This design comes from an exercise in tuning for small area on the open sky130 flow, not from production work. Only simulation tests tie the RTL to the original design; equivalence was not proved. The series may have gaps, and a smaller design here may also do less where the tests do not look.

===== flow/config.mk =====
export PLATFORM = sky130hd
export DESIGN_NAME = moving_average_v4
export DESIGN_NICKNAME = moving_average_v4
export VERILOG_FILES = /design/flow/design.v
export SDC_FILE = /design/flow/constraint.sdc
export NUM_CORES = 4
export LEC_CHECK = 0
export CAP_MARGIN = 20
export CELL_PAD_IN_SITES_GLOBAL_PLACEMENT = 2
export CORE_MARGIN = 2
export CORE_UTILIZATION = 25
export PLACE_DENSITY = 0.3
export SLEW_MARGIN = 20

===== flow/constraint.sdc =====
create_clock -name core_clock -period 11.0 [get_ports {clk}]
set_input_delay 2.2000 -clock core_clock [delete_from_list [all_inputs] [get_ports {clk}]]
set_output_delay 2.2000 -clock core_clock [all_outputs]
set_load 0.01 [all_outputs]

===== flow/design.v =====
`timescale 1ns / 1ps
module moving_average_v4 #(
    parameter DATA_WIDTH = 16
) (
    input wire clk,
    input wire rst_n,
    input wire enable,
    input wire data_refresh,
    input wire output_refresh_mode,
    input wire signed [DATA_WIDTH-1:0] din,
    input wire [2:0] mode,
    output reg signed [DATA_WIDTH-1:0] dout,
    output reg output_pulse
);
reg signed [DATA_WIDTH-1:0] history [0:15];
reg [3:0] ptr;
reg full_flag;
always @(posedge clk or negedge rst_n) begin
    if (!rst_n) begin
        ptr <= 4'b0;
        full_flag <= 1'b0;
        for (integer i=0; i<16; i=i+1) begin
            history[i] <= 16'b0;
        end
        dout <= 16'b0;
        output_pulse <= 1'b0;
    end
    else if (enable) begin
        if (data_refresh) begin
            history[ptr] <= din;
            ptr <= ptr + 1;
            if (ptr == 4'b1111) full_flag <= 1'b1;
        end
        output_pulse <= 1'b0;
        if (data_refresh && enable) begin
            if (output_refresh_mode) begin
                output_pulse <= 1'b1;
            end
            else begin
                case (mode)
                    3'b000: output_pulse <= 1'b1;
                    3'b001: output_pulse <= (ptr[0] == 1'b1);
                    3'b010: output_pulse <= (ptr[1:0] == 2'b10);
                    3'b011: output_pulse <= (ptr[1:0] == 2'b11);
                    3'b100: output_pulse <= (ptr[2:0] == 3'b111);
                    3'b101: output_pulse <= (ptr == 4'b1111);
                    default: output_pulse <= 1'b1;
                endcase
            end
        end
        case (mode)
            3'b000: dout <= din;
            3'b001: dout <= (history[(ptr < 1) ? (16 + ptr - 1) : (ptr - 1)] + din) >>> 1;
            3'b010: dout <= (history[(ptr < 2) ? (16 + ptr - 2) : (ptr - 2)] + 
                          history[(ptr < 1) ? (16 + ptr - 1) : (ptr - 1)] + din) >>> 2;
            3'b011: dout <= (history[(ptr < 3) ? (16 + ptr - 3) : (ptr - 3)] + 
                          history[(ptr < 2) ? (16 + ptr - 2) : (ptr - 2)] + 
                          history[(ptr < 1) ? (16 + ptr - 1) : (ptr - 1)] + din) >>> 2;
            3'b100: begin
                localparam SUM8_WIDTH = DATA_WIDTH + 3;
                reg signed [SUM8_WIDTH-1:0] sum8;
                sum8 = history[(ptr < 7) ? (16 + ptr - 7) : (ptr - 7)] + 
                       history[(ptr < 6) ? (16 + ptr - 6) : (ptr - 6)] + 
                       history[(ptr < 5) ? (16 + ptr - 5) : (ptr - 5)] + 
                       history[(ptr < 4) ? (16 + ptr - 4) : (ptr - 4)] + 
                       history[(ptr < 3) ? (16 + ptr - 3) : (ptr - 3)] + 
                       history[(ptr < 2) ? (16 + ptr - 2) : (ptr - 2)] + 
                       history[(ptr < 1) ? (16 + ptr - 1) : (ptr - 1)] + 
                       din;
                dout <= sum8[SUM8_WIDTH-1:3];
            end
            3'b101: begin
                localparam SUM16_WIDTH = DATA_WIDTH + 4;
                reg signed [SUM16_WIDTH-1:0] sum16;
                sum16 = history[0] + history[1] + history[2] + history[3] +
                         history[4] + history[5] + history[6] + history[7] +
                         history[8] + history[9] + history[10] + history[11] +
                         history[12] + history[13] + history[14] + history[15];
                dout <= sum16[SUM16_WIDTH-1:4];
            end
            default: dout <= din;
        endcase
    end
end
endmodule

===== flow/run.sh =====
#!/bin/bash
# synth_recipe.tcl (not shown) runs the flow's synth.tcl, then flattens the netlist and writes it again
# the make line also repeats each setting of config.mk as NAME=value (left out here)
make -C /OpenROAD-flow-scripts/flow DESIGN_CONFIG=/design/flow/config.mk WORK_HOME=/design/flow/orfs CLKGATE_MAP_FILE= SYNTH_SCRIPT=/design/flow/synth_recipe.tcl finish

Fig. 1: run 1, metal layers overlaid
Scale: 1 px per micron. Only two layers are drawn.
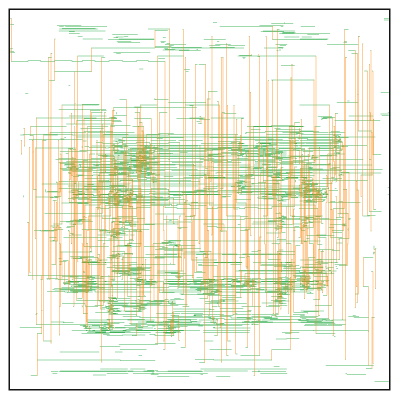
legend:
  orange:
    layer: met4
    wire_length: 28.8 mm
  green:
    layer: met3
    wire_length: 28.6 mm
WL final: 281500 microns
vias: 37290
global-route usage over all layers: 38.74%

Fig. 2: run 1, layout detail
Window x 259 to 309, y 70 to 120 microns. Cells in gray, sequential cells in the stronger gray; small squares are vias.
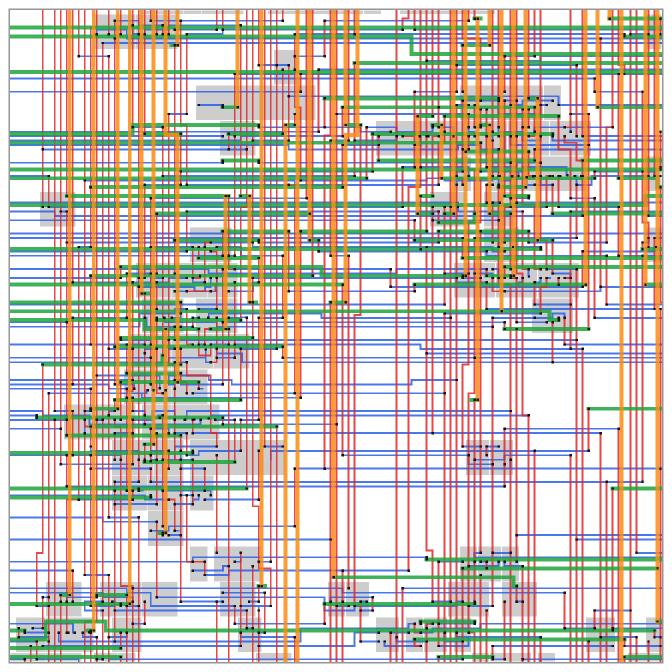
legend:
  orange:
    layer: met4
  green:
    layer: met3
  blue:
    layer: met1
  red:
    layer: met2
cells with their middle in the window: 71
most frequent: a22oi_1 (10), a22o_1 (9), a221oi_1 (9)
sequential cells in the window: 0

Fig. 3: run 1, wires after detailed routing
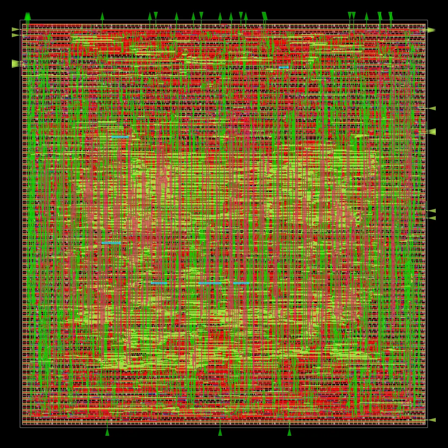
DR top layer: met5
WL met3: 28640 microns
metal1 wirelength: 107400 microns

==> run 1: sequential cells by signal, indices dropped and copies added, names as in the netlist <==
signal,flops
output_pulse,1
ptr,4
dout,16
history,256
==> run 1: per-stage QoR <==
stage	hold WS, ns	setup WS, ns	util, %
5_1_grt	0.5320	1.257	28.03
4_1_cts	0.5118	1.655	28.03
2_1_floorplan	0.5489	3.800	-
3_5_place_dp	0.4974	1.683	27.12
6_report	0.5078	1.418	28.05
3_3_place_gp	0.4923	1.596	27.11
==> run 1: path summary, 6_finish.rpt <==
path	from	to	slack [ns]
max	ptr[0]$_DFFE_PN0P_	dout[15]$_DFFE_PN0P_	1.42
min	dout[9]$_DFFE_PN0P_	dout[9]$_DFFE_PN0P_	0.51
max reg2reg	ptr[0]$_DFFE_PN0P_	dout[15]$_DFFE_PN0P_	1.42
min reg2reg	dout[9]$_DFFE_PN0P_	dout[9]$_DFFE_PN0P_	0.51
max in group asynchronous	rst_n	ptr[3]$_DFFE_PN0P_	7.42
min in group asynchronous	rst_n	history[9][7]$_DFFE_PN0P_	1.55
==> run 1: final cells by class <==
| class | instances | area share [%] |
|---|---|---|
| diodes | 11 | 0.07033 |
| clock buffers | 60 | 2.983 |
| clock inverters | 10 | 0.2461 |
| inverters | 447 | 4.287 |
| multi-input cells | 2817 | 63.49 |
| flip-flops and latches | 277 | 17.71 |
| well taps | 1876 | 5.997 |
| repair buffers | 255 | 5.211 |
==> run 1: worst register-to-register path: cells and delay by family (launching register included) <==
kind                     cells  cell delay (ns)
buffers and inverters        7             1.07
AO/OA/AOI/OAI                8             2.03
adder cells (fa/ha/maj)      7             3.80
flip-flops                   1             0.55
XOR/XNOR                     1             0.14
AND/OR/NAND/NOR              5             1.89
==> run 1: logic make-up after synthesis <==
kind of cell               after synthesis  share of synthesized area [%]
DFF                                    277                          19.72
AOI/OAI and AO/OA                     1264                          26.92
adders and majority gates              444                          23.19
buffers and inverters                  961                          10.38
xor gates and xnor gates                78                          1.943
and+or+nand+nor                        819                          11.04
muxes                                  212                          6.802
==> run notes, run 1 <==
WP data required=11.53 ns; CP Capture Type=flop; vias in the first global route=36830; f_max=approximately 0.10 GHz; max-slew violations=0; die height=roughly 380 microns; fin crit period=9.582 ns; Slowest-stage cell, CP=ha_2; layout cells sized above 1=roughly 14%; worst-path fanout max=28; Synth Flop Type=dfrtp_1; Pre-antenna DRT Iters=14; CTS Buffer Depth=3; DIE AREA=~140000 sq um; CTS root buffer=clkbuf_16; endpoints failing setup=0; met2 wire len=about 120000 microns; # rows=137; RSZ-0062 raised after global routing=false; Yosys top cell area share=19.72%; Yosys reg bits=between 200 and 300; yosys warns=2; Critical Path AT=around 10 ns; post-CTS setup buffers=0; met3 Usage GRT=approximately 13%; Post-DP HPWL=slightly above 200000 microns; drt drc=0; drt wl/cell=approximately 49 microns; worst path buffer plus inverter count=7; mapped cell area=between 30000 and 40000 sq um; Least-Margin Pin Slew=approximately 1.3 ns; DP Cell Count=~5700; CTS HTree Levels=2; GRT met2 Usage=roughly 56%; Post-synth ARST share=100.0%; Crit path depth=28; gpl congestion=roughly 1.1; outcome=finished clean; area leader, netlist=dfrtp_1; number of buffers created by CTS=41; CTS tree=yes; reg2reg path depth=28; number of synthesized flops with an enable pin=0; Starting Density=approximately 25%; syn_area_per_cell=roughly 8.7 sq um; most frequent cells in the layout=inv_1 (447), fa_1 (346), nand2_1 (280); num ports=slightly above 40; Core ar.=139500 sq um; Multi-input gate area=about 25000 sq um; Final Cycle Share=~87%; worst skew pair latency=about 0.65 ns; register area share after synthesis=approximately 20%; top cells by count, synth=inv_1 (447), clkbuf_1 (431), fa_1 (346), nand2_1 (281), dfrtp_1 (277); most common cell after layout, fill and taps aside=inv_1; largest cells by area after synthesis=dfrtp_1 (20%), fa_1 (20%), mux2_2 (5.9%); met1 GRT Util=a little under half; Setup Crit Path Kind=reg -> reg; Reg clk slew, reported paths=0.06 ns; Unique masters post-synth=around 80; IO buf count=40; worst relative slew slack=between 10 and 15%; die width=between 300 and 400 microns; DR iter-0 viols=6078; Fin Clk Skew=roughly 0.029 ns; Register Area=6933 sq um; Non-Filler Instances=5753; grt peak-use layer=met2; Via density=approximately 6.5; Largest delay share family, worst path=adder cells; Area Growth Syn to Fin=11.35%; Hold-fix buffers, CTS=0; Final Hold Fails=0; grt total ovfl=0; number of gates resized after CTS=0; TNS Setup=0 ns; fillers=roughly 15000; Hold WC Path Type=reg -> reg; Sinks on Clock Net=~280; nets=4307; Final ANT Viol Nets=0; max incr delay on CP=~0.82 ns; largest net degree at the start of global routing=85; hold depth=1
Fig. 4: run 1, met3 routing
Scale: 1 px per micron.
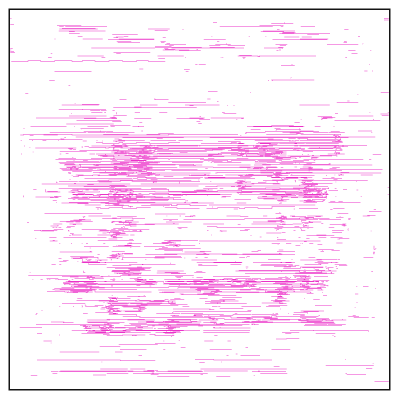

--- run 2 (diff from run 1) ---
==> flow/design.v (replaced) <==
`timescale 1ns / 1ps
module moving_average_v4 #(
    parameter DATA_WIDTH = 16
) (
    input wire clk,
    input wire rst_n,
    input wire enable,
    input wire data_refresh,
    input wire output_refresh_mode,
    input wire signed [DATA_WIDTH-1:0] din,
    input wire [2:0] mode,
    output reg signed [DATA_WIDTH-1:0] dout,
    output reg output_pulse
);
reg [15:0] h [1:16];
reg [3:0] c;
reg full;
reg [18:0] r7;
reg [19:0] r16;
wire we = enable & data_refresh;
wire v1  = full | (c != 4'd0);
wire v2  = full | (c >= 4'd2);
wire v3  = full | (c >= 4'd3);
wire v7  = full | (c >= 4'd7);
wire [15:0] h1m  = v1 ? h[1] : 16'd0;
wire [15:0] h2m  = (v2 && mode[1]) ? h[2] : 16'd0;
wire [15:0] h3m  = (v3 && mode[1] && mode[0]) ? h[3] : 16'd0;
wire [15:0] h7m  = v7 ? h[7] : 16'd0;
wire [15:0] h16m = full ? h[16] : 16'd0;
wire [19:0] dinx = {{4{din[15]}}, din};
wire [15:0] p0, q0, p1, q1;
csa #(16) u_c0 (.a(din), .b(h1m), .c(h2m), .s(p0), .co(q0));
csa #(16) u_c1 (.a(p0), .b({q0[14:0], 1'b0}), .c(h3m), .s(p1), .co(q1));
wire [15:0] s16;
rca #(16) u_a0 (.a(p1), .b({q1[14:0], 1'b0}), .ci(1'b0), .s(s16));
wire [18:0] s8, r7n;
rca #(19) u_a1 (.a(r7), .b(dinx[18:0]), .ci(1'b0), .s(s8));
rca #(19) u_a2 (.a(s8), .b(~{{3{h7m[15]}}, h7m}), .ci(1'b1), .s(r7n));
wire [19:0] hn = ~{{4{h16m[15]}}, h16m};
wire [19:0] p2, q2, r16n;
csa #(20) u_c2 (.a(r16), .b(dinx), .c(hn), .s(p2), .co(q2));
rca #(20) u_a3 (.a(p2), .b({q2[18:0], 1'b1}), .ci(1'b0), .s(r16n));
integer i;
always @(posedge clk) begin
    if (we) begin
        h[1] <= din;
        for (i = 2; i <= 16; i = i + 1) h[i] <= h[i-1];
    end
end
always @(posedge clk or negedge rst_n) begin
    if (!rst_n) begin
        c <= 4'd0;
        full <= 1'b0;
        r7 <= 19'd0;
        r16 <= 20'd0;
        dout <= 16'd0;
        output_pulse <= 1'b0;
    end else if (enable) begin
        if (data_refresh) begin
            c <= c + 4'd1;
            if (c == 4'd15) full <= 1'b1;
            r7 <= r7n;
            r16 <= r16n;
        end
        if (!data_refresh)
            output_pulse <= 1'b0;
        else if (output_refresh_mode)
            output_pulse <= 1'b1;
        else
            case (mode)
                3'b001: output_pulse <= c[0];
                3'b010: output_pulse <= (c[1:0] == 2'b10);
                3'b011: output_pulse <= (c[1:0] == 2'b11);
                3'b100: output_pulse <= (c[2:0] == 3'b111);
                3'b101: output_pulse <= (c == 4'b1111);
                default: output_pulse <= 1'b1;
            endcase
        case (mode)
            3'b001: dout <= {s16[15], s16[15:1]};
            3'b010,
            3'b011: dout <= {{2{s16[15]}}, s16[15:2]};
            3'b100: dout <= s8[18:3];
            3'b101: dout <= r16[19:4];
            default: dout <= din;
        endcase
    end
end
endmodule
module fa (
    input wire a,
    input wire b,
    input wire ci,
    output wire s,
    output wire co
);
assign s = a ^ b ^ ci;
assign co = (a & b) | (a & ci) | (b & ci);
endmodule
module csa #(
    parameter W = 16
) (
    input wire [W-1:0] a,
    input wire [W-1:0] b,
    input wire [W-1:0] c,
    output wire [W-1:0] s,
    output wire [W-1:0] co
);
genvar k;
generate
    for (k = 0; k < W; k = k + 1) begin : g
        fa u (.a(a[k]), .b(b[k]), .ci(c[k]), .s(s[k]), .co(co[k]));
    end
endgenerate
endmodule
module rca #(
    parameter W = 16
) (
    input wire [W-1:0] a,
    input wire [W-1:0] b,
    input wire ci,
    output wire [W-1:0] s
);
wire [W:0] cy;
assign cy[0] = ci;
genvar k;
generate
    for (k = 0; k < W; k = k + 1) begin : g
        fa u (.a(a[k]), .b(b[k]), .ci(cy[k]), .s(s[k]), .co(cy[k+1]));
    end
endgenerate
endmodule
--- a/flow/config.mk
+++ b/flow/config.mk
@@ -8,6 +8,6 @@
 export CAP_MARGIN = 20
-export CELL_PAD_IN_SITES_GLOBAL_PLACEMENT = 2
 export CORE_MARGIN = 2
-export CORE_UTILIZATION = 25
-export PLACE_DENSITY = 0.3
+export CORE_UTILIZATION = 60
+export PLACE_DENSITY = 0.7
 export SLEW_MARGIN = 20
+export SYNTH_HIERARCHICAL = 1
Fig. 5: run 2, met3 routing
Scale: 3 px per micron.
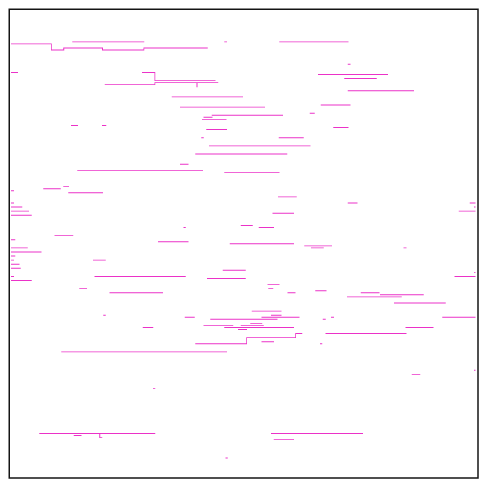
longest straight run: 55.0 microns
wire length on this layer: 1110 microns
nets with wire on the layer: 62
share of all routed wire: 4.5%
main direction: horizontal
met3 Usage GRT: 4.083%
vias: 6548
WL final: 24970 microns

Fig. 6: run 2, selected gate families
Scale: 3 px per micron.
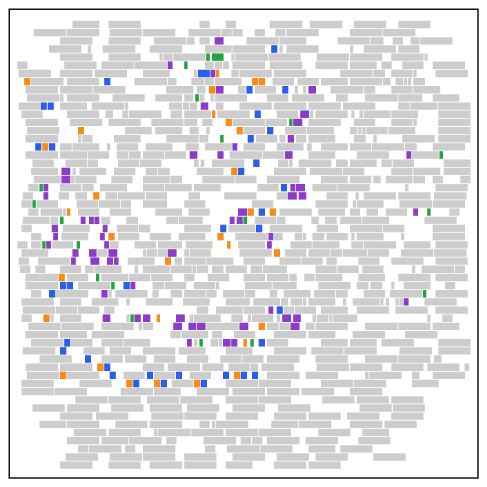
legend:
  green:
    family: inverters
    cells: 20
  blue:
    family: AND and OR gates
    cells: 37
  orange:
    family: NOR gates
    cells: 31
  purple:
    family: inverting AOI/OAI gates
    cells: 63

==> run 2 against run 1 <==
Effect of this change:
- via count shrank 82%
- still clean on timing, DRC and antenna
- first-iteration DRC count shrank 92%
- core utilization grew 41 points
- sequential share of layout area grew 41 points
- final cell count shrank 80%
==> run notes, run 2 <==
largest cells by area after synthesis=edfxtp_1 (56%), fa_1 (18%), dfrtp_1 (11%); drt wl/cell=22.02 microns (-55%); CTS tree=yes; outcome=finished clean; initial antenna violation count=1; hold depth=0 (-1); top cells by count, synth=edfxtp_1 (256), fa_1 (126), dfrtp_1 (61), nand2_1 (44), mux2_2 (40); Fin Clk Skew=0.02243 ns (-0.006738 ns); Final Hold Fails=0 (unchanged); largest net degree at the start of global routing=132 (+55%); Critical Path Start Type=input port; number of buffers created by CTS=34 (-17%); Reg clk slew, reported paths=0.06 ns (about the same); area leader, netlist=edfxtp_1; Register Area=9214 sq um (+33%); reg2reg path depth=24 (-14%); syn_area_per_cell=18.38 sq um (+110%); Starting Density=61.06% (+36 points); n_taps=285 (-85%); Reg2Reg Capture Point=r7[18]$_DFFE_PN0P_; RSZ-0062 raised after global routing=false; Crit path depth=23 (-18%); DR iter-0 viols=466 (-92%); Top reg by flops=h; Top Registers=h x256, r16 x20, r7 x19; Post-synth ARST share=19.24% (-81 points); Non-Filler Instances=1134 (-80%); Critical Path AT=10.95 ns (+0.83 ns); Crit path top cell by count=fa_1; max incr delay on CP=0.49 ns (-0.33 ns); register area share after synthesis=66.65% (+47 points); Hold-fix buffers, CTS=0 (unchanged); Worst R2R Setup Slack=1.75 ns (+0.33 ns); Syn Inst Count=roughly 750; Seq Cell Count=317 (+14%); CTS Buffer Depth=3 (unchanged); Core ar.=22640 sq um (-84%); Max Cap Viol=0; multi-input logic portion of the cell area=28.27% (-35 points); worst-path fanout max=5 (-82%); first-pass GRT wire length=between 30000 and 40000 microns; Hold WC Path Type=reg -> reg; WP data required=11.39 ns (-0.14 ns); Sinks on Clock Net=317 (+14%); num ports=41 (unchanged); Yosys reg bits=317 (+14%); CP Capture Type=flop; Largest delay share family, worst path=adder cells; Top class by area=flip-flops and latches; drt drc=0 (unchanged); #MultiIn Comb=393 (-86%); fraction of area in registers=58.64% (+41 points); die width=155.8 microns (-59%); endpoints failing setup=0 (unchanged); Via density=5.774 (-11%); worst path buffer plus inverter count=2 (-5); Clock buf/inv share=6.792% (+3.6 points); Final ANT Viol Nets=0 (unchanged); Final Cycle Share=95.98% (+8.9 points); fin crit period=10.56 ns (+0.9761 ns); Largest register FFs=256 (unchanged); layout cells sized above 1=14.61% (+0.40 points); vias in the first global route=7221 (-80%); Multi-input gate area=4442 sq um (-82%); yosys warns=8 (+6); most common cell after layout, fill and taps aside=edfxtp_1; nets=980 (-77%); Hold Slack=0.4153 ns (-0.09249 ns); max-slew violations=0 (unchanged); design area=15710 sq um; CTS root buffer=clkbuf_16; most frequent cells in the layout=edfxtp_1 (256), fa_1 (116), dfrtp_1 (61); global-route usage over all layers=21.65% (-17 points); Worst Hold End=h[14][14]$_DFFE_PP_; IO buf count=40 (unchanged); DIE AREA=24270 sq um (-83%); Yosys top cell area share=55.61% (+36 points); placed cell area=between 10000 and 15000 sq um; cell with the most instances after synthesis=edfxtp_1; DP Cell Count=1074 (-81%); grt total ovfl=0 (unchanged); Least-Margin Pin Slew=1.044 ns (-0.2802 ns); Post-DP HPWL=15750 microns (-92%); RR Startpoint=c[1]$_DFFE_PN0P_; Inverters=20 (-96%); clock buffers=43 (-28%); worst skew pair latency=0.51 ns (-0.14 ns); worst relative slew slack=30.42% (+19 points); die height=155.8 microns (-59%); Synth Flop Type=edfxtp_1; gpl congestion=0.8219 (-22%); Critical path origin=din[0]; mapped cell area=13820 sq um (-61%); CTS HTree Levels=2 (unchanged); Area Growth Syn to Fin=13.67%; CP Cell Sequence=dlymetal6s2s_1 -> buf_6 -> fa_1 -> fa_1 -> fa_2 -> fa_1 -> fa_1 -> fa_1 -> fa_1 -> fa_2 -> fa_1 -> fa_2 -> fa_1 -> fa_1 -> fa_1 -> fa_1 -> fa_1 -> fa_1 -> fa_1 -> fa_1 -> fa_1 -> fa_1 -> mux2_2; number of synthesized flops with an enable pin=256 (+256); bufs w/o clock=60 (-76%); fillers=1456 (-90%); Slowest-stage cell, CP=fa_1; TNS Setup=0 ns (unchanged); Non-clock buffering overhead=3.511% (-1.7 points); min-delay src=h[13][14]$_DFFE_PP_; Pre-antenna DRT Iters=5 (-9); f_max=0.09471 GHz (-9.2%); Setup Crit Path Kind=in -> reg; Unique masters post-synth=43 (-45%); # diodes=0 (-11); # rows=55 (-60%)
Fig. 7: run 2, wires after detailed routing
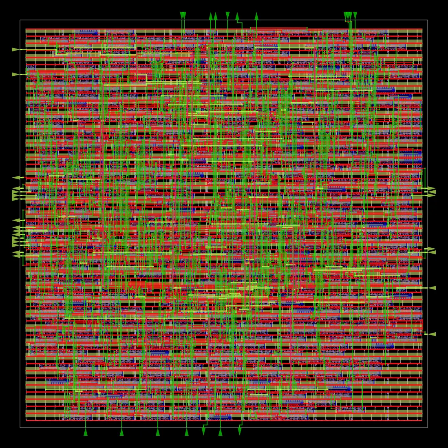
WL met3: 1111 microns
met2 wire len: 12600 microns
metal1 wirelength: 10580 microns

run 2: cell types whose count changed after synthesis, sizes merged, moves of 161 or more:
cell,previous run,this run
dfrtp,277,61
nor2,192,7
nand2,281,44
a22oi,235,0
a22o,166,5
edfxtp,0,256
clkbuf,432,8
fa,346,126
inv,447,20
o21ai,201,19
a221oi,166,2
run 2: worst max-delay path by stage:
stage | endpoint | slack, ns
finish | r7[18]$_DFFE_PN0P_ | 0.44
global route | r16[19]$_DFFE_PN0P_ | 0.27
CTS | r16[19]$_DFFE_PN0P_ | 0.02
detailed placement | r16[19]$_DFFE_PN0P_ | -0.74
global placement | r16[19]$_DFFE_PN0P_ | -0.52
floorplan | r16[19]$_DFFE_PN0P_ | 0.26
run 2: cell families after synthesis:
| family | after synthesis | synth area share (%) |
|---|---|---|
| DFF | 317 | 66.65 |
| adders and majority gates | 130 | 18.61 |
| and+or+nand+nor | 119 | 4.525 |
| AOI/OAI and AO/OA | 75 | 3.792 |
| muxes | 60 | 4.706 |
| buffers and inverters | 47 | 1.539 |
| other | 2 | 0.05432 |
| xor gates and xnor gates | 2 | 0.1267 |
run 2: layer usage:
| layer | routed length, microns | vias to the layer above | share of wire [%] | GRT usage, % |
|---|---|---|---|---|
| li1 | - | 2840 | - | - |
| met1 | 10580 | 3497 | 42 | 29.46 |
| met2 | 12600 | 159 | 50 | 35.95 |
| met3 | 1111 | 52 | 4.4 | 4.083 |
| met4 | 678 | 0 | 2.7 | 7.427 |
| met5 | 0 | - | 0 | 0 |
run 2: what timing repair did:
item | CTS | global route
pin swaps | 1 | 4
setup buffers | 0 | 1
endpoints found under the setup margin | 1 | 2
gates resized for setup | 4 | 8
gates cloned | 0 | 0
run 2: worst reg2reg max path: cells and delay by family, from the launching register on:
family	cells	cell delay, ns
AOI/OAI and AO/OA	1	0.15
adders and majority gates	20	7.89
buffers and inverters	1	0.26
DFF	1	0.46
muxes	1	0.27
and+or+nand+nor	1	0.12
run 2: through the flow:
step	setup WS [ns]	util, %
final	0.4419	69.41
after global routing	0.2713	69.41
after CTS	0.01810	69.28
after detailed placement	-0.7419	64.52
after global placement	-0.5176	64.52
after floorplan	0.2586	-
Fig. 8: run 2, metal layers overlaid
Scale: 3 px per micron. Only two layers are drawn.
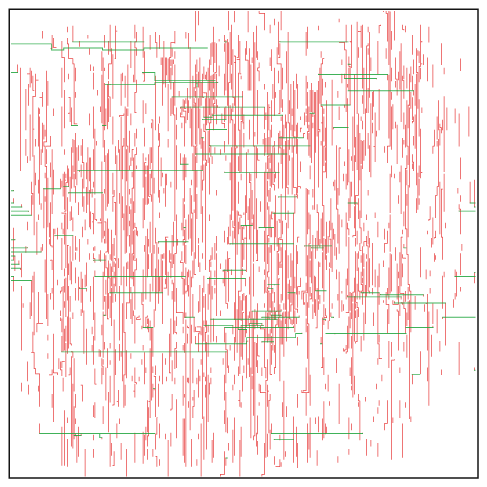

--- run 3 (diff from run 2) ---
--- a/flow/design.v
+++ b/flow/design.v
@@ -37,4 +37,6 @@
 rca #(19) u_a1 (.a(r7), .b(dinx[18:0]), .ci(1'b0), .s(s8));
-rca #(19) u_a2 (.a(s8), .b(~{{3{h7m[15]}}, h7m}), .ci(1'b1), .s(r7n));
-wire [19:0] hn = ~{{4{h16m[15]}}, h16m};
+wire [15:0] t7 = we ? h7m : din;
+rca #(19) u_a2 (.a(s8), .b(~{{3{t7[15]}}, t7}), .ci(1'b1), .s(r7n));
+wire [15:0] t16 = we ? h16m : din;
+wire [19:0] hn = ~{{4{t16[15]}}, t16};
 wire [19:0] p2, q2, r16n;
@@ -42,8 +44,20 @@
 rca #(20) u_a3 (.a(p2), .b({q2[18:0], 1'b1}), .ci(1'b0), .s(r16n));
+wire wen = ~we;
+wire [15:0] hd [1:16];
+wire [15:0] hsrc [1:16];
+assign hsrc[1] = din;
+genvar g, b;
+generate
+    for (g = 1; g <= 16; g = g + 1) begin : gh
+        if (g > 1) begin : gs
+            assign hsrc[g] = h[g-1];
+        end
+        for (b = 0; b < 16; b = b + 1) begin : gb
+            sel2 u_s (.s(we), .sn(wen), .a(hsrc[g][b]), .b(h[g][b]), .y(hd[g][b]));
+        end
+    end
+endgenerate
 integer i;
 always @(posedge clk) begin
-    if (we) begin
-        h[1] <= din;
-        for (i = 2; i <= 16; i = i + 1) h[i] <= h[i-1];
-    end
+    for (i = 1; i <= 16; i = i + 1) h[i] <= hd[i];
 end
@@ -57,3 +71,6 @@
         output_pulse <= 1'b0;
-    end else if (enable) begin
+    end else begin
+        r7 <= r7n;
+        r16 <= r16n;
+        if (enable) begin
         if (data_refresh) begin
@@ -61,4 +78,2 @@
             if (c == 4'd15) full <= 1'b1;
-            r7 <= r7n;
-            r16 <= r16n;
         end
@@ -85,2 +100,3 @@
         endcase
+        end
     end
@@ -131 +147,10 @@
 endmodule
+module sel2 (
+    input wire s,
+    input wire sn,
+    input wire a,
+    input wire b,
+    output wire y
+);
+assign y = (s & a) | (sn & b);
+endmodule
--- a/flow/config.mk
+++ b/flow/config.mk
@@ -9,4 +9,5 @@
 export CORE_MARGIN = 2
-export CORE_UTILIZATION = 60
-export PLACE_DENSITY = 0.7
+export CORE_UTILIZATION = 70
+export CTS_BUF_LIST = sky130_fd_sc_hd__clkbuf_4
+export PLACE_DENSITY = 0.8
 export SLEW_MARGIN = 20
Fig. 9: run 3, metal layers overlaid
Scale: 3 px per micron. Only two layers are drawn.
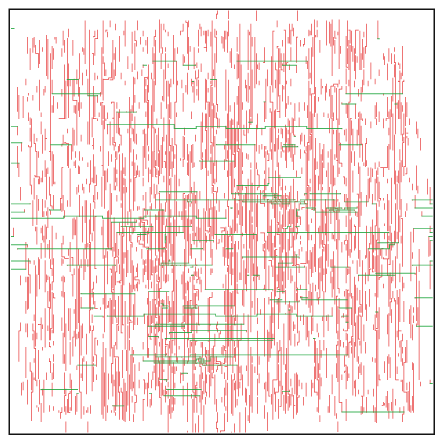
legend:
  red:
    layer: met2
    wire_length: 12900 microns
  green:
    layer: met3
    wire_length: 1440 microns
global-route usage over all layers: 28.66%
drt wl/cell: 19.84 microns
WL final: 27280 microns

Fig. 10: run 3, met3 routing
Scale: 3 px per micron.
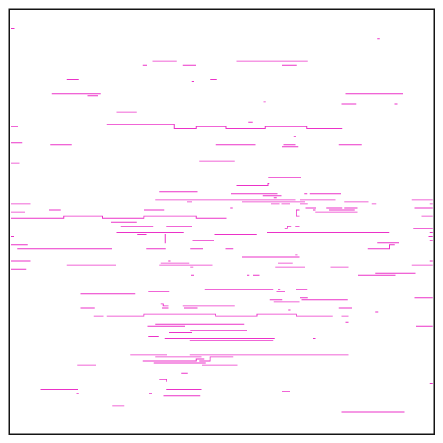
met3 Usage GRT: 6.488%
vias: 8677

Fig. 11: run 3, layout detail
Window x 81 to 131, y 10 to 60 microns. Cells in gray, sequential cells in the stronger gray; small squares are vias.
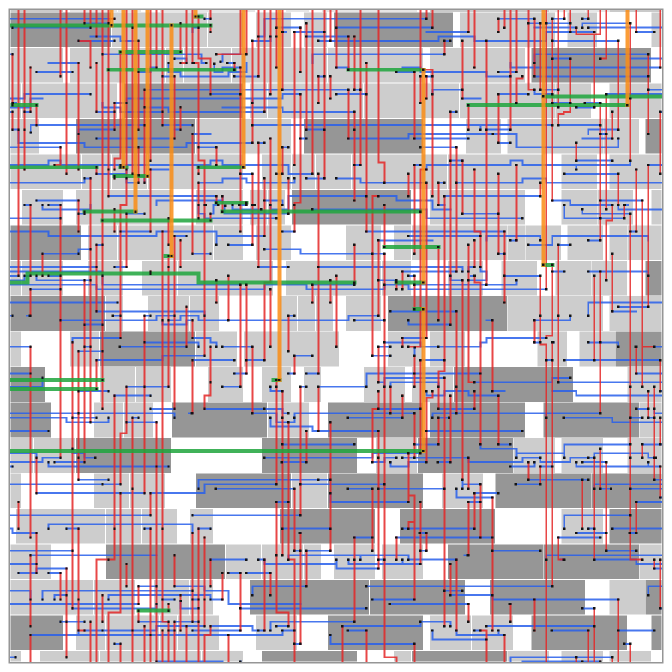
legend:
  orange:
    layer: met4
  blue:
    layer: met1
  red:
    layer: met2
  green:
    layer: met3
most frequent: fa_1 (26), a22o_1 (23), dfxtp_1 (23)
sequential cells in the window: 34
netlist names of flops here include: `h` (23), `r16` (5), `r7` (3)
cells with their middle in the window: 161

==> run 3 against run 2 <==
Effect of this change:
- sequential share of layout area down 14 points
- via count up 33%
- global-route usage up 7.0 points
- highest routed layer unchanged
- still clean
- critical endpoint is now r16[19]$_DFF_PN0_
- synthesized cell count up 27%
- die area down 18%
- non-clock buffer count up 7
==> run notes, run 3 <==
outcome=finished clean; Yosys reg bits=317 (unchanged); Post-synth ARST share=19.24% (unchanged); Reg clk slew, reported paths=0.07 ns (about the same); design area=14940 sq um (-4.9%); nets=1236 (+26%); largest net degree at the start of global routing=142 (+7.6%); Syn Inst Count=955 (+27%); Final ANT Viol Nets=0 (unchanged); gpl congestion=0.8637 (+5.1%); Final Cycle Share=98.24% (+2.3 points); number of synthesized flops with an enable pin=0 (-100%); vias in the first global route=8752 (+21%); area leader, netlist=dfxtp_1; CTS HTree Levels=3 (+1); Hold WC Path Type=reg -> reg; Largest delay share family, worst path=adder cells; Fin Clk Skew=0.04011 ns (+0.01767 ns); RSZ-0062 raised after global routing=false; Setup Crit Path Kind=in -> reg; Final Hold Fails=0 (unchanged); DIE AREA=19920 sq um (-18%); worst relative slew slack=33.76% (+3.3 points); worst skew pair latency=0.68 ns (+0.17 ns); Max Cap Viol=0 (unchanged); first-pass GRT wire length=45220 microns (+15%); drt drc=0 (unchanged); CTS Buffer Depth=3 (unchanged); grt total ovfl=0 (unchanged); Least-Margin Pin Slew=0.9915 ns (-0.05216 ns); Critical Path AT=11.32 ns (+0.37 ns); max-slew violations=0 (unchanged); Core ar.=18580 sq um (-18%); most frequent cells in the layout=a22o_1 (260), dfxtp_1 (256), fa_1 (122); CTS tree=yes; f_max=0.09254 GHz (-2.3%); register area share after synthesis=50.52% (-16 points); endpoints failing setup=0 (unchanged); Top Registers=h x256, r16 x20, r7 x19; fillers=1124 (-23%); Yosys top cell area share=38.93% (-17 points); worst-path fanout max=3 (-2); Top reg by flops=h; Starting Density=70.86% (+9.8 points); die width=141.1 microns (-9.4%); mapped cell area=13170 sq um (-4.8%); # rows=50 (-9.1%); syn_area_per_cell=13.79 sq um (-25%); most common cell after layout, fill and taps aside=a22o_1; worst path buffer plus inverter count=2 (unchanged); Crit path depth=25 (+8.7%); Sinks on Clock Net=317 (unchanged); IO buf count=40 (unchanged); yosys warns=9 (+1); max incr delay on CP=0.47 ns (-0.02 ns); number of gates resized after CTS=0 (-4); Register Area=6651 sq um (-28%); Post-DP HPWL=17460 microns (+11%); Hold-fix buffers, CTS=0 (unchanged); Multi-input gate area=6384 sq um (+44%); Area Growth Syn to Fin=13.51%; WP data required=11.51 ns (+0.12 ns); Via density=6.311 (+9.3%); CP Capture Type=flop; layout cells sized above 1=16.14% (+1.5 points); reg2reg path depth=24 (unchanged); CTS root buffer=clkbuf_4; num ports=41 (unchanged); Synth Flop Type=dfxtp_1; Non-Filler Instances=1375 (+21%); Crit path top cell by count=fa_1; Largest register FFs=256 (unchanged); Critical Path Start Type=input port; fin crit period=10.81 ns (+0.2481 ns); hold depth=1 (+1); Unique masters post-synth=48 (+12%); die height=141.1 microns (-9.4%); post-CTS setup buffers=0 (unchanged); DP Cell Count=1237 (+15%); top cells by count, synth=a22o_1 (260), dfxtp_1 (256), fa_1 (126), dfrtp_1 (61), a22oi_1 (38); Pre-antenna DRT Iters=5 (unchanged); cell with the most instances after synthesis=a22o_1; largest cells by area after synthesis=dfxtp_1 (39%), fa_1 (19%), a22o_1 (17%); DR iter-0 viols=763 (+64%); placed cell area=13970 sq um (-4.4%); number of buffers created by CTS=77 (+130%); initial antenna violation count=1 (unchanged); Slowest-stage cell, CP=fa_1
run 3: changes by cell type after synthesis, sizes merged, moves of 13 or more:
cell	change
a21oi	+31
a22oi	+38
o21ai	-13
nand2	-32
dfxtp	+256
edfxtp	-256
mux2	-39
a22o	+255
run 3: kinds of logic after synthesis:
kind of cell             Yosys count  share of synthesized area [%]
AO/OA/AOI/OAI                    370                          23.13
XOR/XNOR                           2                         0.1331
buffers and inverters             34                          1.350
flip-flops                       317                          50.52
multiplexers                      12                         0.9219
adder cells (fa/ha/maj)          130                          19.54
other                              2                        0.05704
AND/OR/NAND/NOR                   88                          4.343
run 3: layer usage:
metal	vias up	track usage (%)	wire length, microns
li1	3926	-	-
met1	4427	40.66	12080
met2	268	43.05	12890
met3	56	6.488	1438
met4	0	12.42	871
met5	-	0	0
run 3: through the flow:
step | utilization (%) | TNS, ns | worst slack, ns | hold WS (ns)
floorplan | - | 0 | 0.008228 | 0.4399
global placement | 75.17 | -0.8066 | -0.4694 | 0.4520
detailed placement | 75.17 | -1.564 | -0.6226 | 0.4528
CTS | 80.35 | 0 | 0.07121 | 0.4589
global route | 80.42 | 0 | 0.04832 | 0.4823
finish | 80.42 | 0 | 0.1938 | 0.4699
run 3: final cells by class:
| type | count | area share (%) |
|---|---|---|
| Sequential cell | 317 | 44.51 |
| Multi-Input combinational cell | 609 | 42.72 |
| Clock buffer | 117 | 5.878 |
| Timing Repair Buffer | 67 | 4.044 |
| Tap cell | 234 | 1.959 |
| Clock inverter | 20 | 0.5694 |
| Inverter | 10 | 0.3014 |
| Antenna cell | 1 | 0.01675 |
run 3: worst paths after layout:
check	start	end	slack, ns
setup / recovery	enable	r16[19]$_DFF_PN0_	0.19
hold / removal	h[5][1]$_DFF_P_	h[5][1]$_DFF_P_	0.47
setup reg to reg	full$_DFFE_PN0P_	dout[13]$_DFFE_PN0P_	1.80
hold reg to reg	h[5][1]$_DFF_P_	h[5][1]$_DFF_P_	0.47
max in group asynchronous	rst_n	r16[19]$_DFF_PN0_	8.69
min in group asynchronous	rst_n	dout[1]$_DFFE_PN0P_	1.69
run 3: Yosys stat by module (local to each module, per instance), a selection:
module             flops+latches  copies in the design
fa                             0                   126
moving_average_v4            317                     1
sel2                           0                   256
Fig. 12: run 3, wires after detailed routing
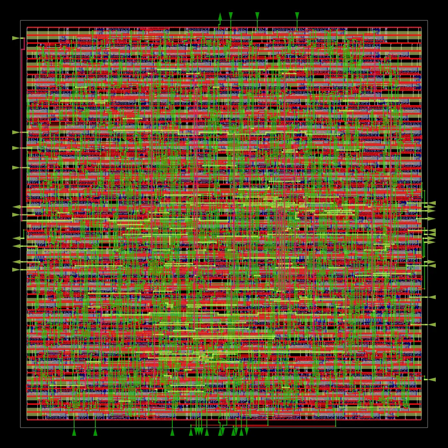

--- run 4 (diff from run 3) ---
--- a/flow/config.mk
+++ b/flow/config.mk
@@ -10,3 +10,5 @@
 export CORE_UTILIZATION = 70
-export CTS_BUF_LIST = sky130_fd_sc_hd__clkbuf_4
+export CTS_BUF_LIST = sky130_fd_sc_hd__clkbuf_16
+export CTS_CLUSTER_DIAMETER = 60
+export CTS_CLUSTER_SIZE = 25
 export PLACE_DENSITY = 0.8
Fig. 13: run 4, wires after detailed routing
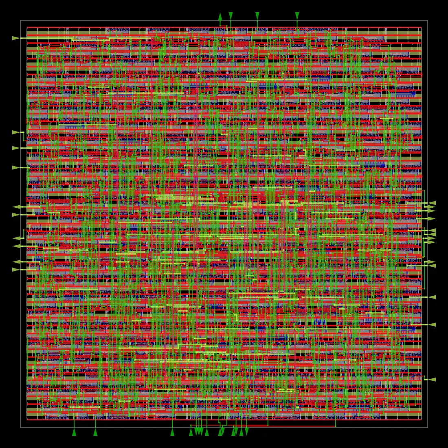
WL final: 26670 microns
metal1 wirelength: 11870 microns
global-route usage over all layers: 27.79%
met2 wire len: 12840 microns
DR top layer: met4

Fig. 14: run 4, met3 routing
Scale: 3 px per micron.
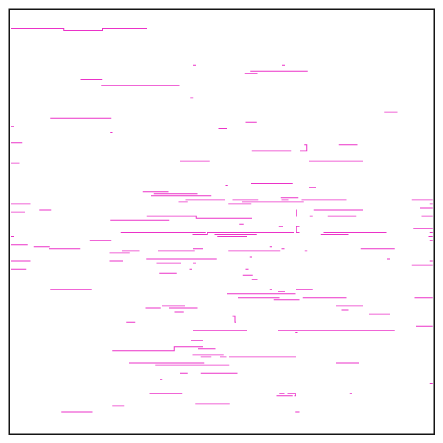
nets with wire on the layer: 83
wire length on this layer: 1110 microns
share of all routed wire: 4.2%
main direction: horizontal

==> run 4 against run 3 <==
Effect of this change:
- still clean on timing, DRC and antenna
- synthesized cell count unchanged
- fmax down 0.36%
- die area unchanged
- non-clock buffer count up 1
- critical path depth up 1
==> run notes, run 4 <==
initial antenna violation count=0 (-1); num ports=41 (unchanged); endpoints failing setup=0 (unchanged); # diodes=0 (-1); RR Startpoint=full$_DFFE_PN0P_; largest cells by area after synthesis=dfxtp_1 (39%), fa_1 (19%), a22o_1 (17%); Post-DP HPWL=17460 microns (unchanged); drt wl/cell=21.01 microns (+5.9%); Yosys reg bits=317 (unchanged); post-synthesis simple-gate area fraction=4.343% (unchanged); worst-path fanout max=32 (+29); CTS HTree Levels=1 (-2); largest net degree at the start of global routing=142 (unchanged); Non-Filler Instances=1269 (-7.7%); mapped cell area=13170 sq um (unchanged); outcome=finished clean; largest family of logic cells by synthesized area=compound AO/OA/AOI/OAI gates; Synth Flop Type=dfxtp_1; max-slew violations=0 (unchanged); Crit path top cell by count=fa_1; most frequent cells in the layout=a22o_1 (260), dfxtp_1 (256), fa_1 (116); cell with the most instances after synthesis=a22o_1; worst skew pair latency=0.51 ns (-0.17 ns); Compound-Gate Fraction of Synth Area=23.13% (unchanged); CTS tree=yes; Syn Inst Count=955 (unchanged); mux contribution to synthesized area=0.9219% (unchanged); Reg clk slew, reported paths=0.09 ns (+0.02 ns); Starting Density=70.86% (unchanged); drt drc=0 (unchanged); fin crit period=10.85 ns (+0.03905 ns); reg2reg path depth=24 (unchanged); area leader, netlist=dfxtp_1; max incr delay on CP=0.46 ns (about the same); DIE AREA=19920 sq um (unchanged); Least-Margin Pin Slew=0.9453 ns (-0.04627 ns); top cells by count, synth=a22o_1 (260), dfxtp_1 (256), fa_1 (126), dfrtp_1 (61), a22oi_1 (38); Sinks on Clock Net=317 (unchanged); WP data required=11.38 ns (-0.13 ns); first-pass GRT wire length=44080 microns (-2.5%); Largest delay share family, worst path=adder cells; DP Cell Count=1237 (unchanged); vias=8264 (-4.8%); Via density=6.512 (+3.2%); Post-Synth XOR/XNOR Area=0.1331% (unchanged); worst path buffer plus inverter count=4 (+2); DR iter-0 viols=695 (-8.9%); Critical Path AT=11.23 ns (-0.09 ns); gpl congestion=0.8637 (unchanged); grt total ovfl=0 (unchanged); dpl ws=-0.6226 ns (unchanged); Slowest-stage cell, CP=fa_1; number of buffers created by CTS=19 (-75%); Fin Clk Skew=0.01634 ns (-0.02377 ns); syn_area_per_cell=13.79 sq um (unchanged); die width=141.1 microns (unchanged); nets=1179 (-4.6%); Core ar.=18580 sq um (unchanged); register area share after synthesis=50.52% (unchanged); Unique masters post-synth=48 (unchanged); f_max=0.09221 GHz (-0.36%); # rows=50 (unchanged); Hold-fix buffers, CTS=0 (unchanged); Critical path origin=enable; Top Registers=h x256, r16 x20, r7 x19; Top reg by flops=h; vias in the first global route=8176 (-6.6%); CTS Buffer Depth=3 (unchanged); number of synthesized flops with an enable pin=0 (unchanged); Post-synth ARST share=19.24% (unchanged); Final ANT Viol Nets=0 (unchanged); Final Cycle Share=98.59% (+0.35 points); Yosys top cell area share=38.93% (unchanged)
Fig. 15: run 4, selected gate families
Scale: 3 px per micron.
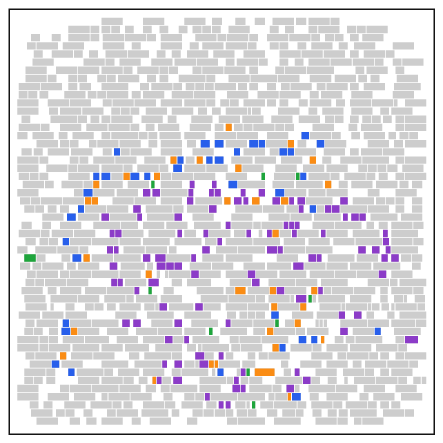
most common cell after layout, fill and taps aside: a22o_1
multi-input logic portion of the cell area: 43.87%

==> run 4: cell counts after synthesis <==
Identical to the previous run, type by type.
==> run 4: Yosys stat by module, one instance, submodules excluded, a selection <==
module,copies in the design,flip-flops and latches
moving_average_v4,1,317
sel2,256,0
fa,126,0
==> run 4: how the worst min path moves through the flow <==
stage,start,to,slack [ns],cells past startpoint
2_1_floorplan,h[10][0]$_DFF_P_,h[10][0]$_DFF_P_,0.44,1
3_3_place_gp,h[12][11]$_DFF_P_,h[12][11]$_DFF_P_,0.45,1
3_5_place_dp,h[9][5]$_DFF_P_,h[9][5]$_DFF_P_,0.45,1
4_1_cts,h[11][13]$_DFF_P_,h[11][13]$_DFF_P_,0.48,1
5_1_grt,h[5][9]$_DFF_P_,h[5][9]$_DFF_P_,0.49,1
6_report,h[5][1]$_DFF_P_,h[5][1]$_DFF_P_,0.48,1
==> run 4: per-stage QoR <==
step | utilization [%] | TNS [ns] | area (sq um)
2_1_floorplan | - | 0 | 13200
3_3_place_gp | 75.17 | -0.8066 | 13970
3_5_place_dp | 75.17 | -1.564 | 13970
4_1_cts | 78.34 | 0 | 14560
5_1_grt | 78.49 | -0.003019 | 14580
6_report | 78.49 | 0 | 14580
==> run 4: per-layer routing <==
metal  vias to the layer above  routed length [microns]  GRT usage (%)
met5                         -                        0              0
met4                         0                      850          9.368
met3                        55                     1107          3.465
met2                       221                    12840          43.15
met1                      4228                    11870          41.28
li1                       3760                        -              -
==> run 4: area by class of cell <==
| type | instances | area [sq um] | area share (%) |
|---|---|---|---|
| well taps | 234 | 292.8 | 2.008 |
| inverters | 10 | 45.04 | 0.3089 |
| clock buffers | 19 | 475.5 | 3.260 |
| repair buffers | 68 | 608.1 | 4.170 |
| multi-input cells | 609 | 6399 | 43.87 |
| flip-flops and latches | 317 | 6651 | 45.61 |
| clock inverters | 12 | 112.6 | 0.7721 |
==> run 4: repair_timing <==
item	in CTS	in global routing
pin swaps	1	3
gates resized for setup	2	7
endpoints found under the setup margin	1	2
setup buffers	0	1
Fig. 16: run 4, metal layers overlaid
Scale: 3 px per micron. Only two layers are drawn.
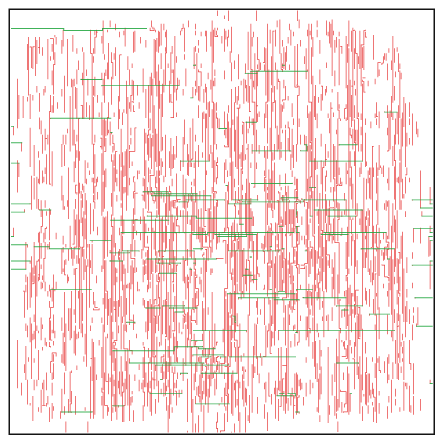

--- run 5 (diff from run 4) ---
--- a/flow/config.mk
+++ b/flow/config.mk
@@ -10,5 +10,5 @@
 export CORE_UTILIZATION = 70
-export CTS_BUF_LIST = sky130_fd_sc_hd__clkbuf_16
-export CTS_CLUSTER_DIAMETER = 60
-export CTS_CLUSTER_SIZE = 25
+export CTS_BUF_LIST = sky130_fd_sc_hd__clkbuf_8
+export CTS_CLUSTER_DIAMETER = 50
+export CTS_CLUSTER_SIZE = 15
 export PLACE_DENSITY = 0.8
Fig. 17: run 5, metal layers overlaid
Scale: 3 px per micron. Only two layers are drawn.
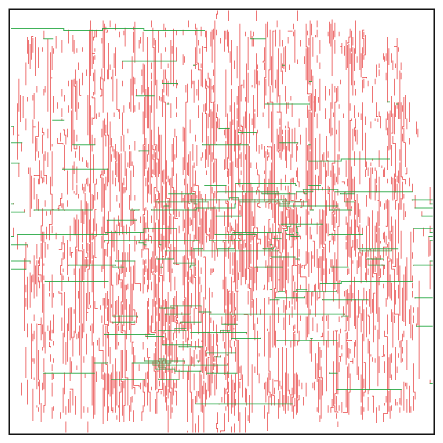
global-route usage over all layers: 27.79%
WL final: 26910 microns
vias: 8324
drt wl/cell: 20.97 microns

Fig. 18: run 5, selected gate families
Scale: 3 px per micron.
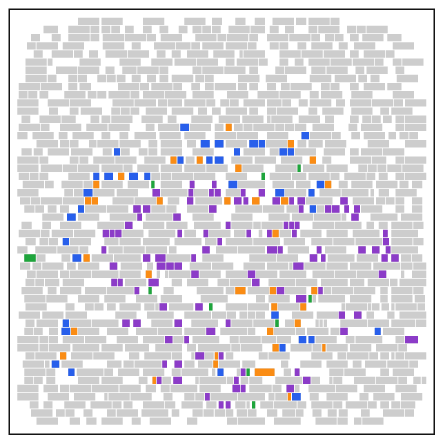
multi-input logic portion of the cell area: 43.94%
Non-Filler Instances: 1283

Fig. 19: run 5, layout detail
Window x 81 to 131, y 10 to 60 microns. Cells in gray, sequential cells in the stronger gray; small squares are vias.
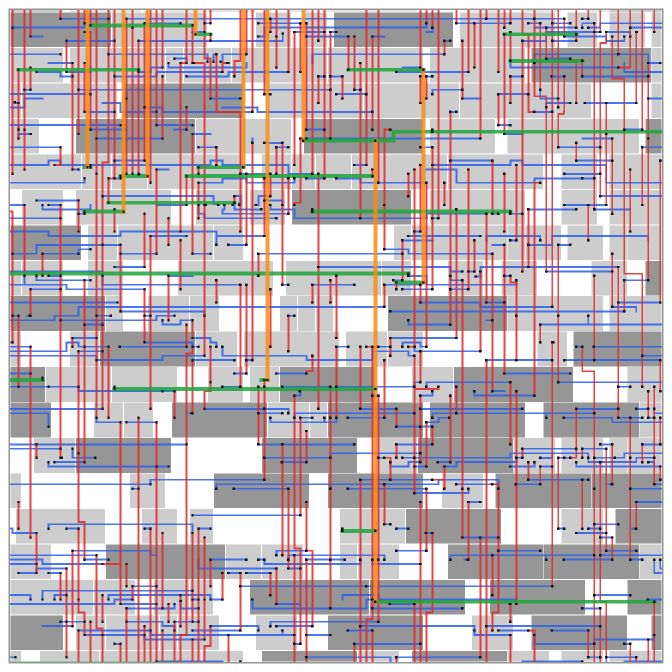
legend:
  blue:
    layer: met1
  orange:
    layer: met4
  red:
    layer: met2
  green:
    layer: met3
sequential cells in the window: 34
netlist names of flops here include: `h` (23), `r16` (5), `r7` (3)
cells with their middle in the window: 147
most frequent: fa_1 (26), dfxtp_1 (23), a22o_1 (21)

==> run 5 against run 4 <==
Effect of this change:
- still clean
- sequential share of layout area rose by 0.16 points
- synthesized cell count unchanged
- die area unchanged
- critical path depth decreased by 1
==> run notes, run 5 <==
outcome=finished clean; RSZ-0062 raised after global routing=false; Hold WC Path Type=reg -> reg; RR Startpoint=full$_DFFE_PN0P_; Setup Crit Path Kind=in -> reg; grt total ovfl=0 (unchanged); drt drc=0 (unchanged); worst-path fanout max=3 (-91%); Worst Hold End=h[11][6]$_DFF_P_; Critical Path Start Type=input port; endpoints failing setup=0 (unchanged); DIE AREA=19920 sq um (unchanged); most common cell after layout, fill and taps aside=a22o_1; Reg clk slew, reported paths=0.09 ns (about the same); num ports=41 (unchanged); met1 GRT Util=41.46% (+0.18 points); Least-Margin Pin Slew=0.9723 ns (+0.02704 ns); die height=~140 microns; Starting Density=70.86% (unchanged); Worst R2R Setup Slack=between 1.5 and 2 ns; hold depth=1 (unchanged); Final Cycle Share=98.32% (-0.27 points); largest net degree at the start of global routing=142 (unchanged); Hold-fix buffers, CTS=0 (unchanged); Crit path depth=25; Top Registers=h x256, r16 x20, r7 x19; Yosys reg bits=317 (unchanged); Core ar.=18580 sq um (unchanged); Final Hold Fails=0; CP Capture Type=flop; Sinks on Clock Net=317 (unchanged); GRT met2 Usage=43.33% (+0.18 points); worst setup margin=between 0.15 and 0.2 ns; yosys warns=9; gpl congestion=0.8637 (unchanged); Crit path top cell by count=fa_1; Largest delay share family, worst path=adder cells; Unique masters post-synth=48 (unchanged); nets=1187 (+0.68%); post-CTS setup buffers=0 (unchanged); area leader, netlist=dfxtp_1; Final ANT Viol Nets=0 (unchanged); Area Growth Syn to Fin=10.39%; layout cells sized above 1=approximately 10%; WP data required=11.47 ns (+0.09 ns); Largest register FFs=around 260; max incr delay on CP=0.47 ns (about the same); most frequent cells in the layout=a22o_1 (260), dfxtp_1 (256), fa_1 (121); register area share after synthesis=50.52% (unchanged); number of gates resized after CTS=0 (-2); Synth Flop Type=dfxtp_1; largest cells by area after synthesis=dfxtp_1 (39%), fa_1 (19%), a22o_1 (17%); grt peak-use layer=met2; CTS root buffer=clkbuf_8; worst path buffer plus inverter count=2 (-2); initial antenna violation count=0 (unchanged); reg2reg path depth=24 (unchanged); # rows=50 (unchanged); worst skew pair latency=0.58 ns (+0.07 ns); Post-synth ARST share=19.24% (unchanged); DR iter-0 viols=648 (-6.8%); Via density=6.488 (-0.37%); min-delay src=h[11][6]$_DFF_P_; max-slew violations=0 (unchanged); f_max=0.09246 GHz (+0.28%); Syn Inst Count=955 (unchanged); TNS Setup=0 ns (unchanged); cell with the most instances after synthesis=a22o_1; worst relative slew slack=between 30% and 40%; CTS HTree Levels=1 (unchanged); dpl ws=-0.6226 ns (unchanged); number of synthesized flops with an enable pin=0 (unchanged); CTS Buffer Depth=3 (unchanged); Fin Clk Skew=0.02421 ns (+0.007868 ns); Top reg by flops=h; Slowest-stage cell, CP=fa_1; met3 Usage GRT=3.770% (+0.31 points); die width=141.1 microns (unchanged); Reg2Reg Capture Point=dout[13]$_DFFE_PN0P_; top cells by count, synth=a22o_1 (260), dfxtp_1 (256), fa_1 (126), dfrtp_1 (61), a22oi_1 (38); Critical Path AT=11.28 ns (+0.05 ns); Yosys top cell area share=38.93% (unchanged); number of buffers created by CTS=28 (+9); IO buf count=40; CTS tree=yes; mapped cell area=13170 sq um (unchanged); Pre-antenna DRT Iters=6; fin crit period=10.82 ns (-0.03003 ns); Post-DP HPWL=17460 microns (unchanged); first-pass GRT wire length=44280 microns (+0.45%); vias in the first global route=8244 (+0.83%); fillers=around 1200; Max Cap Viol=0; syn_area_per_cell=13.79 sq um (unchanged); # diodes=0 (unchanged)
-- run 5: changes by cell type in the layout (fill, tap and decap cells not counted), moves of 2 or more --
cell,before,now
clkbuf_16,19,0
clkbuf_8,0,32
clkinv_2,0,3
fa_1,116,121
fa_2,10,5
inv_1,11,14
inv_12,2,0
-- run 5: metrics by stage --
stage	area, sq um	util, %	hold slack [ns]	cells
3_5_place_dp	13970	75.17	0.4528	1237
2_1_floorplan	13200	-	0.4399	960
3_3_place_gp	13970	75.17	0.4520	1237
5_1_grt	14530	78.22	0.4891	1283
4_1_cts	14520	78.14	0.4792	1283
6_report	14530	78.22	0.4742	1283
-- run 5: final cells by class --
class | count | area [sq um] | share of cell area [%]
inverter | 10 | 45.04 | 0.3099
clock inverter | 14 | 112.6 | 0.7749
sequential | 317 | 6651 | 45.77
multi-input combinational | 609 | 6386 | 43.94
clock buffer | 32 | 440.4 | 3.031
tap | 234 | 292.8 | 2.015
timing repair buffer | 67 | 604.3 | 4.158
-- run 5: per-layer routing --
layer  routed length (microns)  vias up
li1                          -     3761
met1                     11830     4245
met2                     12900      260
met3                      1396       58
met4                       782        0
met5                         0        -
-- run 5: per-module statistics from Yosys, one instance, submodules excluded, a selection --
module / copies in the design / cells inside
fa: 126 / 1
moving_average_v4: 1 / 573
sel2: 256 / 1
-- run 5: how the worst max path moves through the flow --
| stage | start | end | slack (ns) |
|---|---|---|---|
| finish | enable | r16[19]$_DFF_PN0_ | 0.18 |
| global route | enable | r16[19]$_DFF_PN0_ | 0.02 |
| CTS | data_refresh | r16[19]$_DFF_PN0_ | 0.01 |
| detailed placement | data_refresh | r16[19]$_DFF_PN0_ | -0.62 |
| global placement | data_refresh | r16[19]$_DFF_PN0_ | -0.47 |
| floorplan | enable | r16[19]$_DFF_PN0_ | 0.008 |
-- run 5: logic make-up after synthesis --
family / synth area share (%)
buffers and inverters: 1.350
adder cells (fa/ha/maj): 19.54
flip-flops: 50.52
AO/OA/AOI/OAI: 23.13
XOR/XNOR: 0.1331
multiplexers: 0.9219
other: 0.05704
AND/OR/NAND/NOR: 4.343
Fig. 20: run 5, wires after detailed routing
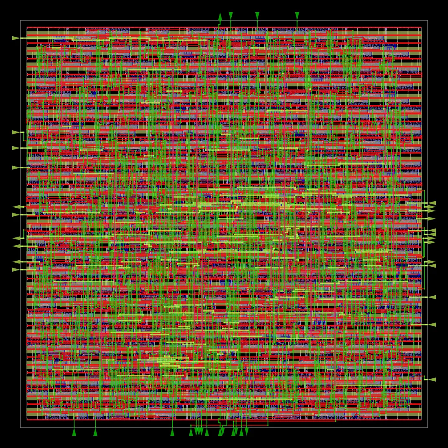

--- run 6 (diff from run 5) ---
==> flow/flow/run.sh (new file) <==
#!/bin/bash
# Standard layout, with smaller port buffers and a clock tree without dummy loads.
set -e
export BUFFER_PORTS_ARGS="-buffer_cell sky130_fd_sc_hd__buf_1"
export CTS_ARGS="-sink_clustering_enable -repair_clock_nets -sink_clustering_size 25 -sink_clustering_max_diameter 60 -buf_list sky130_fd_sc_hd__clkbuf_16 -dont_use_dummy_load"
bash standard.sh > standard.log 2>&1
==> flow/standard.sh (new file) <==
#!/bin/bash
# synth_recipe.tcl (not shown) runs the flow's synth.tcl, then flattens the netlist and writes it again
# the make line also repeats each setting of config.mk as NAME=value (left out here)
make -C /OpenROAD-flow-scripts/flow DESIGN_CONFIG=/design/flow/config.mk WORK_HOME=/design/flow/orfs CLKGATE_MAP_FILE= SYNTH_SCRIPT=/design/flow/synth_recipe.tcl "${@:-finish}"
--- a/flow/config.mk
+++ b/flow/config.mk
@@ -10,5 +10,2 @@
 export CORE_UTILIZATION = 70
-export CTS_BUF_LIST = sky130_fd_sc_hd__clkbuf_8
-export CTS_CLUSTER_DIAMETER = 50
-export CTS_CLUSTER_SIZE = 15
 export PLACE_DENSITY = 0.8
removed: flow/run.sh
Fig. 21: run 6, wires after detailed routing
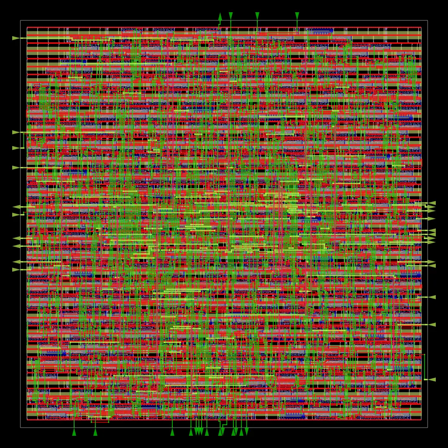
WL met3: 1341 microns
met2 wire len: 12210 microns

Fig. 22: run 6, layout detail
Window x 81 to 131, y 10 to 60 microns. Cells in gray, sequential cells in the stronger gray; small squares are vias.
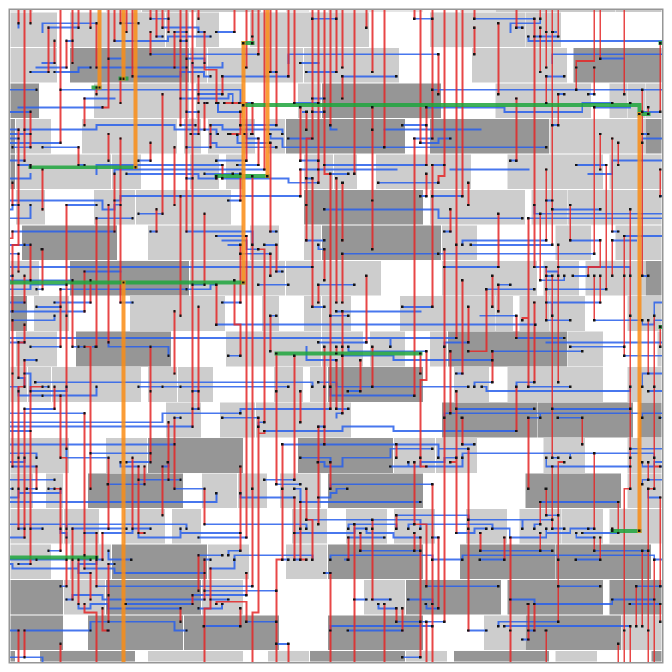
legend:
  orange:
    layer: met4
  green:
    layer: met3
  blue:
    layer: met1
  red:
    layer: met2
netlist names of flops here include: `h` (23), `r16` (4), `dout` (2)
most frequent: a22o_1 (26), dfxtp_1 (23), fa_1 (22)
cells with their middle in the window: 139
sequential cells in the window: 32

==> run 6 against run 5 <==
Effect of this change:
- via count down 2.2%
- critical path type unchanged
- register-to-register slack got worse by 0.10 ns
- final area fell by 2.3%
- clock skew increased by 0.016 ns
- sequential share of layout area grew 1.1 points
- non-clock buffer count fell by 8
- core utilization decreased by 1.8 points
==> run notes, run 6 <==
Least-Margin Pin Slew=1.039 ns (+0.06697 ns); fin crit period=10.75 ns (-0.06750 ns); CTS tree=yes; most frequent cells in the layout=a22o_1 (260), dfxtp_1 (256), fa_1 (124); CP Cell Sequence=buf_1 -> and3_1 -> a22oi_2 -> fa_1 -> fa_2 -> fa_1 -> fa_1 -> fa_1 -> fa_1 -> fa_1 -> fa_1 -> fa_1 -> fa_1 -> fa_1 -> fa_1 -> fa_1 -> fa_1 -> fa_1 -> fa_1 -> fa_1 -> fa_1 -> fa_1 -> fa_2 -> fa_1; Largest delay share family, worst path=adder cells; gpl congestion=0.8742 (+1.2%); Hold Slack=0.4473 ns (-0.02692 ns); IO buf count=40 (unchanged); Critical Path AT=11.13 ns (-0.15 ns); Hold WC Path Type=reg -> reg; f_max=0.09304 GHz (+0.63%); CTS root buffer=clkbuf_16; Max Cap Viol=0 (unchanged); Syn Inst Count=955 (unchanged); Core ar.=18580 sq um (unchanged); Critical Path Start Type=input port; Unique masters post-synth=48 (unchanged); Top Registers=h x256, r16 x20, r7 x19; Worst setup endpoint=r16[19]$_DFF_PN0_; max incr delay on CP=0.50 ns (+0.03 ns); Pre-antenna DRT Iters=5 (-1); TNS Setup=0 ns (unchanged); Post-Synth XOR/XNOR Area=0.1331% (unchanged); fillers=1192 (+1.2%); Critical path origin=data_refresh; Worst R2R Setup Slack=1.73 ns (-0.10 ns); Crit path top cell by count=fa_1; mux contribution to synthesized area=0.9219% (unchanged); CTS HTree Levels=1 (unchanged); post-CTS setup buffers=0 (unchanged); CP Capture Type=flop; Post-DP HPWL=16750 microns (-4.1%); grt total ovfl=0 (unchanged); Reg2Reg Capture Point=r16[19]$_DFF_PN0_; mapped cell area=13170 sq um (unchanged); initial antenna violation count=0 (unchanged); top cells by count, synth=a22o_1 (260), dfxtp_1 (256), fa_1 (126), dfrtp_1 (61), a22oi_1 (38); worst skew pair latency=0.52 ns (-0.06 ns); largest cells by area after synthesis=dfxtp_1 (39%), fa_1 (19%), a22o_1 (17%); first-pass GRT wire length=43620 microns (-1.5%); fin util=76.38% (-1.8 points); WP data required=11.38 ns (-0.09 ns); endpoints failing setup=0 (unchanged); Slowest-stage cell, CP=fa_1; largest family of logic cells by synthesized area=compound AO/OA/AOI/OAI gates; Starting Density=70.86% (unchanged); DR iter-0 viols=559 (-14%); nets=1171 (-1.3%); Final ANT Viol Nets=0 (unchanged); reg2reg path depth=23 (-4.2%); area leader, netlist=dfxtp_1; Reg clk slew, reported paths=0.09 ns (about the same); design area=14190 sq um (-2.3%); Via density=6.520 (+0.50%); Fin Clk Skew=0.04040 ns (+0.01619 ns); drt drc=0 (unchanged); number of buffers created by CTS=20 (-29%); Final Cycle Share=97.71% (-0.61 points); outcome=finished clean; worst relative slew slack=30.71% (-4.3 points); register area share after synthesis=50.52% (unchanged); # diodes=0 (unchanged); area share of fa/ha/maj cells after synthesis=19.54% (unchanged); Area Growth Syn to Fin=7.803%; RR Startpoint=full$_DFFE_PN0P_; number of synthesized flops with an enable pin=0 (unchanged); worst-path fanout max=2 (-1); Top reg by flops=h; RSZ-0062 raised after global routing=false; Final Hold Fails=0 (unchanged); layout cells sized above 1=7.389% (-2.5 points); vias in the first global route=8307 (+0.76%); cell with the most instances after synthesis=a22o_1; number of gates resized after CTS=0 (unchanged); Crit path depth=24 (-4.0%); Hold-fix buffers, CTS=0 (unchanged); Sinks on Clock Net=317 (unchanged); Yosys top cell area share=38.93% (unchanged); Synth Flop Type=dfxtp_1; num ports=41 (unchanged); die height=141.1 microns (unchanged); yosys warns=9 (unchanged); Compound-Gate Fraction of Synth Area=23.13% (unchanged); largest net degree at the start of global routing=155 (+9.2%); DIE AREA=19920 sq um (unchanged); die width=141.1 microns (unchanged); CTS Buffer Depth=3 (unchanged); Largest register FFs=256 (unchanged); most common cell after layout, fill and taps aside=a22o_1; Post-synth ARST share=19.24% (unchanged); # rows=50 (unchanged); post-synthesis simple-gate area fraction=4.343% (unchanged); placed cell area=13690 sq um (-2.0%); worst path buffer plus inverter count=1 (-1); Yosys reg bits=317 (unchanged); max-slew violations=0 (unchanged); Setup Crit Path Kind=in -> reg; syn_area_per_cell=13.79 sq um (unchanged)
Fig. 23: run 6, metal layers overlaid
Scale: 3 px per micron. Only two layers are drawn.
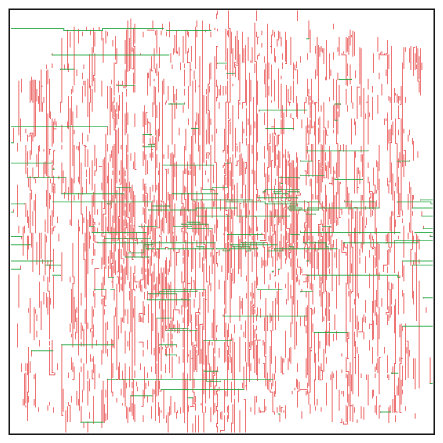
WL final: 25780 microns
global-route usage over all layers: 27.14%
vias: 8144
drt wl/cell: 20.64 microns

run 6: per-layer routing:
metal | up-vias | share of wire, % | GRT usage [%]
met3 | 44 | 5.2 | 4.178
li1 | 3720 | - | -
met2 | 236 | 47 | 42.59
met5 | - | 0 | 0
met1 | 4144 | 45 | 40.07
met4 | 0 | 2.7 | 7.474
run 6: worst min path at each step:
stage                           start                 to  slack, ns  cells after the start
floorplan            h[10][0]$_DFF_P_   h[10][0]$_DFF_P_       0.44                      1
global placement      h[8][5]$_DFF_P_    h[8][5]$_DFF_P_       0.45                      1
detailed placement    h[4][0]$_DFF_P_    h[4][0]$_DFF_P_       0.45                      1
CTS                  h[6][11]$_DFF_P_   h[7][11]$_DFF_P_       0.45                      1
global route        h[11][10]$_DFF_P_  h[12][10]$_DFF_P_       0.46                      1
finish              h[11][10]$_DFF_P_  h[12][10]$_DFF_P_       0.45                      1
run 6: layout make-up:
cell class	instances	area, sq um	share of cell area (%)
tap	234	292.8	2.063
timing repair buffer	59	320.3	2.257
multi-input combinational	609	6382	44.97
clock buffer	20	500.5	3.526
inverter	10	45.04	0.3174
sequential	317	6651	46.87
run 6: stage by stage:
stage	instances	setup WS, ns
CTS	1249	0.2609
detailed placement	1229	-0.2521
floorplan	960	0.008228
global placement	1229	-0.1284
finish	1249	0.2522
global route	1249	0.05228
run 6: worst register-to-register path: stages, from the launching register on:
cell and delay (ns):
dfrtp_1 0.42, and3_1 0.22, a22oi_2 0.15, fa_1 0.47, fa_2 0.40, fa_1 0.38, fa_1 0.38, fa_1 0.39
fa_1 0.40, fa_1 0.42, fa_1 0.41, fa_1 0.40, fa_1 0.40, fa_1 0.39, fa_1 0.40, fa_1 0.39
fa_1 0.39, fa_1 0.39, fa_1 0.38, fa_1 0.40, fa_1 0.39, fa_1 0.39, fa_2 0.35, fa_1 0.43
run 6: cell families (layout without fill, tap and decap cells):
group,Yosys count,count (layout)
xor gates and xnor gates,2,2
and+or+nand+nor,88,88
adders and majority gates,130,130
DFF,317,317
muxes,12,12
other,2,7
AOI/OAI and AO/OA,370,370
buffers and inverters,34,89
Fig. 24: run 6, selected gate families
Scale: 3 px per micron.
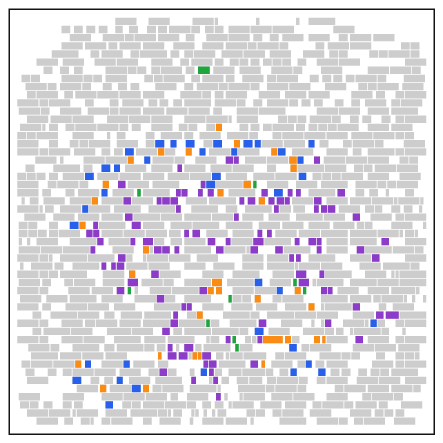

--- run 7 (diff from run 6) ---
==> flow/flow/run.sh (replaced) <==
#!/bin/bash
# Standard layout, with smaller port buffers and a clock tree without dummy loads.
set -e
export BUFFER_PORTS_ARGS="-buffer_cell sky130_fd_sc_hd__buf_1"
export CTS_ARGS="-sink_clustering_enable -repair_clock_nets -sink_clustering_size 30 -sink_clustering_max_diameter 70 -buf_list sky130_fd_sc_hd__clkbuf_16 -dont_use_dummy_load"
bash standard.sh > standard.log 2>&1
--- a/flow/config.mk
+++ b/flow/config.mk
@@ -9,4 +9,4 @@
 export CORE_MARGIN = 2
-export CORE_UTILIZATION = 70
-export PLACE_DENSITY = 0.8
+export CORE_UTILIZATION = 85
+export PLACE_DENSITY = 0.9
 export SLEW_MARGIN = 20
Fig. 25: run 7, selected gate families
Scale: 4 px per micron.
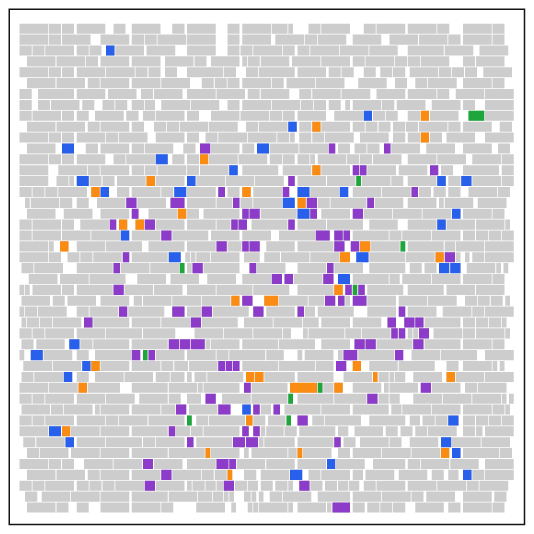
legend:
  purple:
    family: inverting AOI/OAI gates
    cells: 102
  orange:
    family: NOR gates
    cells: 34
  blue:
    family: AND and OR gates
    cells: 38
  green:
    family: inverters
    cells: 10
Non-Filler Instances: 1199
multi-input logic portion of the cell area: 45.63%

Fig. 26: run 7, metal layers overlaid
Scale: 4 px per micron. Only two layers are drawn.
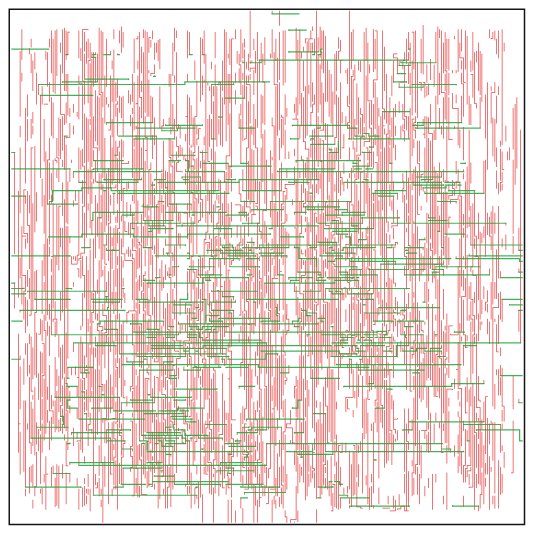
global-route usage over all layers: 44.00%
vias: 9302
drt wl/cell: 29.31 microns
WL final: 35140 microns

==> run 7 against run 6 <==
Effect of this change:
- via count increased by 14%
- sequential share of layout area grew 0.63 points
- non-clock buffer count up 1
- worst setup slack worse by 0.15 ns
- critical endpoint unchanged
- still clean
==> run notes, run 7 <==
vias in the first global route=9666 (+16%); Least-Margin Pin Slew=1.149 ns (+0.1096 ns); Slowest-stage cell, CP=fa_1; Worst Hold End=h[7][12]$_DFF_P_; Hold WC Path Type=reg -> reg; Starting Density=86.92% (+16 points); layout cells sized above 1=7.319% (-0.070 points); CTS HTree Levels=1 (unchanged); area leader, netlist=dfxtp_1; Yosys top cell area share=38.93% (unchanged); Synth Flop Type=dfxtp_1; max incr delay on CP=0.48 ns (-0.02 ns); CTS root buffer=clkbuf_16; worst-path fanout max=2 (unchanged); num ports=41 (unchanged); Top reg by flops=h; top cells by count, synth=a22o_1 (260), dfxtp_1 (256), fa_1 (126), dfrtp_1 (61), a22oi_1 (38); Largest delay share family, worst path=adder cells; yosys warns=9 (unchanged); Post-synth ARST share=19.24% (unchanged); fillers=478 (-60%); Syn Inst Count=955 (unchanged); Max Cap Viol=0 (unchanged); nets=1167 (-0.34%); Sinks on Clock Net=317 (unchanged); Via density=7.758 (+19%); DR iter-0 viols=1221 (+120%); Yosys reg bits=317 (unchanged); Post-DP HPWL=19720 microns (+18%); Unique masters post-synth=48 (unchanged); number of synthesized flops with an enable pin=0 (unchanged); die width=128.5 microns (-9.0%); register area share after synthesis=50.52% (unchanged); Multi-input gate area=6390 sq um (+0.12%); worst relative slew slack=23.25% (-7.5 points); gpl congestion=0.8852 (+1.3%); cell with the most instances after synthesis=a22o_1; largest cells by area after synthesis=dfxtp_1 (39%), fa_1 (19%), a22o_1 (17%); Critical Path Start Type=input port; most common cell after layout, fill and taps aside=a22o_1; WP data required=11.38 ns (about the same); Largest register FFs=256 (unchanged); TNS Setup=0 ns (unchanged); Final Hold Fails=0 (unchanged); placed cell area=13610 sq um (-0.58%); reg2reg path depth=24 (+4.3%); Worst R2R Setup Slack=1.28 ns (-0.45 ns); Critical Path AT=11.28 ns (+0.15 ns); RR Startpoint=c[0]$_DFFE_PN0P_; endpoints failing setup=0 (unchanged); Pre-antenna DRT Iters=6 (+1); # rows=45 (-10%); most frequent cells in the layout=a22o_1 (260), dfxtp_1 (256), fa_1 (121); grt total ovfl=0 (unchanged); worst path buffer plus inverter count=2 (+1); drt drc=0 (unchanged); Register Area=6651 sq um (unchanged); post-CTS setup buffers=0 (unchanged); max-slew violations=0 (unchanged); IO buf count=40 (unchanged); CP Capture Type=flop; outcome=finished clean; CTS Buffer Depth=3 (unchanged); Area Growth Syn to Fin=6.367%; fin crit period=10.90 ns (+0.1530 ns); hold depth=1 (unchanged); Top Registers=h x256, r16 x20, r7 x19; die height=128.5 microns (-9.0%); Crit path top cell by count=fa_1; number of buffers created by CTS=15 (-25%); Final Cycle Share=99.10% (+1.4 points); Fin Clk Skew=0.03859 ns (-0.001804 ns); Reg2Reg Capture Point=dout[13]$_DFFE_PN0P_; Core ar.=15150 sq um (-18%); mapped cell area=13170 sq um (unchanged); Reg clk slew, reported paths=0.10 ns (about the same); largest net degree at the start of global routing=145 (-6.5%); first-pass GRT wire length=54660 microns (+25%); initial antenna violation count=0 (unchanged); CTS tree=yes; syn_area_per_cell=13.79 sq um (unchanged); DIE AREA=16500 sq um (-17%); # diodes=0 (unchanged); min-delay src=h[6][12]$_DFF_P_; f_max=0.09174 GHz (-1.4%); Final ANT Viol Nets=0 (unchanged); worst skew pair latency=0.51 ns (about the same); Setup Crit Path Kind=in -> reg
Fig. 27: run 7, met3 routing
Scale: 4 px per micron.
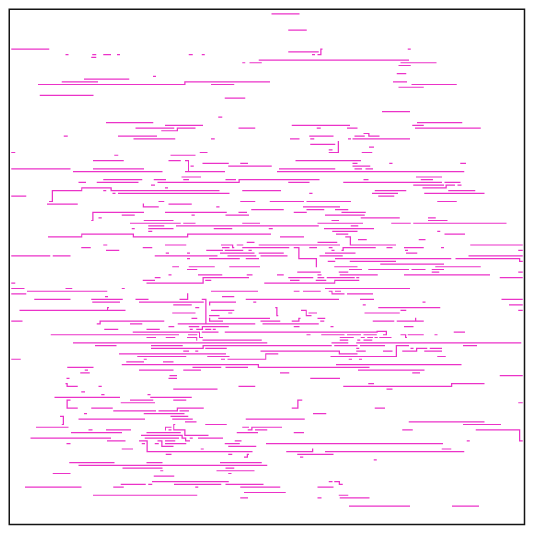
main direction: horizontal
longest straight run: 48.3 microns

run 7: cell counts after synthesis:
Identical to the previous run, type by type.
run 7: stage by stage:
stage               setup WS, ns  hold WS, ns  instances  util [%]
finish                   0.09929       0.4781       1199     92.46
floorplan               0.008228       0.4399        960         -
global route             0.02088       0.4768       1199     92.46
global placement         0.02846       0.4518       1184     89.88
CTS                      0.02952       0.4726       1199     92.36
detailed placement       -0.3882       0.4552       1184     89.88
run 7: logic make-up after synthesis:
family,after synthesis,share of synthesized area [%]
other cells,2,0.05704
buf+inv,34,1.350
compound gates,370,23.13
flops,317,50.52
fa+ha+maj,130,19.54
mux,12,0.9219
xor+xnor,2,0.1331
simple gates,88,4.343
run 7: area by class of cell:
type,count,area share [%]
Clock buffer,15,2.680
Sequential cell,317,47.50
Timing Repair Buffer,60,2.189
Multi-Input combinational cell,609,45.63
Inverter,10,0.3217
Tap cell,188,1.680
run 7: metal layers:
layer | global-route usage (%) | wire, microns | up-vias
met3 | 10.69 | 3424 | 269
met1 | 53.55 | 11920 | 4559
met5 | 0 | 0 | -
met2 | 71.09 | 16850 | 771
li1 | - | - | 3703
met4 | 28.77 | 2946 | 0
run 7: worst max-delay path by stage:
stage            from                end  depth (start not counted)
2_1_floorplan  enable  r16[19]$_DFF_PN0_                         25
3_3_place_gp   enable  r16[19]$_DFF_PN0_                         25
3_5_place_dp   enable  r16[19]$_DFF_PN0_                         25
4_1_cts        enable  r16[19]$_DFF_PN0_                         25
5_1_grt        enable  r16[19]$_DFF_PN0_                         25
6_report       enable  r16[19]$_DFF_PN0_                         25
run 7: worst reg2reg max path, delay by kind of cell (launching register included):
family                   cells  cell delay, ns
AO/OA/AOI/OAI                3            0.97
adder cells (fa/ha/maj)     18            7.61
buffers and inverters        1            0.12
flip-flops                   1            0.44
multiplexers                 1            0.21
AND/OR/NAND/NOR              1            0.27
run 7: per-module statistics from Yosys, one instance, submodules excluded, a selection:
module,cells inside,flops+latches
fa,1,0
moving_average_v4,573,317
sel2,1,0
run 7: what timing repair did:
| action | CTS | global route |
|---|---|---|
| hold buffers | 0 | 0 |
| setup endpoints to repair | 0 | 1 |
| gates resized for setup | 0 | 3 |
Fig. 28: run 7, wires after detailed routing
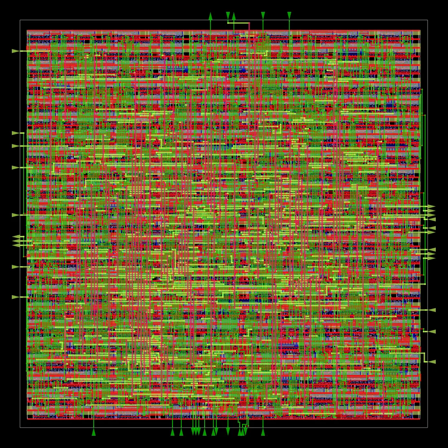

==> run 8: a larger rewrite; changed files in full <==
==> flow/design.v <==
`timescale 1ns / 1ps
module moving_average_v4 #(
    parameter DATA_WIDTH = 16
) (
    input wire clk,
    input wire rst_n,
    input wire enable,
    input wire data_refresh,
    input wire output_refresh_mode,
    input wire signed [DATA_WIDTH-1:0] din,
    input wire [2:0] mode,
    output reg signed [DATA_WIDTH-1:0] dout,
    output reg output_pulse
);
reg [15:0] h [1:16];
reg [3:0] c;
reg full;
reg [18:0] r7;
reg [19:0] r16;
wire we = enable & data_refresh;
wire wen = ~we;
wire v1 = full | (c != 4'd0);
wire v2 = full | (c >= 4'd2);
wire v3 = full | (c >= 4'd3);
wire v7 = full | (c >= 4'd7);
wire [15:0] h1m  = v1 ? h[1] : 16'd0;
wire [15:0] h2m  = (v2 && mode[1]) ? h[2] : 16'd0;
wire [15:0] h3m  = (v3 && mode[1] && mode[0]) ? h[3] : 16'd0;
wire [15:0] h7m  = v7 ? h[7] : 16'd0;
wire [15:0] h16m = full ? h[16] : 16'd0;
wire [15:0] t7  = we ? h7m : din;
wire [15:0] t16 = we ? h16m : din;
genvar k;
wire [15:0] p0, q0, p1, q1;
wire [15:0] s16;
wire [16:0] ca;
generate
    for (k = 0; k < 16; k = k + 1) begin : g_s16
        fa u_r0 (.a(din[k]), .b(h1m[k]), .ci(h2m[k]), .s(p0[k]), .co(q0[k]));
        if (k == 0) begin : b0
            assign q1[0] = p0[0] & h3m[0];
            assign p1[0] = 1'b0;
            assign s16[0] = 1'b0;
            assign ca[1] = 1'b0;
        end else begin : bk
            fa u_r1 (.a(p0[k]), .b(q0[k-1]), .ci(h3m[k]), .s(p1[k]), .co(q1[k]));
            if (k == 1) begin : b1
                assign s16[1] = p1[1] ^ q1[0];
                assign ca[2] = p1[1] & q1[0];
            end else begin : bc
                fa u_a (.a(p1[k]), .b(q1[k-1]), .ci(ca[k]), .s(s16[k]), .co(ca[k+1]));
            end
        end
    end
endgenerate
wire [18:0] dinx7 = {{3{din[15]}}, din};
wire [18:0] nt7 = ~{{3{t7[15]}}, t7};
wire [18:0] s8, r7n;
wire [19:0] cb, cc;
assign s8[0] = r7[0] ^ din[0];
assign cb[1] = r7[0] & din[0];
assign r7n[0] = s8[0] ^ t7[0];
assign cc[1] = s8[0] | nt7[0];
generate
    for (k = 1; k < 19; k = k + 1) begin : g_s8
        fa u_a (.a(r7[k]), .b(dinx7[k]), .ci(cb[k]), .s(s8[k]), .co(cb[k+1]));
        fa u_b (.a(s8[k]), .b(nt7[k]), .ci(cc[k]), .s(r7n[k]), .co(cc[k+1]));
    end
endgenerate
wire [19:0] dinx16 = {{4{din[15]}}, din};
wire [19:0] nt16 = ~{{4{t16[15]}}, t16};
wire [19:0] p2, q2, r16n;
wire [20:0] cd;
generate
    for (k = 0; k < 20; k = k + 1) begin : g_r16
        fa u_r (.a(r16[k]), .b(dinx16[k]), .ci(nt16[k]), .s(p2[k]), .co(q2[k]));
        if (k == 0) begin : b0
            assign r16n[0] = ~p2[0];
            assign cd[1] = p2[0];
        end else begin : bk
            fa u_a (.a(p2[k]), .b(q2[k-1]), .ci(cd[k]), .s(r16n[k]), .co(cd[k+1]));
        end
    end
endgenerate
wire [15:0] hd [1:16];
wire [15:0] hsrc [1:16];
assign hsrc[1] = din;
genvar g;
generate
    for (g = 1; g <= 16; g = g + 1) begin : gh
        if (g > 1) begin : gs
            assign hsrc[g] = h[g-1];
        end
        for (k = 0; k < 16; k = k + 1) begin : gb
            sel2 u_s (.s(we), .sn(wen), .a(hsrc[g][k]), .b(h[g][k]), .y(hd[g][k]));
        end
    end
endgenerate
integer i;
always @(posedge clk) begin
    for (i = 1; i <= 16; i = i + 1) h[i] <= hd[i];
end
wire e_din = enable & ((mode == 3'b000) | (mode[2] & mode[1]));
wire e_1   = enable & (mode == 3'b001);
wire e_23  = enable & (mode[2:1] == 2'b01);
wire e_4   = enable & (mode == 3'b100);
wire e_5   = enable & (mode == 3'b101);
wire e_h   = ~enable;
wire [15:0] m1  = {s16[15], s16[15:1]};
wire [15:0] m23 = {{2{s16[15]}}, s16[15:2]};
wire [15:0] dn;
generate
    for (k = 0; k < 16; k = k + 1) begin : g_out
        ao6 u_o (.a0(e_din), .b0(din[k]), .a1(e_1), .b1(m1[k]), .a2(e_23), .b2(m23[k]),
                 .a3(e_4), .b3(s8[k+3]), .a4(e_5), .b4(r16[k+4]), .a5(e_h), .b5(dout[k]),
                 .y(dn[k]));
    end
endgenerate
always @(posedge clk or negedge rst_n) begin
    if (!rst_n) begin
        c <= 4'd0;
        full <= 1'b0;
        r7 <= 19'd0;
        r16 <= 20'd0;
        dout <= 16'd0;
        output_pulse <= 1'b0;
    end else begin
        r7 <= r7n;
        r16 <= r16n;
        dout <= dn;
        if (enable) begin
            if (data_refresh) begin
                c <= c + 4'd1;
                if (c == 4'd15) full <= 1'b1;
            end
            if (!data_refresh)
                output_pulse <= 1'b0;
            else if (output_refresh_mode)
                output_pulse <= 1'b1;
            else
                case (mode)
                    3'b001: output_pulse <= c[0];
                    3'b010: output_pulse <= (c[1:0] == 2'b10);
                    3'b011: output_pulse <= (c[1:0] == 2'b11);
                    3'b100: output_pulse <= (c[2:0] == 3'b111);
                    3'b101: output_pulse <= (c == 4'b1111);
                    default: output_pulse <= 1'b1;
                endcase
        end
    end
end
endmodule
module fa (
    input wire a,
    input wire b,
    input wire ci,
    output wire s,
    output wire co
);
assign s = a ^ b ^ ci;
assign co = (a & b) | (a & ci) | (b & ci);
endmodule
module sel2 (
    input wire s,
    input wire sn,
    input wire a,
    input wire b,
    output wire y
);
assign y = (s & a) | (sn & b);
endmodule
module ao6 (
    input wire a0, input wire b0,
    input wire a1, input wire b1,
    input wire a2, input wire b2,
    input wire a3, input wire b3,
    input wire a4, input wire b4,
    input wire a5, input wire b5,
    output wire y
);
assign y = (a0 & b0) | (a1 & b1) | (a2 & b2) | (a3 & b3) | (a4 & b4) | (a5 & b5);
endmodule
==> flow/flow/run.sh <==
#!/bin/bash
# Standard layout, with smaller port buffers and a clock tree without dummy loads.
set -e
export BUFFER_PORTS_ARGS="-buffer_cell sky130_fd_sc_hd__buf_1"
export CTS_ARGS="-sink_clustering_enable -repair_clock_nets -sink_clustering_size 15 -sink_clustering_max_diameter 50 -buf_list sky130_fd_sc_hd__clkbuf_8 -dont_use_dummy_load"
bash standard.sh > standard.log 2>&1
==> flow/config.mk <==
export PLATFORM = sky130hd
export DESIGN_NAME = moving_average_v4
export DESIGN_NICKNAME = moving_average_v4
export VERILOG_FILES = /design/flow/design.v
export SDC_FILE = /design/flow/constraint.sdc
export NUM_CORES = 4
export LEC_CHECK = 0
export CAP_MARGIN = 20
export CORE_MARGIN = 2
export CORE_UTILIZATION = 70
export PLACE_DENSITY = 0.8
export SLEW_MARGIN = 20
export SYNTH_HIERARCHICAL = 1
Fig. 29: run 8, wires after detailed routing
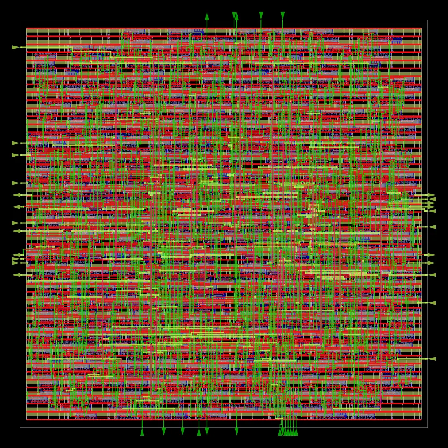
WL met3: 1485 microns
met2 wire len: 12550 microns

Fig. 30: run 8, layout detail
Window x 79 to 129, y 10 to 60 microns. Cells in gray, sequential cells in the stronger gray; small squares are vias.
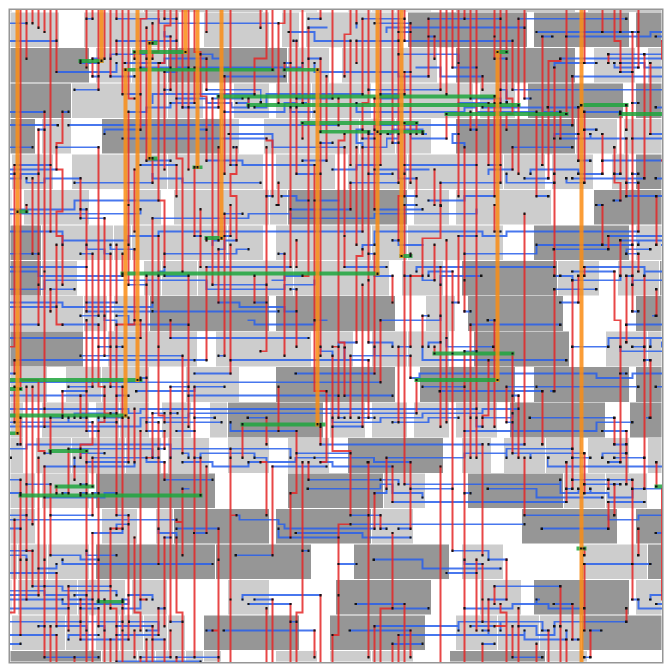

==> run 8 against run 7 <==
Effect of this change:
- still clean on timing, DRC and antenna
- global-route usage decreased by 16 points
- via count decreased by 13%
- core utilization fell by 16 points
- non-clock buffer count is 1 higher
- highest routed layer unchanged
==> run notes, run 8 <==
post-CTS setup buffers=0 (unchanged); Starting Density=71.11% (-16 points); mapped cell area=12730 sq um (-3.3%); CTS tree=yes; first-pass GRT wire length=43520 microns (-20%); nets=1129 (-3.3%); cell with the most instances after synthesis=a22o_1; RSZ-0062 raised after global routing=false; vias in the first global route=8440 (-13%); syn_area_per_cell=14.16 sq um (+2.7%); outcome=finished clean; CTS root buffer=clkbuf_8; number of gates resized after CTS=0 (unchanged); gpl congestion=0.9025 (+2.0%); Post-DP HPWL=17330 microns (-12%); DP Cell Count=1177 (-0.59%); placed cell area=13310 sq um (-2.2%); Via density=6.690 (-14%); CP Capture Type=flop; f_max=0.09483 GHz (+3.4%); grt total ovfl=0 (unchanged); met3 Usage GRT=4.662% (-6.0 points); GRT met2 Usage=43.79% (-27 points); worst-path fanout max=5 (+3); CTS HTree Levels=1 (unchanged); Critical Path Start Type=input port; Critical path origin=enable; Yosys reg bits=317 (unchanged); number of buffers created by CTS=28 (+13); yosys warns=9 (unchanged); Top Registers=h x256, r16 x20, r7 x19; Pre-antenna DRT Iters=5 (-1); register area share after synthesis=52.25% (+1.7 points); Unique masters post-synth=36 (-25%); most frequent cells in the layout=a22o_1 (257), dfxtp_1 (256), fa_1 (120); layout cells sized above 1=6.967% (-0.35 points); CP Cell Sequence=buf_1 -> and3_1 -> a22oi_1 -> fa_1 -> fa_1 -> fa_1 -> fa_1 -> fa_1 -> fa_1 -> fa_1 -> fa_1 -> fa_1 -> fa_1 -> fa_1 -> fa_1 -> fa_1 -> fa_1 -> fa_1 -> fa_1 -> fa_1 -> fa_1 -> fa_1 -> fa_1; Worst R2R Setup Slack=1.72 ns (+0.44 ns); drt wl/cell=21.64 microns (-26%); most common cell after layout, fill and taps aside=a22o_1; Yosys top cell area share=40.26% (+1.3 points); WL final=26080 microns (-26%); DR top layer=met4; Max Cap Viol=0 (unchanged); Worst setup endpoint=r16[19]$_DFF_PN0_; initial antenna violation count=0 (unchanged); num ports=41 (unchanged); top cells by count, synth=a22o_1 (257), dfxtp_1 (256), fa_1 (120), a22oi_1 (79), dfrtp_1 (61); die height=138.9 microns (+8.1%); Reg2Reg Capture Point=dout[14]$_DFF_PN0_; met1 GRT Util=39.23% (-14 points); worst skew pair latency=0.59 ns (+0.08 ns); die width=138.9 microns (+8.1%); largest cells by area after synthesis=dfxtp_1 (40%), fa_1 (19%), a22o_1 (18%); Hold-fix buffers, CTS=0 (unchanged); IO buf count=40 (unchanged); worst relative slew slack=30.30% (+7.0 points); Hold WC Path Type=reg -> reg; Sinks on Clock Net=317 (unchanged); grt peak-use layer=met2; DR iter-0 viols=691 (-43%); Reg clk slew, reported paths=0.09 ns (about the same); reg2reg path depth=22 (-8.3%); Post-synth ARST share=19.24% (unchanged); Core ar.=17900 sq um (+18%); fin crit period=10.55 ns (-0.3555 ns); vias=8062 (-13%); Least-Margin Pin Slew=1.042 ns (-0.1072 ns); max-slew violations=0 (unchanged); CTS Buffer Depth=3 (unchanged); Non-Filler Instances=1205 (+0.50%); Largest register FFs=256 (unchanged); Final Cycle Share=95.87% (-3.2 points); global-route usage over all layers=27.67% (-16 points); RR Startpoint=c[3]$_DFFE_PN0P_; Crit path top cell by count=fa_1; number of synthesized flops with an enable pin=0 (unchanged); Area Growth Syn to Fin=7.568%; Slowest-stage cell, CP=fa_1; Final ANT Viol Nets=0 (unchanged); Critical Path AT=10.97 ns (-0.31 ns); DIE AREA=19280 sq um (+17%); Fin Clk Skew=0.05079 ns (+0.01220 ns); endpoints failing setup=0 (unchanged); # rows=49 (+8.9%); drt drc=0 (unchanged); # diodes=0 (unchanged); Setup Crit Path Kind=in -> reg; design area=between 10000 and 15000 sq um; max incr delay on CP=0.48 ns (about the same); area leader, netlist=dfxtp_1; Synth Flop Type=dfxtp_1; largest net degree at the start of global routing=161 (+11%); metal1 wirelength=11040 microns (-7.4%); WP data required=11.42 ns (+0.04 ns); Syn Inst Count=899 (-5.9%); Final Hold Fails=0 (unchanged); Top reg by flops=h
Fig. 31: run 8, metal layers overlaid
Scale: 3 px per micron. Only two layers are drawn.
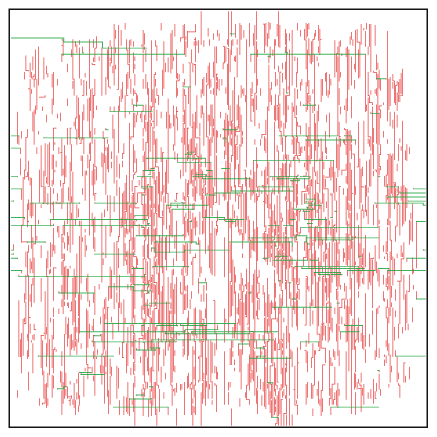
legend:
  green:
    layer: met3
    wire_length: 1490 microns
  red:
    layer: met2
    wire_length: 12600 microns

[run 8: cell type report]
class	count	area (sq um)
Sequential cell	317	6651
Multi-Input combinational cell	561	6020
Fill cell	1146	4209
Clock buffer	28	385.4
Timing Repair Buffer	61	309.0
Tap cell	229	286.5
Inverter	9	41.29
[run 8: worst min-delay path by stage]
stage | start | endpoint | slack, ns | cells past startpoint
3_3_place_gp | h[11][15]$_DFF_P_ | h[11][15]$_DFF_P_ | 0.45 | 1
3_5_place_dp | h[11][0]$_DFF_P_ | h[11][0]$_DFF_P_ | 0.46 | 1
5_1_grt | h[13][10]$_DFF_P_ | h[14][10]$_DFF_P_ | 0.46 | 1
6_report | h[14][15]$_DFF_P_ | h[15][15]$_DFF_P_ | 0.46 | 1
4_1_cts | h[14][15]$_DFF_P_ | h[15][15]$_DFF_P_ | 0.45 | 1
2_1_floorplan | h[10][0]$_DFF_P_ | h[10][0]$_DFF_P_ | 0.44 | 1
[run 8: logic make-up (layout without fill, tap and decap cells)]
group	count (synthesis)	after routing	share of synthesized area, %
AOI/OAI and AO/OA	347	347	23.04
DFF	317	317	52.25
adders and majority gates	127	127	19.56
and+or+nand+nor	84	84	4.217
buffers and inverters	21	98	0.7076
xor gates and xnor gates	2	2	0.1376
muxes	1	1	0.08845
[run 8: stage by stage]
stage / setup slack (ns) / TNS (ns) / utilization (%) / hold WS, ns
6_report: 0.4548 / 0 / 76.49 / 0.4602
5_1_grt: 0.1619 / 0 / 76.49 / 0.4642
4_1_cts: 0.4793 / 0 / 76.49 / 0.4532
3_5_place_dp: -0.1391 / -0.1391 / 74.34 / 0.4552
3_3_place_gp: 0.1749 / 0 / 74.30 / 0.4521
2_1_floorplan: 0.2930 / 0 / - / 0.4399
[run 8: critical path: cells and delay by family]
family	cells	cell delay, ns
AOI/OAI and AO/OA	1	0.12
and+or+nand+nor	1	0.30
buffers and inverters	1	0.22
adders and majority gates	20	8.12
[run 8: per-module statistics from Yosys (local to each module, per instance)]
module | cell area (sq um) | flops+latches
ao6 | 27.53 | 0
fa | 20.02 | 0
moving_average_v4 | 7645 | 317
sel2 | 8.758 | 0
Fig. 32: run 8, met3 routing
Scale: 3 px per micron.
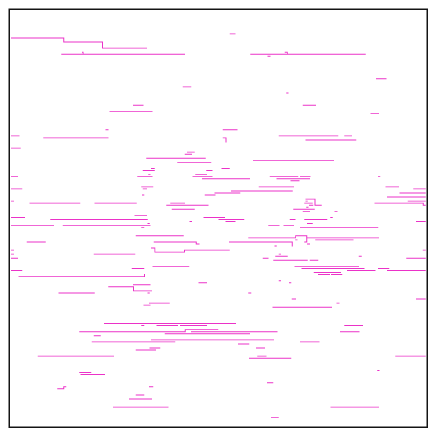

--- run 9 (diff from run 8) ---
==> flow/flow/run.sh (replaced) <==
#!/bin/bash
# Standard layout, with smaller port buffers and a clock tree without dummy loads.
set -e
export BUFFER_PORTS_ARGS="-buffer_cell sky130_fd_sc_hd__buf_1"
export CTS_ARGS="-sink_clustering_enable -repair_clock_nets -sink_clustering_size 20 -sink_clustering_max_diameter 60 -buf_list sky130_fd_sc_hd__clkbuf_8 -dont_use_dummy_load"
bash standard.sh > standard.log 2>&1
Fig. 33: run 9, met3 routing
Scale: 3 px per micron.
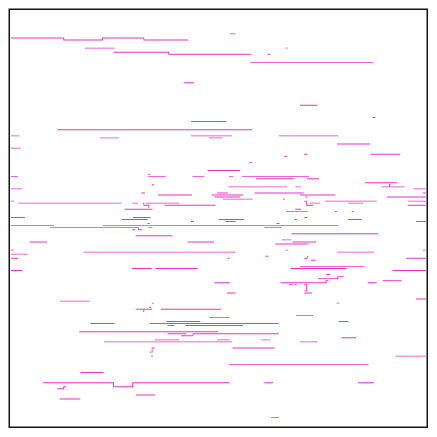
share of all routed wire: 6.0%
longest straight run: 78.2 microns
nets with wire on the layer: 92
wire length on this layer: 1540 microns

Fig. 34: run 9, wires after detailed routing
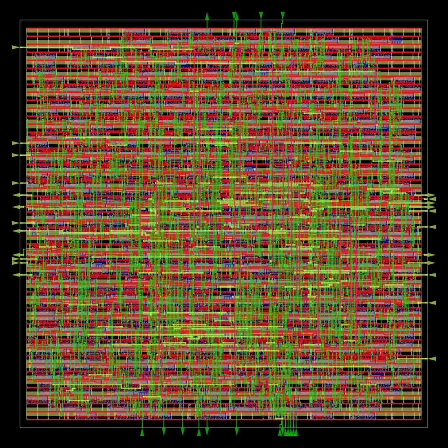
WL met3: 1544 microns
met2 wire len: 12460 microns
metal1 wirelength: 10990 microns
WL final: 25770 microns
drt wl/cell: 21.53 microns

Fig. 35: run 9, layout detail
Window x 79 to 129, y 10 to 60 microns. Cells in gray, sequential cells in the stronger gray; small squares are vias.
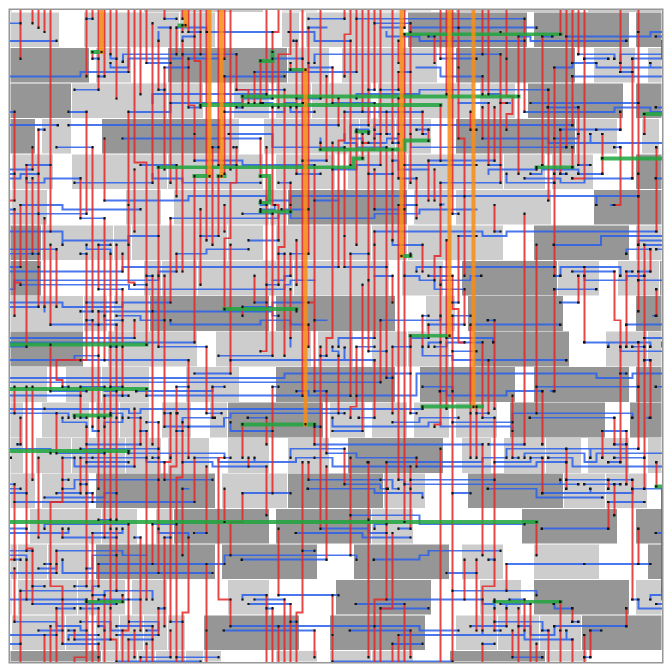
legend:
  blue:
    layer: met1
  orange:
    layer: met4
  green:
    layer: met3
  red:
    layer: met2
sequential cells in the window: 38
netlist names of flops here include: `h` (26), `r16` (6), `r7` (3)
most frequent: a22o_1 (29), dfxtp_1 (26), fa_1 (19)
cells with their middle in the window: 153

==> run 9 against run 8 <==
Effect of this change:
- fmax about the same
- via count fell by 0.42%
- non-clock buffer count is the same
- core utilization decreased by 0.62 points
- count of clock-buffer cells in the layout fell by 8
- first-iteration DRC count rose by 5.9%
- die area stayed put
- area after synthesis did not move
- critical endpoint unchanged
==> run notes, run 9 <==
most frequent cells in the layout=a22o_1 (257), dfxtp_1 (256), fa_1 (120); CP Cell Sequence=buf_1 -> and3_1 -> a22oi_1 -> fa_1 -> fa_1 -> fa_1 -> fa_1 -> fa_1 -> fa_1 -> fa_1 -> fa_1 -> fa_1 -> fa_1 -> fa_1 -> fa_1 -> fa_1 -> fa_1 -> fa_1 -> fa_1 -> fa_1 -> fa_1 -> fa_1 -> fa_1; # rows=49 (unchanged); # diodes=0 (unchanged); number of gates resized after CTS=0 (unchanged); dpl ws=-0.1391 ns (unchanged); worst relative slew slack=29.35% (-0.94 points); Yosys reg bits=317 (unchanged); Via density=6.707 (+0.24%); worst skew pair latency=0.56 ns (-0.03 ns); Multi-input gate area=6020 sq um (unchanged); Post-synth ARST share=19.24% (unchanged); Hold WC Path Type=reg -> reg; global-route usage over all layers=27.44% (-0.22 points); CTS HTree Levels=1 (unchanged); cell with the most instances after synthesis=a22o_1; mapped cell area=12730 sq um (unchanged); die width=138.9 microns (unchanged); Reg clk slew, reported paths=0.12 ns (+0.03 ns); number of buffers created by CTS=20 (-29%); Top reg by flops=h; most common cell after layout, fill and taps aside=a22o_1; post-CTS setup buffers=0 (unchanged); Critical path origin=enable; Final ANT Viol Nets=0 (unchanged); Area Growth Syn to Fin=6.703%; Core ar.=17900 sq um (unchanged); fin crit period=10.56 ns (+0.01016 ns); initial antenna violation count=0 (unchanged); top cells by count, synth=a22o_1 (257), dfxtp_1 (256), fa_1 (120), a22oi_1 (79), dfrtp_1 (61); largest cells by area after synthesis=dfxtp_1 (40%), fa_1 (19%), a22o_1 (18%); f_max=0.09474 GHz (about the same); endpoints failing setup=0 (unchanged); DIE AREA=19280 sq um (unchanged); syn_area_per_cell=14.16 sq um (unchanged); CTS root buffer=clkbuf_8; DR iter-0 viols=732 (+5.9%); design area=13580 sq um (-0.80%); Post-DP HPWL=17330 microns (unchanged); Fin Clk Skew=0.04752 ns (-0.003271 ns); WP data required=11.43 ns (about the same); Syn Inst Count=899 (unchanged); Setup Crit Path Kind=in -> reg; Critical Path Start Type=input port; yosys warns=9 (unchanged); first-pass GRT wire length=43090 microns (-0.98%); Worst R2R Setup Slack=1.63 ns (-0.09 ns); worst-path fanout max=5 (unchanged); num ports=41 (unchanged); Top Registers=h x256, r16 x20, r7 x19; Final Cycle Share=95.96% (about the same); drt drc=0 (unchanged); Register Area=6651 sq um (unchanged); CTS Buffer Depth=3 (unchanged); Yosys top cell area share=40.26% (unchanged); IO buf count=40 (unchanged); placed cell area=13310 sq um (unchanged); Slowest-stage cell, CP=fa_1; area leader, netlist=dfxtp_1; RSZ-0062 raised after global routing=false; Sinks on Clock Net=317 (unchanged); Max Cap Viol=0 (unchanged); vias=8028 (-0.42%); gpl congestion=0.9025 (unchanged); number of synthesized flops with an enable pin=0 (unchanged); Unique masters post-synth=36 (unchanged); worst setup margin=0.4446 ns (-0.01016 ns); grt total ovfl=0 (unchanged); fillers=1159 (+1.1%); Critical Path AT=10.98 ns (about the same); Crit path top cell by count=fa_1; Largest register FFs=256 (unchanged); vias in the first global route=8377 (-0.75%); outcome=finished clean; max-slew violations=0 (unchanged); CP Capture Type=flop; Least-Margin Pin Slew=1.056 ns (+0.01408 ns); Final Hold Fails=0 (unchanged); nets=1121 (-0.71%); Hold-fix buffers, CTS=0 (unchanged); CTS tree=yes; RR Startpoint=full$_DFFE_PN0P_; die height=138.9 microns (unchanged); min-delay src=h[8][0]$_DFF_P_; max incr delay on CP=0.48 ns (about the same); largest net degree at the start of global routing=161 (unchanged); Starting Density=71.11% (unchanged); register area share after synthesis=52.25% (unchanged); Pre-antenna DRT Iters=5 (unchanged); layout cells sized above 1=6.198% (-0.77 points); Synth Flop Type=dfxtp_1
-- run 9: cell counts after synthesis --
No cell type changed its count.
-- run 9: through the flow --
stage / TNS (ns) / hold slack [ns] / util, % / instances
detailed placement: -0.1391 / 0.4552 / 74.34 / 1177
finish: 0 / 0.4660 / 75.87 / 1197
CTS: 0 / 0.4645 / 75.87 / 1197
global placement: 0 / 0.4521 / 74.30 / 1177
floorplan: 0 / 0.4399 / - / 899
global route: 0 / 0.4744 / 75.87 / 1197
-- run 9: routing by layer --
| layer | wire [microns] | GRT usage, % | vias to the layer above |
|---|---|---|---|
| li1 | - | - | 3570 |
| met2 | 12460 | 43.87 | 270 |
| met1 | 10990 | 38.72 | 4128 |
| met3 | 1544 | 5.007 | 60 |
| met5 | 0 | 0 | - |
| met4 | 769 | 9.304 | 0 |
-- run 9: modules after synthesis, one instance, submodules excluded --
module | cell area (sq um) | copies in the design | flops+latches
fa | 20.02 | 120 | 0
sel2 | 8.758 | 256 | 0
moving_average_v4 | 7645 | 1 | 317
ao6 | 27.53 | 16 | 0
-- run 9: path summary, 6_finish.rpt --
kind / cells after the start / to
setup reg to reg: 22 / dout[14]$_DFF_PN0_
setup / recovery: 23 / r16[19]$_DFF_PN0_
max in group asynchronous: 2 / r16[17]$_DFF_PN0_
hold reg to reg: 1 / h[9][0]$_DFF_P_
hold / removal: 1 / h[9][0]$_DFF_P_
min in group asynchronous: 2 / r16[4]$_DFF_PN0_
-- run 9: kinds of logic (layout without fill, tap and decap cells) --
group,Yosys count,count (layout),share of synthesized area (%)
compound gates,347,347,23.04
xor+xnor,2,2,0.1376
fa+ha+maj,127,127,19.56
buf+inv,21,90,0.7076
flops,317,317,52.25
mux,1,1,0.08845
simple gates,84,84,4.217
-- run 9: area by class of cell --
class / count / area share (%)
clock buffers: 20 / 2.027
inverters: 9 / 0.3040
multi-input cells: 561 / 44.32
flip-flops and latches: 317 / 48.97
well taps: 229 / 2.109
repair buffers: 61 / 2.275
-- run 9: critical path, delay by kind of cell --
family	cells	cell delay [ns]
compound gates	1	0.12
simple gates	1	0.29
buf+inv	1	0.23
fa+ha+maj	20	8.14
Fig. 36: run 9, metal layers overlaid
Scale: 3 px per micron. Only two layers are drawn.
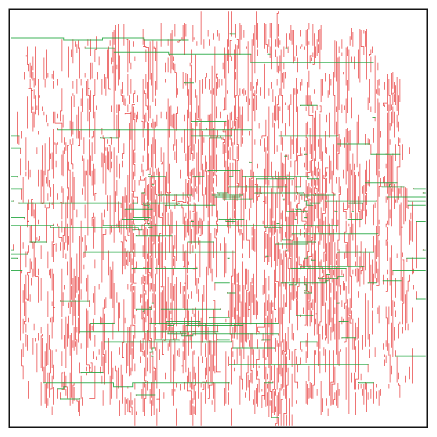

--- run 10 (diff from run 9) ---
==> flow/flow/run.sh (replaced) <==
#!/bin/bash
# Standard layout, with smaller port buffers and a clock tree without dummy loads.
set -e
export BUFFER_PORTS_ARGS="-buffer_cell sky130_fd_sc_hd__buf_1"
export CTS_ARGS="-sink_clustering_enable -repair_clock_nets -sink_clustering_size 8 -sink_clustering_max_diameter 30 -buf_list sky130_fd_sc_hd__clkbuf_4 -dont_use_dummy_load"
bash standard.sh > standard.log 2>&1
Fig. 37: run 10, metal layers overlaid
Scale: 3 px per micron. Only two layers are drawn.
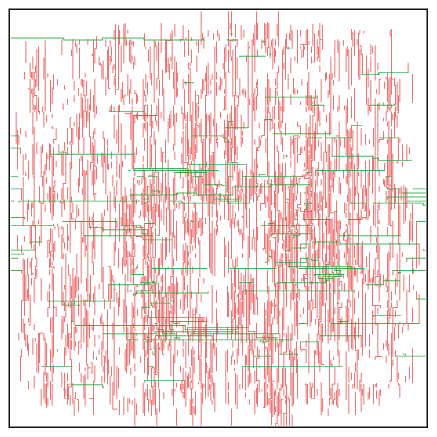
legend:
  red:
    layer: met2
    wire_length: 12500 microns
  green:
    layer: met3
    wire_length: 1600 microns
vias: 8196
global-route usage over all layers: 28.13%

Fig. 38: run 10, met3 routing
Scale: 3 px per micron.
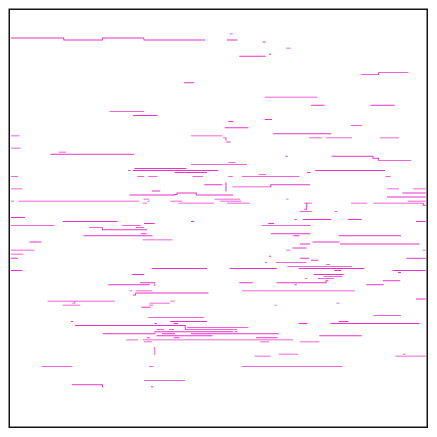
met3 Usage GRT: 6.146%
WL final: 26190 microns

==> run 10 against run 9 <==
Effect of this change:
- die area unchanged
- core utilization increased by 0.69 points
- clock skew increased by 0.037 ns
- flip-flop and latch count unchanged
- register-to-register slack got worse by 0.02 ns
- hold slack got worse by 0.021 ns
- synthesized cell count unchanged
- largest cell class unchanged
==> run notes, run 10 <==
worst setup margin=0.5562 ns (+0.1116 ns); TNS Setup=0 ns (unchanged); RSZ-0062 raised after global routing=false; num ports=41 (unchanged); initial antenna violation count=0 (unchanged); Fin Clk Skew=0.08440 ns (+0.03688 ns); nets=1154 (+2.9%); Multi-input gate area=6020 sq um (unchanged); Top Registers=h x256, r16 x20, r7 x19; first-pass GRT wire length=44150 microns (+2.5%); Final ANT Viol Nets=0 (unchanged); gpl congestion=0.9025 (unchanged); cell with the most instances after synthesis=a22o_1; top cells by count, synth=a22o_1 (257), dfxtp_1 (256), fa_1 (120), a22oi_1 (79), dfrtp_1 (61); grt total ovfl=0 (unchanged); hold depth=1 (unchanged); fin util=76.56% (+0.69 points); die height=138.9 microns (unchanged); IO buf count=40 (unchanged); CTS HTree Levels=2 (+1); Hold Slack=0.4449 ns (-0.02116 ns); DR iter-0 viols=697 (-4.8%); dpl ws=-0.1391 ns (unchanged); number of gates resized after CTS=0 (unchanged); placed cell area=13310 sq um (unchanged); # rows=49 (unchanged); largest cells by area after synthesis=dfxtp_1 (40%), fa_1 (19%), a22o_1 (18%); Post-DP HPWL=17330 microns (unchanged); outcome=finished clean; drt drc=0 (unchanged); layout cells sized above 1=9.291% (+3.1 points); register area share after synthesis=52.25% (unchanged); RR Startpoint=c[3]$_DFFE_PN0P_; Area Growth Syn to Fin=7.666%; CP Capture Type=flop; Sinks on Clock Net=317 (unchanged); Largest register FFs=256 (unchanged); worst relative slew slack=29.67% (+0.31 points); Post-synth ARST share=19.24% (unchanged); Worst R2R Setup Slack=1.61 ns (-0.02 ns); die width=138.9 microns (unchanged); Setup Crit Path Kind=in -> reg; Top reg by flops=h; Final Hold Fails=0 (unchanged); Starting Density=71.11% (unchanged); Hold WC Path Type=reg -> reg; Core ar.=17900 sq um (unchanged); fillers=1154 (-0.43%); syn_area_per_cell=14.16 sq um (unchanged); Final Cycle Share=94.94% (-1.0 points); CTS root buffer=clkbuf_4; Non-Filler Instances=1230 (+2.8%); DIE AREA=19280 sq um (unchanged); Worst Hold End=h[12][10]$_DFF_P_; min-delay src=h[11][10]$_DFF_P_; Hold-fix buffers, CTS=0 (unchanged); Unique masters post-synth=36 (unchanged); fin crit period=10.44 ns (-0.1116 ns); worst-path fanout max=5 (unchanged); WP data required=11.51 ns (+0.08 ns); Critical Path AT=10.96 ns (-0.02 ns); Critical Path Start Type=input port; Yosys top cell area share=40.26% (unchanged); # diodes=0 (unchanged); Max Cap Viol=0 (unchanged); DP Cell Count=1177 (unchanged); mapped cell area=12730 sq um (unchanged); Register Area=6651 sq um (unchanged); Synth Flop Type=dfxtp_1; Via density=6.663 (-0.65%); most frequent cells in the layout=a22o_1 (257), dfxtp_1 (256), fa_1 (120); post-CTS setup buffers=0 (unchanged); design area=13710 sq um (+0.90%); Reg clk slew, reported paths=0.09 ns (-0.03 ns); Pre-antenna DRT Iters=5 (unchanged); Yosys reg bits=317 (unchanged); f_max=0.09575 GHz (+1.1%); area leader, netlist=dfxtp_1; Syn Inst Count=899 (unchanged); Least-Margin Pin Slew=1.051 ns (-0.004705 ns); number of synthesized flops with an enable pin=0 (unchanged); largest net degree at the start of global routing=161 (unchanged); reg2reg path depth=22 (unchanged); CTS Buffer Depth=3 (unchanged); worst skew pair latency=0.70 ns (+0.14 ns); vias in the first global route=8701 (+3.9%); max-slew violations=0 (unchanged); CTS tree=yes; endpoints failing setup=0 (unchanged); number of buffers created by CTS=53 (+170%); Reg2Reg Capture Point=dout[14]$_DFF_PN0_; most common cell after layout, fill and taps aside=a22o_1; yosys warns=9 (unchanged)
Fig. 39: run 10, wires after detailed routing
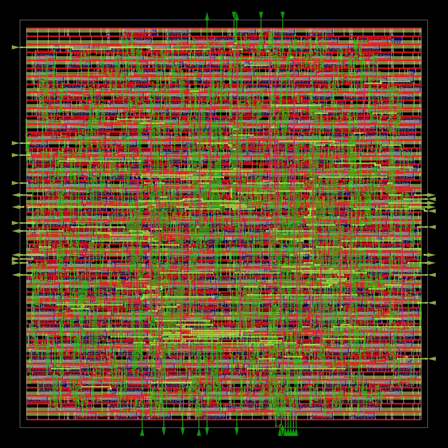
drt wl/cell: 21.29 microns
metal1 wirelength: 11070 microns
met2 wire len: 12530 microns
WL met3: 1604 microns

run 10: cell counts after synthesis:
No cell type changed its count.
run 10: worst max-delay path by stage:
| stage | from | end | slack, ns | cells past startpoint |
|---|---|---|---|---|
| after floorplan | data_refresh | r16[19]$_DFF_PN0_ | 0.29 | 23 |
| after global placement | enable | r16[19]$_DFF_PN0_ | 0.17 | 23 |
| after detailed placement | enable | r16[19]$_DFF_PN0_ | -0.14 | 23 |
| after CTS | enable | r16[19]$_DFF_PN0_ | 0.59 | 23 |
| after global routing | enable | r16[19]$_DFF_PN0_ | 0.28 | 23 |
| final | enable | r16[19]$_DFF_PN0_ | 0.56 | 23 |
run 10: area by class of cell:
class	count	share of cell area, %
clock buffer	53	2.903
timing repair buffer	61	2.255
inverter	9	0.3013
multi-input combinational	561	43.92
sequential	317	48.53
tap	229	2.091
run 10: worst max-delay path: stages:
cell and delay, ns:
buf_1 0.23, and3_1 0.29, a22oi_1 0.12, fa_1 0.48
fa_1 0.45, fa_1 0.40, fa_1 0.39, fa_1 0.40
fa_1 0.39, fa_1 0.39, fa_1 0.39, fa_1 0.39
fa_1 0.40, fa_1 0.39, fa_1 0.39, fa_1 0.40
fa_1 0.40, fa_1 0.41, fa_1 0.40, fa_1 0.39
fa_1 0.40, fa_1 0.41, fa_1 0.43
run 10: cells by family (layout without fill, tap and decap cells):
group	after synthesis	after routing	synth area share, %
adders and majority gates	127	127	19.56
and+or+nand+nor	84	84	4.217
buffers and inverters	21	123	0.7076
AOI/OAI and AO/OA	347	347	23.04
xor gates and xnor gates	2	2	0.1376
DFF	317	317	52.25
muxes	1	1	0.08845
run 10: layer usage:
layer / vias up / wire length, microns / global-route usage, %
li1: 3654 / - / -
met1: 4175 / 11070 / 39.19
met2: 284 / 12530 / 43.89
met3: 83 / 1604 / 6.146
met4: 0 / 983 / 11.32
met5: - / 0 / 0
run 10: modules after synthesis, one instance, submodules excluded:
module,area [sq um],cells inside,copies in the design,flip-flops and latches
fa,20.02,1,120,0
ao6,27.53,4,16,0
moving_average_v4,7645,459,1,317
sel2,8.758,1,256,0

## Gallery

Selected gate families.
Scale: 3 px per micron.
picture 1
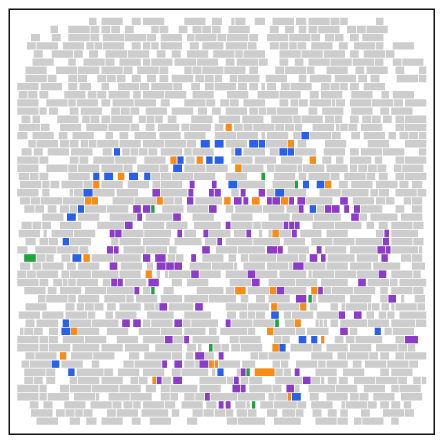
picture 2
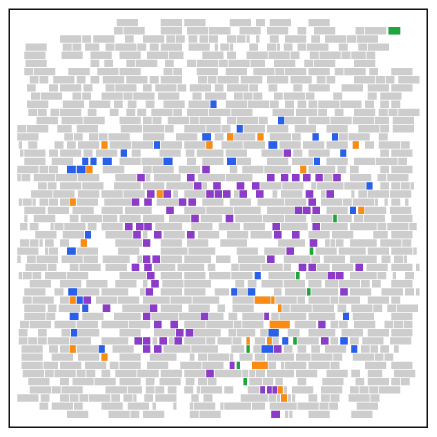
run 9 -> picture 2
run 3 -> picture 1

Key to picture 1:
legend:
  orange:
    family: NOR gates
    cells: 34
  purple:
    family: inverting AOI/OAI gates
    cells: 102
  blue:
    family: AND and OR gates
    cells: 38
  green:
    family: inverters
    cells: 10


==> screenshots <==
Layout detail.
Plate I
Window x 71 to 121, y 7 to 57 microns. Cells in gray, sequential cells in the stronger gray; small squares are vias.
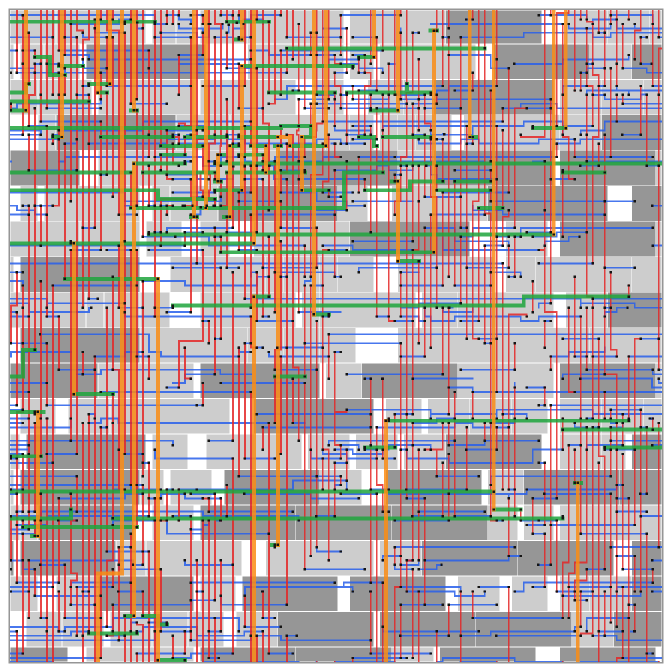
Plate II
Window x 79 to 129, y 10 to 60 microns. Cells in gray, sequential cells in the stronger gray; small squares are vias.
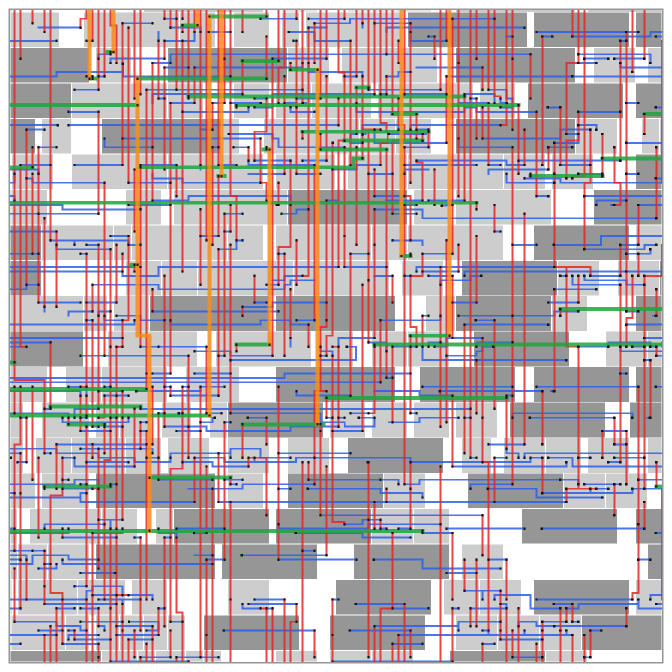
Plate III
Window x 81 to 131, y 10 to 60 microns. Cells in gray, sequential cells in the stronger gray; small squares are vias.
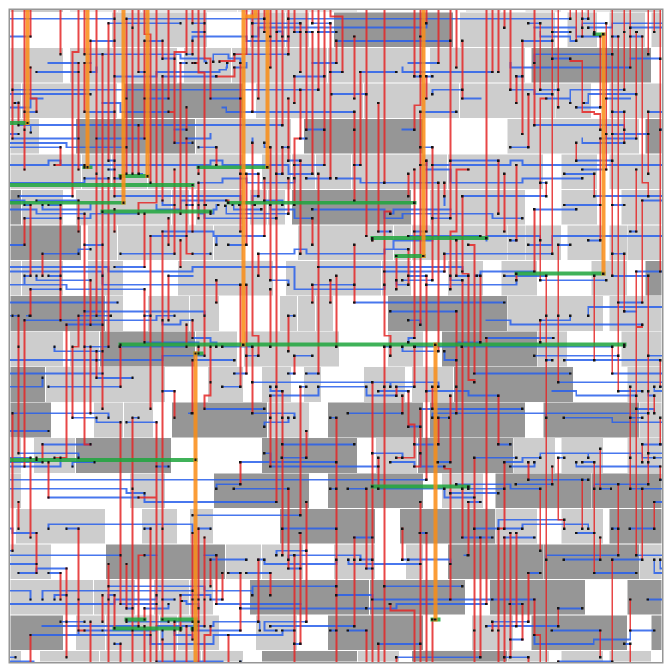
Plate IV
Window x 92 to 142, y 14 to 64 microns. Cells in gray, sequential cells in the stronger gray; small squares are vias.
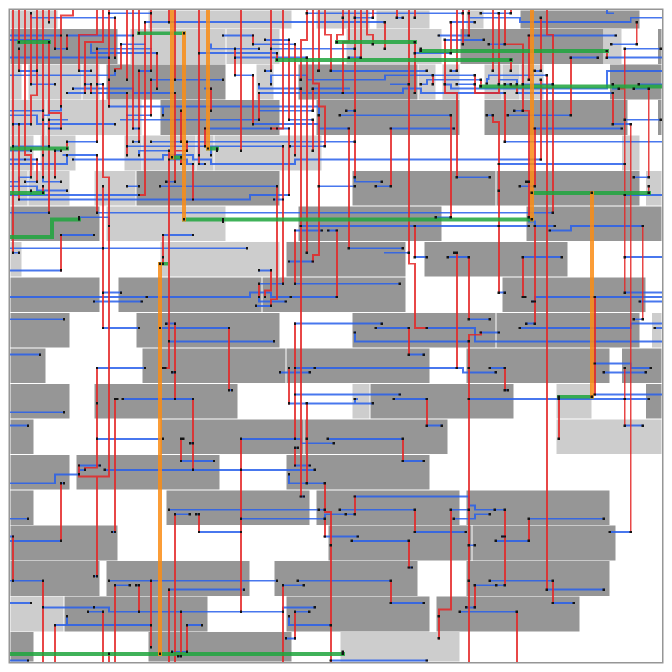
For run 10, see Plate II.
For run 4, see Plate III.
For run 7, see Plate I.
For run 2, see Plate IV.

Key to Plate I:
legend:
  blue:
    layer: met1
  red:
    layer: met2
  green:
    layer: met3
  orange:
    layer: met4
most frequent: a22o_1 (28), dfxtp_1 (26), fa_1 (24)
netlist names of flops here include: `h` (26), `r16` (8), `r7` (3)
cells with their middle in the window: 162
sequential cells in the window: 42

[afterwards: timing with drivers on the ports]
How much do the figures lean on ideal ports? The routed layouts below were timed once more, with nothing changed but the port constraints.
Step 1 sets driving cells, clkbuf_16 on the clock port and buf_2 on the other inputs (assumed; they add their load-dependent delay and slew).
Step 2 adds t to the input delays and takes it off the output delays; t is the mean of the earliest and latest rising clock arrival at the registers after step 1. Input paths then give back, and output paths get back, about the clock's delay inside the block.
Slacks: no drivers / after step 1 / after step 2; pairs: no drivers / after step 1.
| run | t (ns) | setup slack, ns | latest minus earliest clock arrival (ns) | worst slew at a driven data input, ns |
|---|---|---|---|---|
| run 1 | 0.724 | 1.418 / 1.418 / 1.418 | 0.032 / 0.031 | 0.06 |
| run 2 | 0.553 | 0.442 / 0.468 / -0.085 | 0.023 / 0.024 | 0.06 |
| run 3 | 0.691 | 0.194 / 0.197 / -0.494 | 0.048 / 0.048 | 0.04 |
| run 4 | 0.555 | 0.155 / 0.163 / -0.393 | 0.017 / 0.017 | 0.04 |
| run 5 | 0.611 | 0.185 / 0.182 / -0.429 | 0.025 / 0.025 | 0.05 |
| run 6 | 0.542 | 0.252 / 0.263 / -0.279 | 0.040 / 0.040 | 0.05 |
| run 7 | 0.540 | 0.099 / 0.116 / -0.424 | 0.039 / 0.039 | 0.07 |
| run 8 | 0.600 | 0.455 / 0.462 / -0.138 | 0.052 / 0.052 | 0.05 |
| run 9 | 0.576 | 0.445 / 0.458 / -0.118 | 0.048 / 0.047 | 0.04 |
| run 10 | 0.694 | 0.556 / 0.564 / -0.130 | 0.086 / 0.085 | 0.04 |
Met with ideal ports but missed after step 2: setup timing in 9 of these runs. For run 3, which loses most, drivers alone change the setup slack by +0.003 ns; drivers and shift together by -0.688 ns.
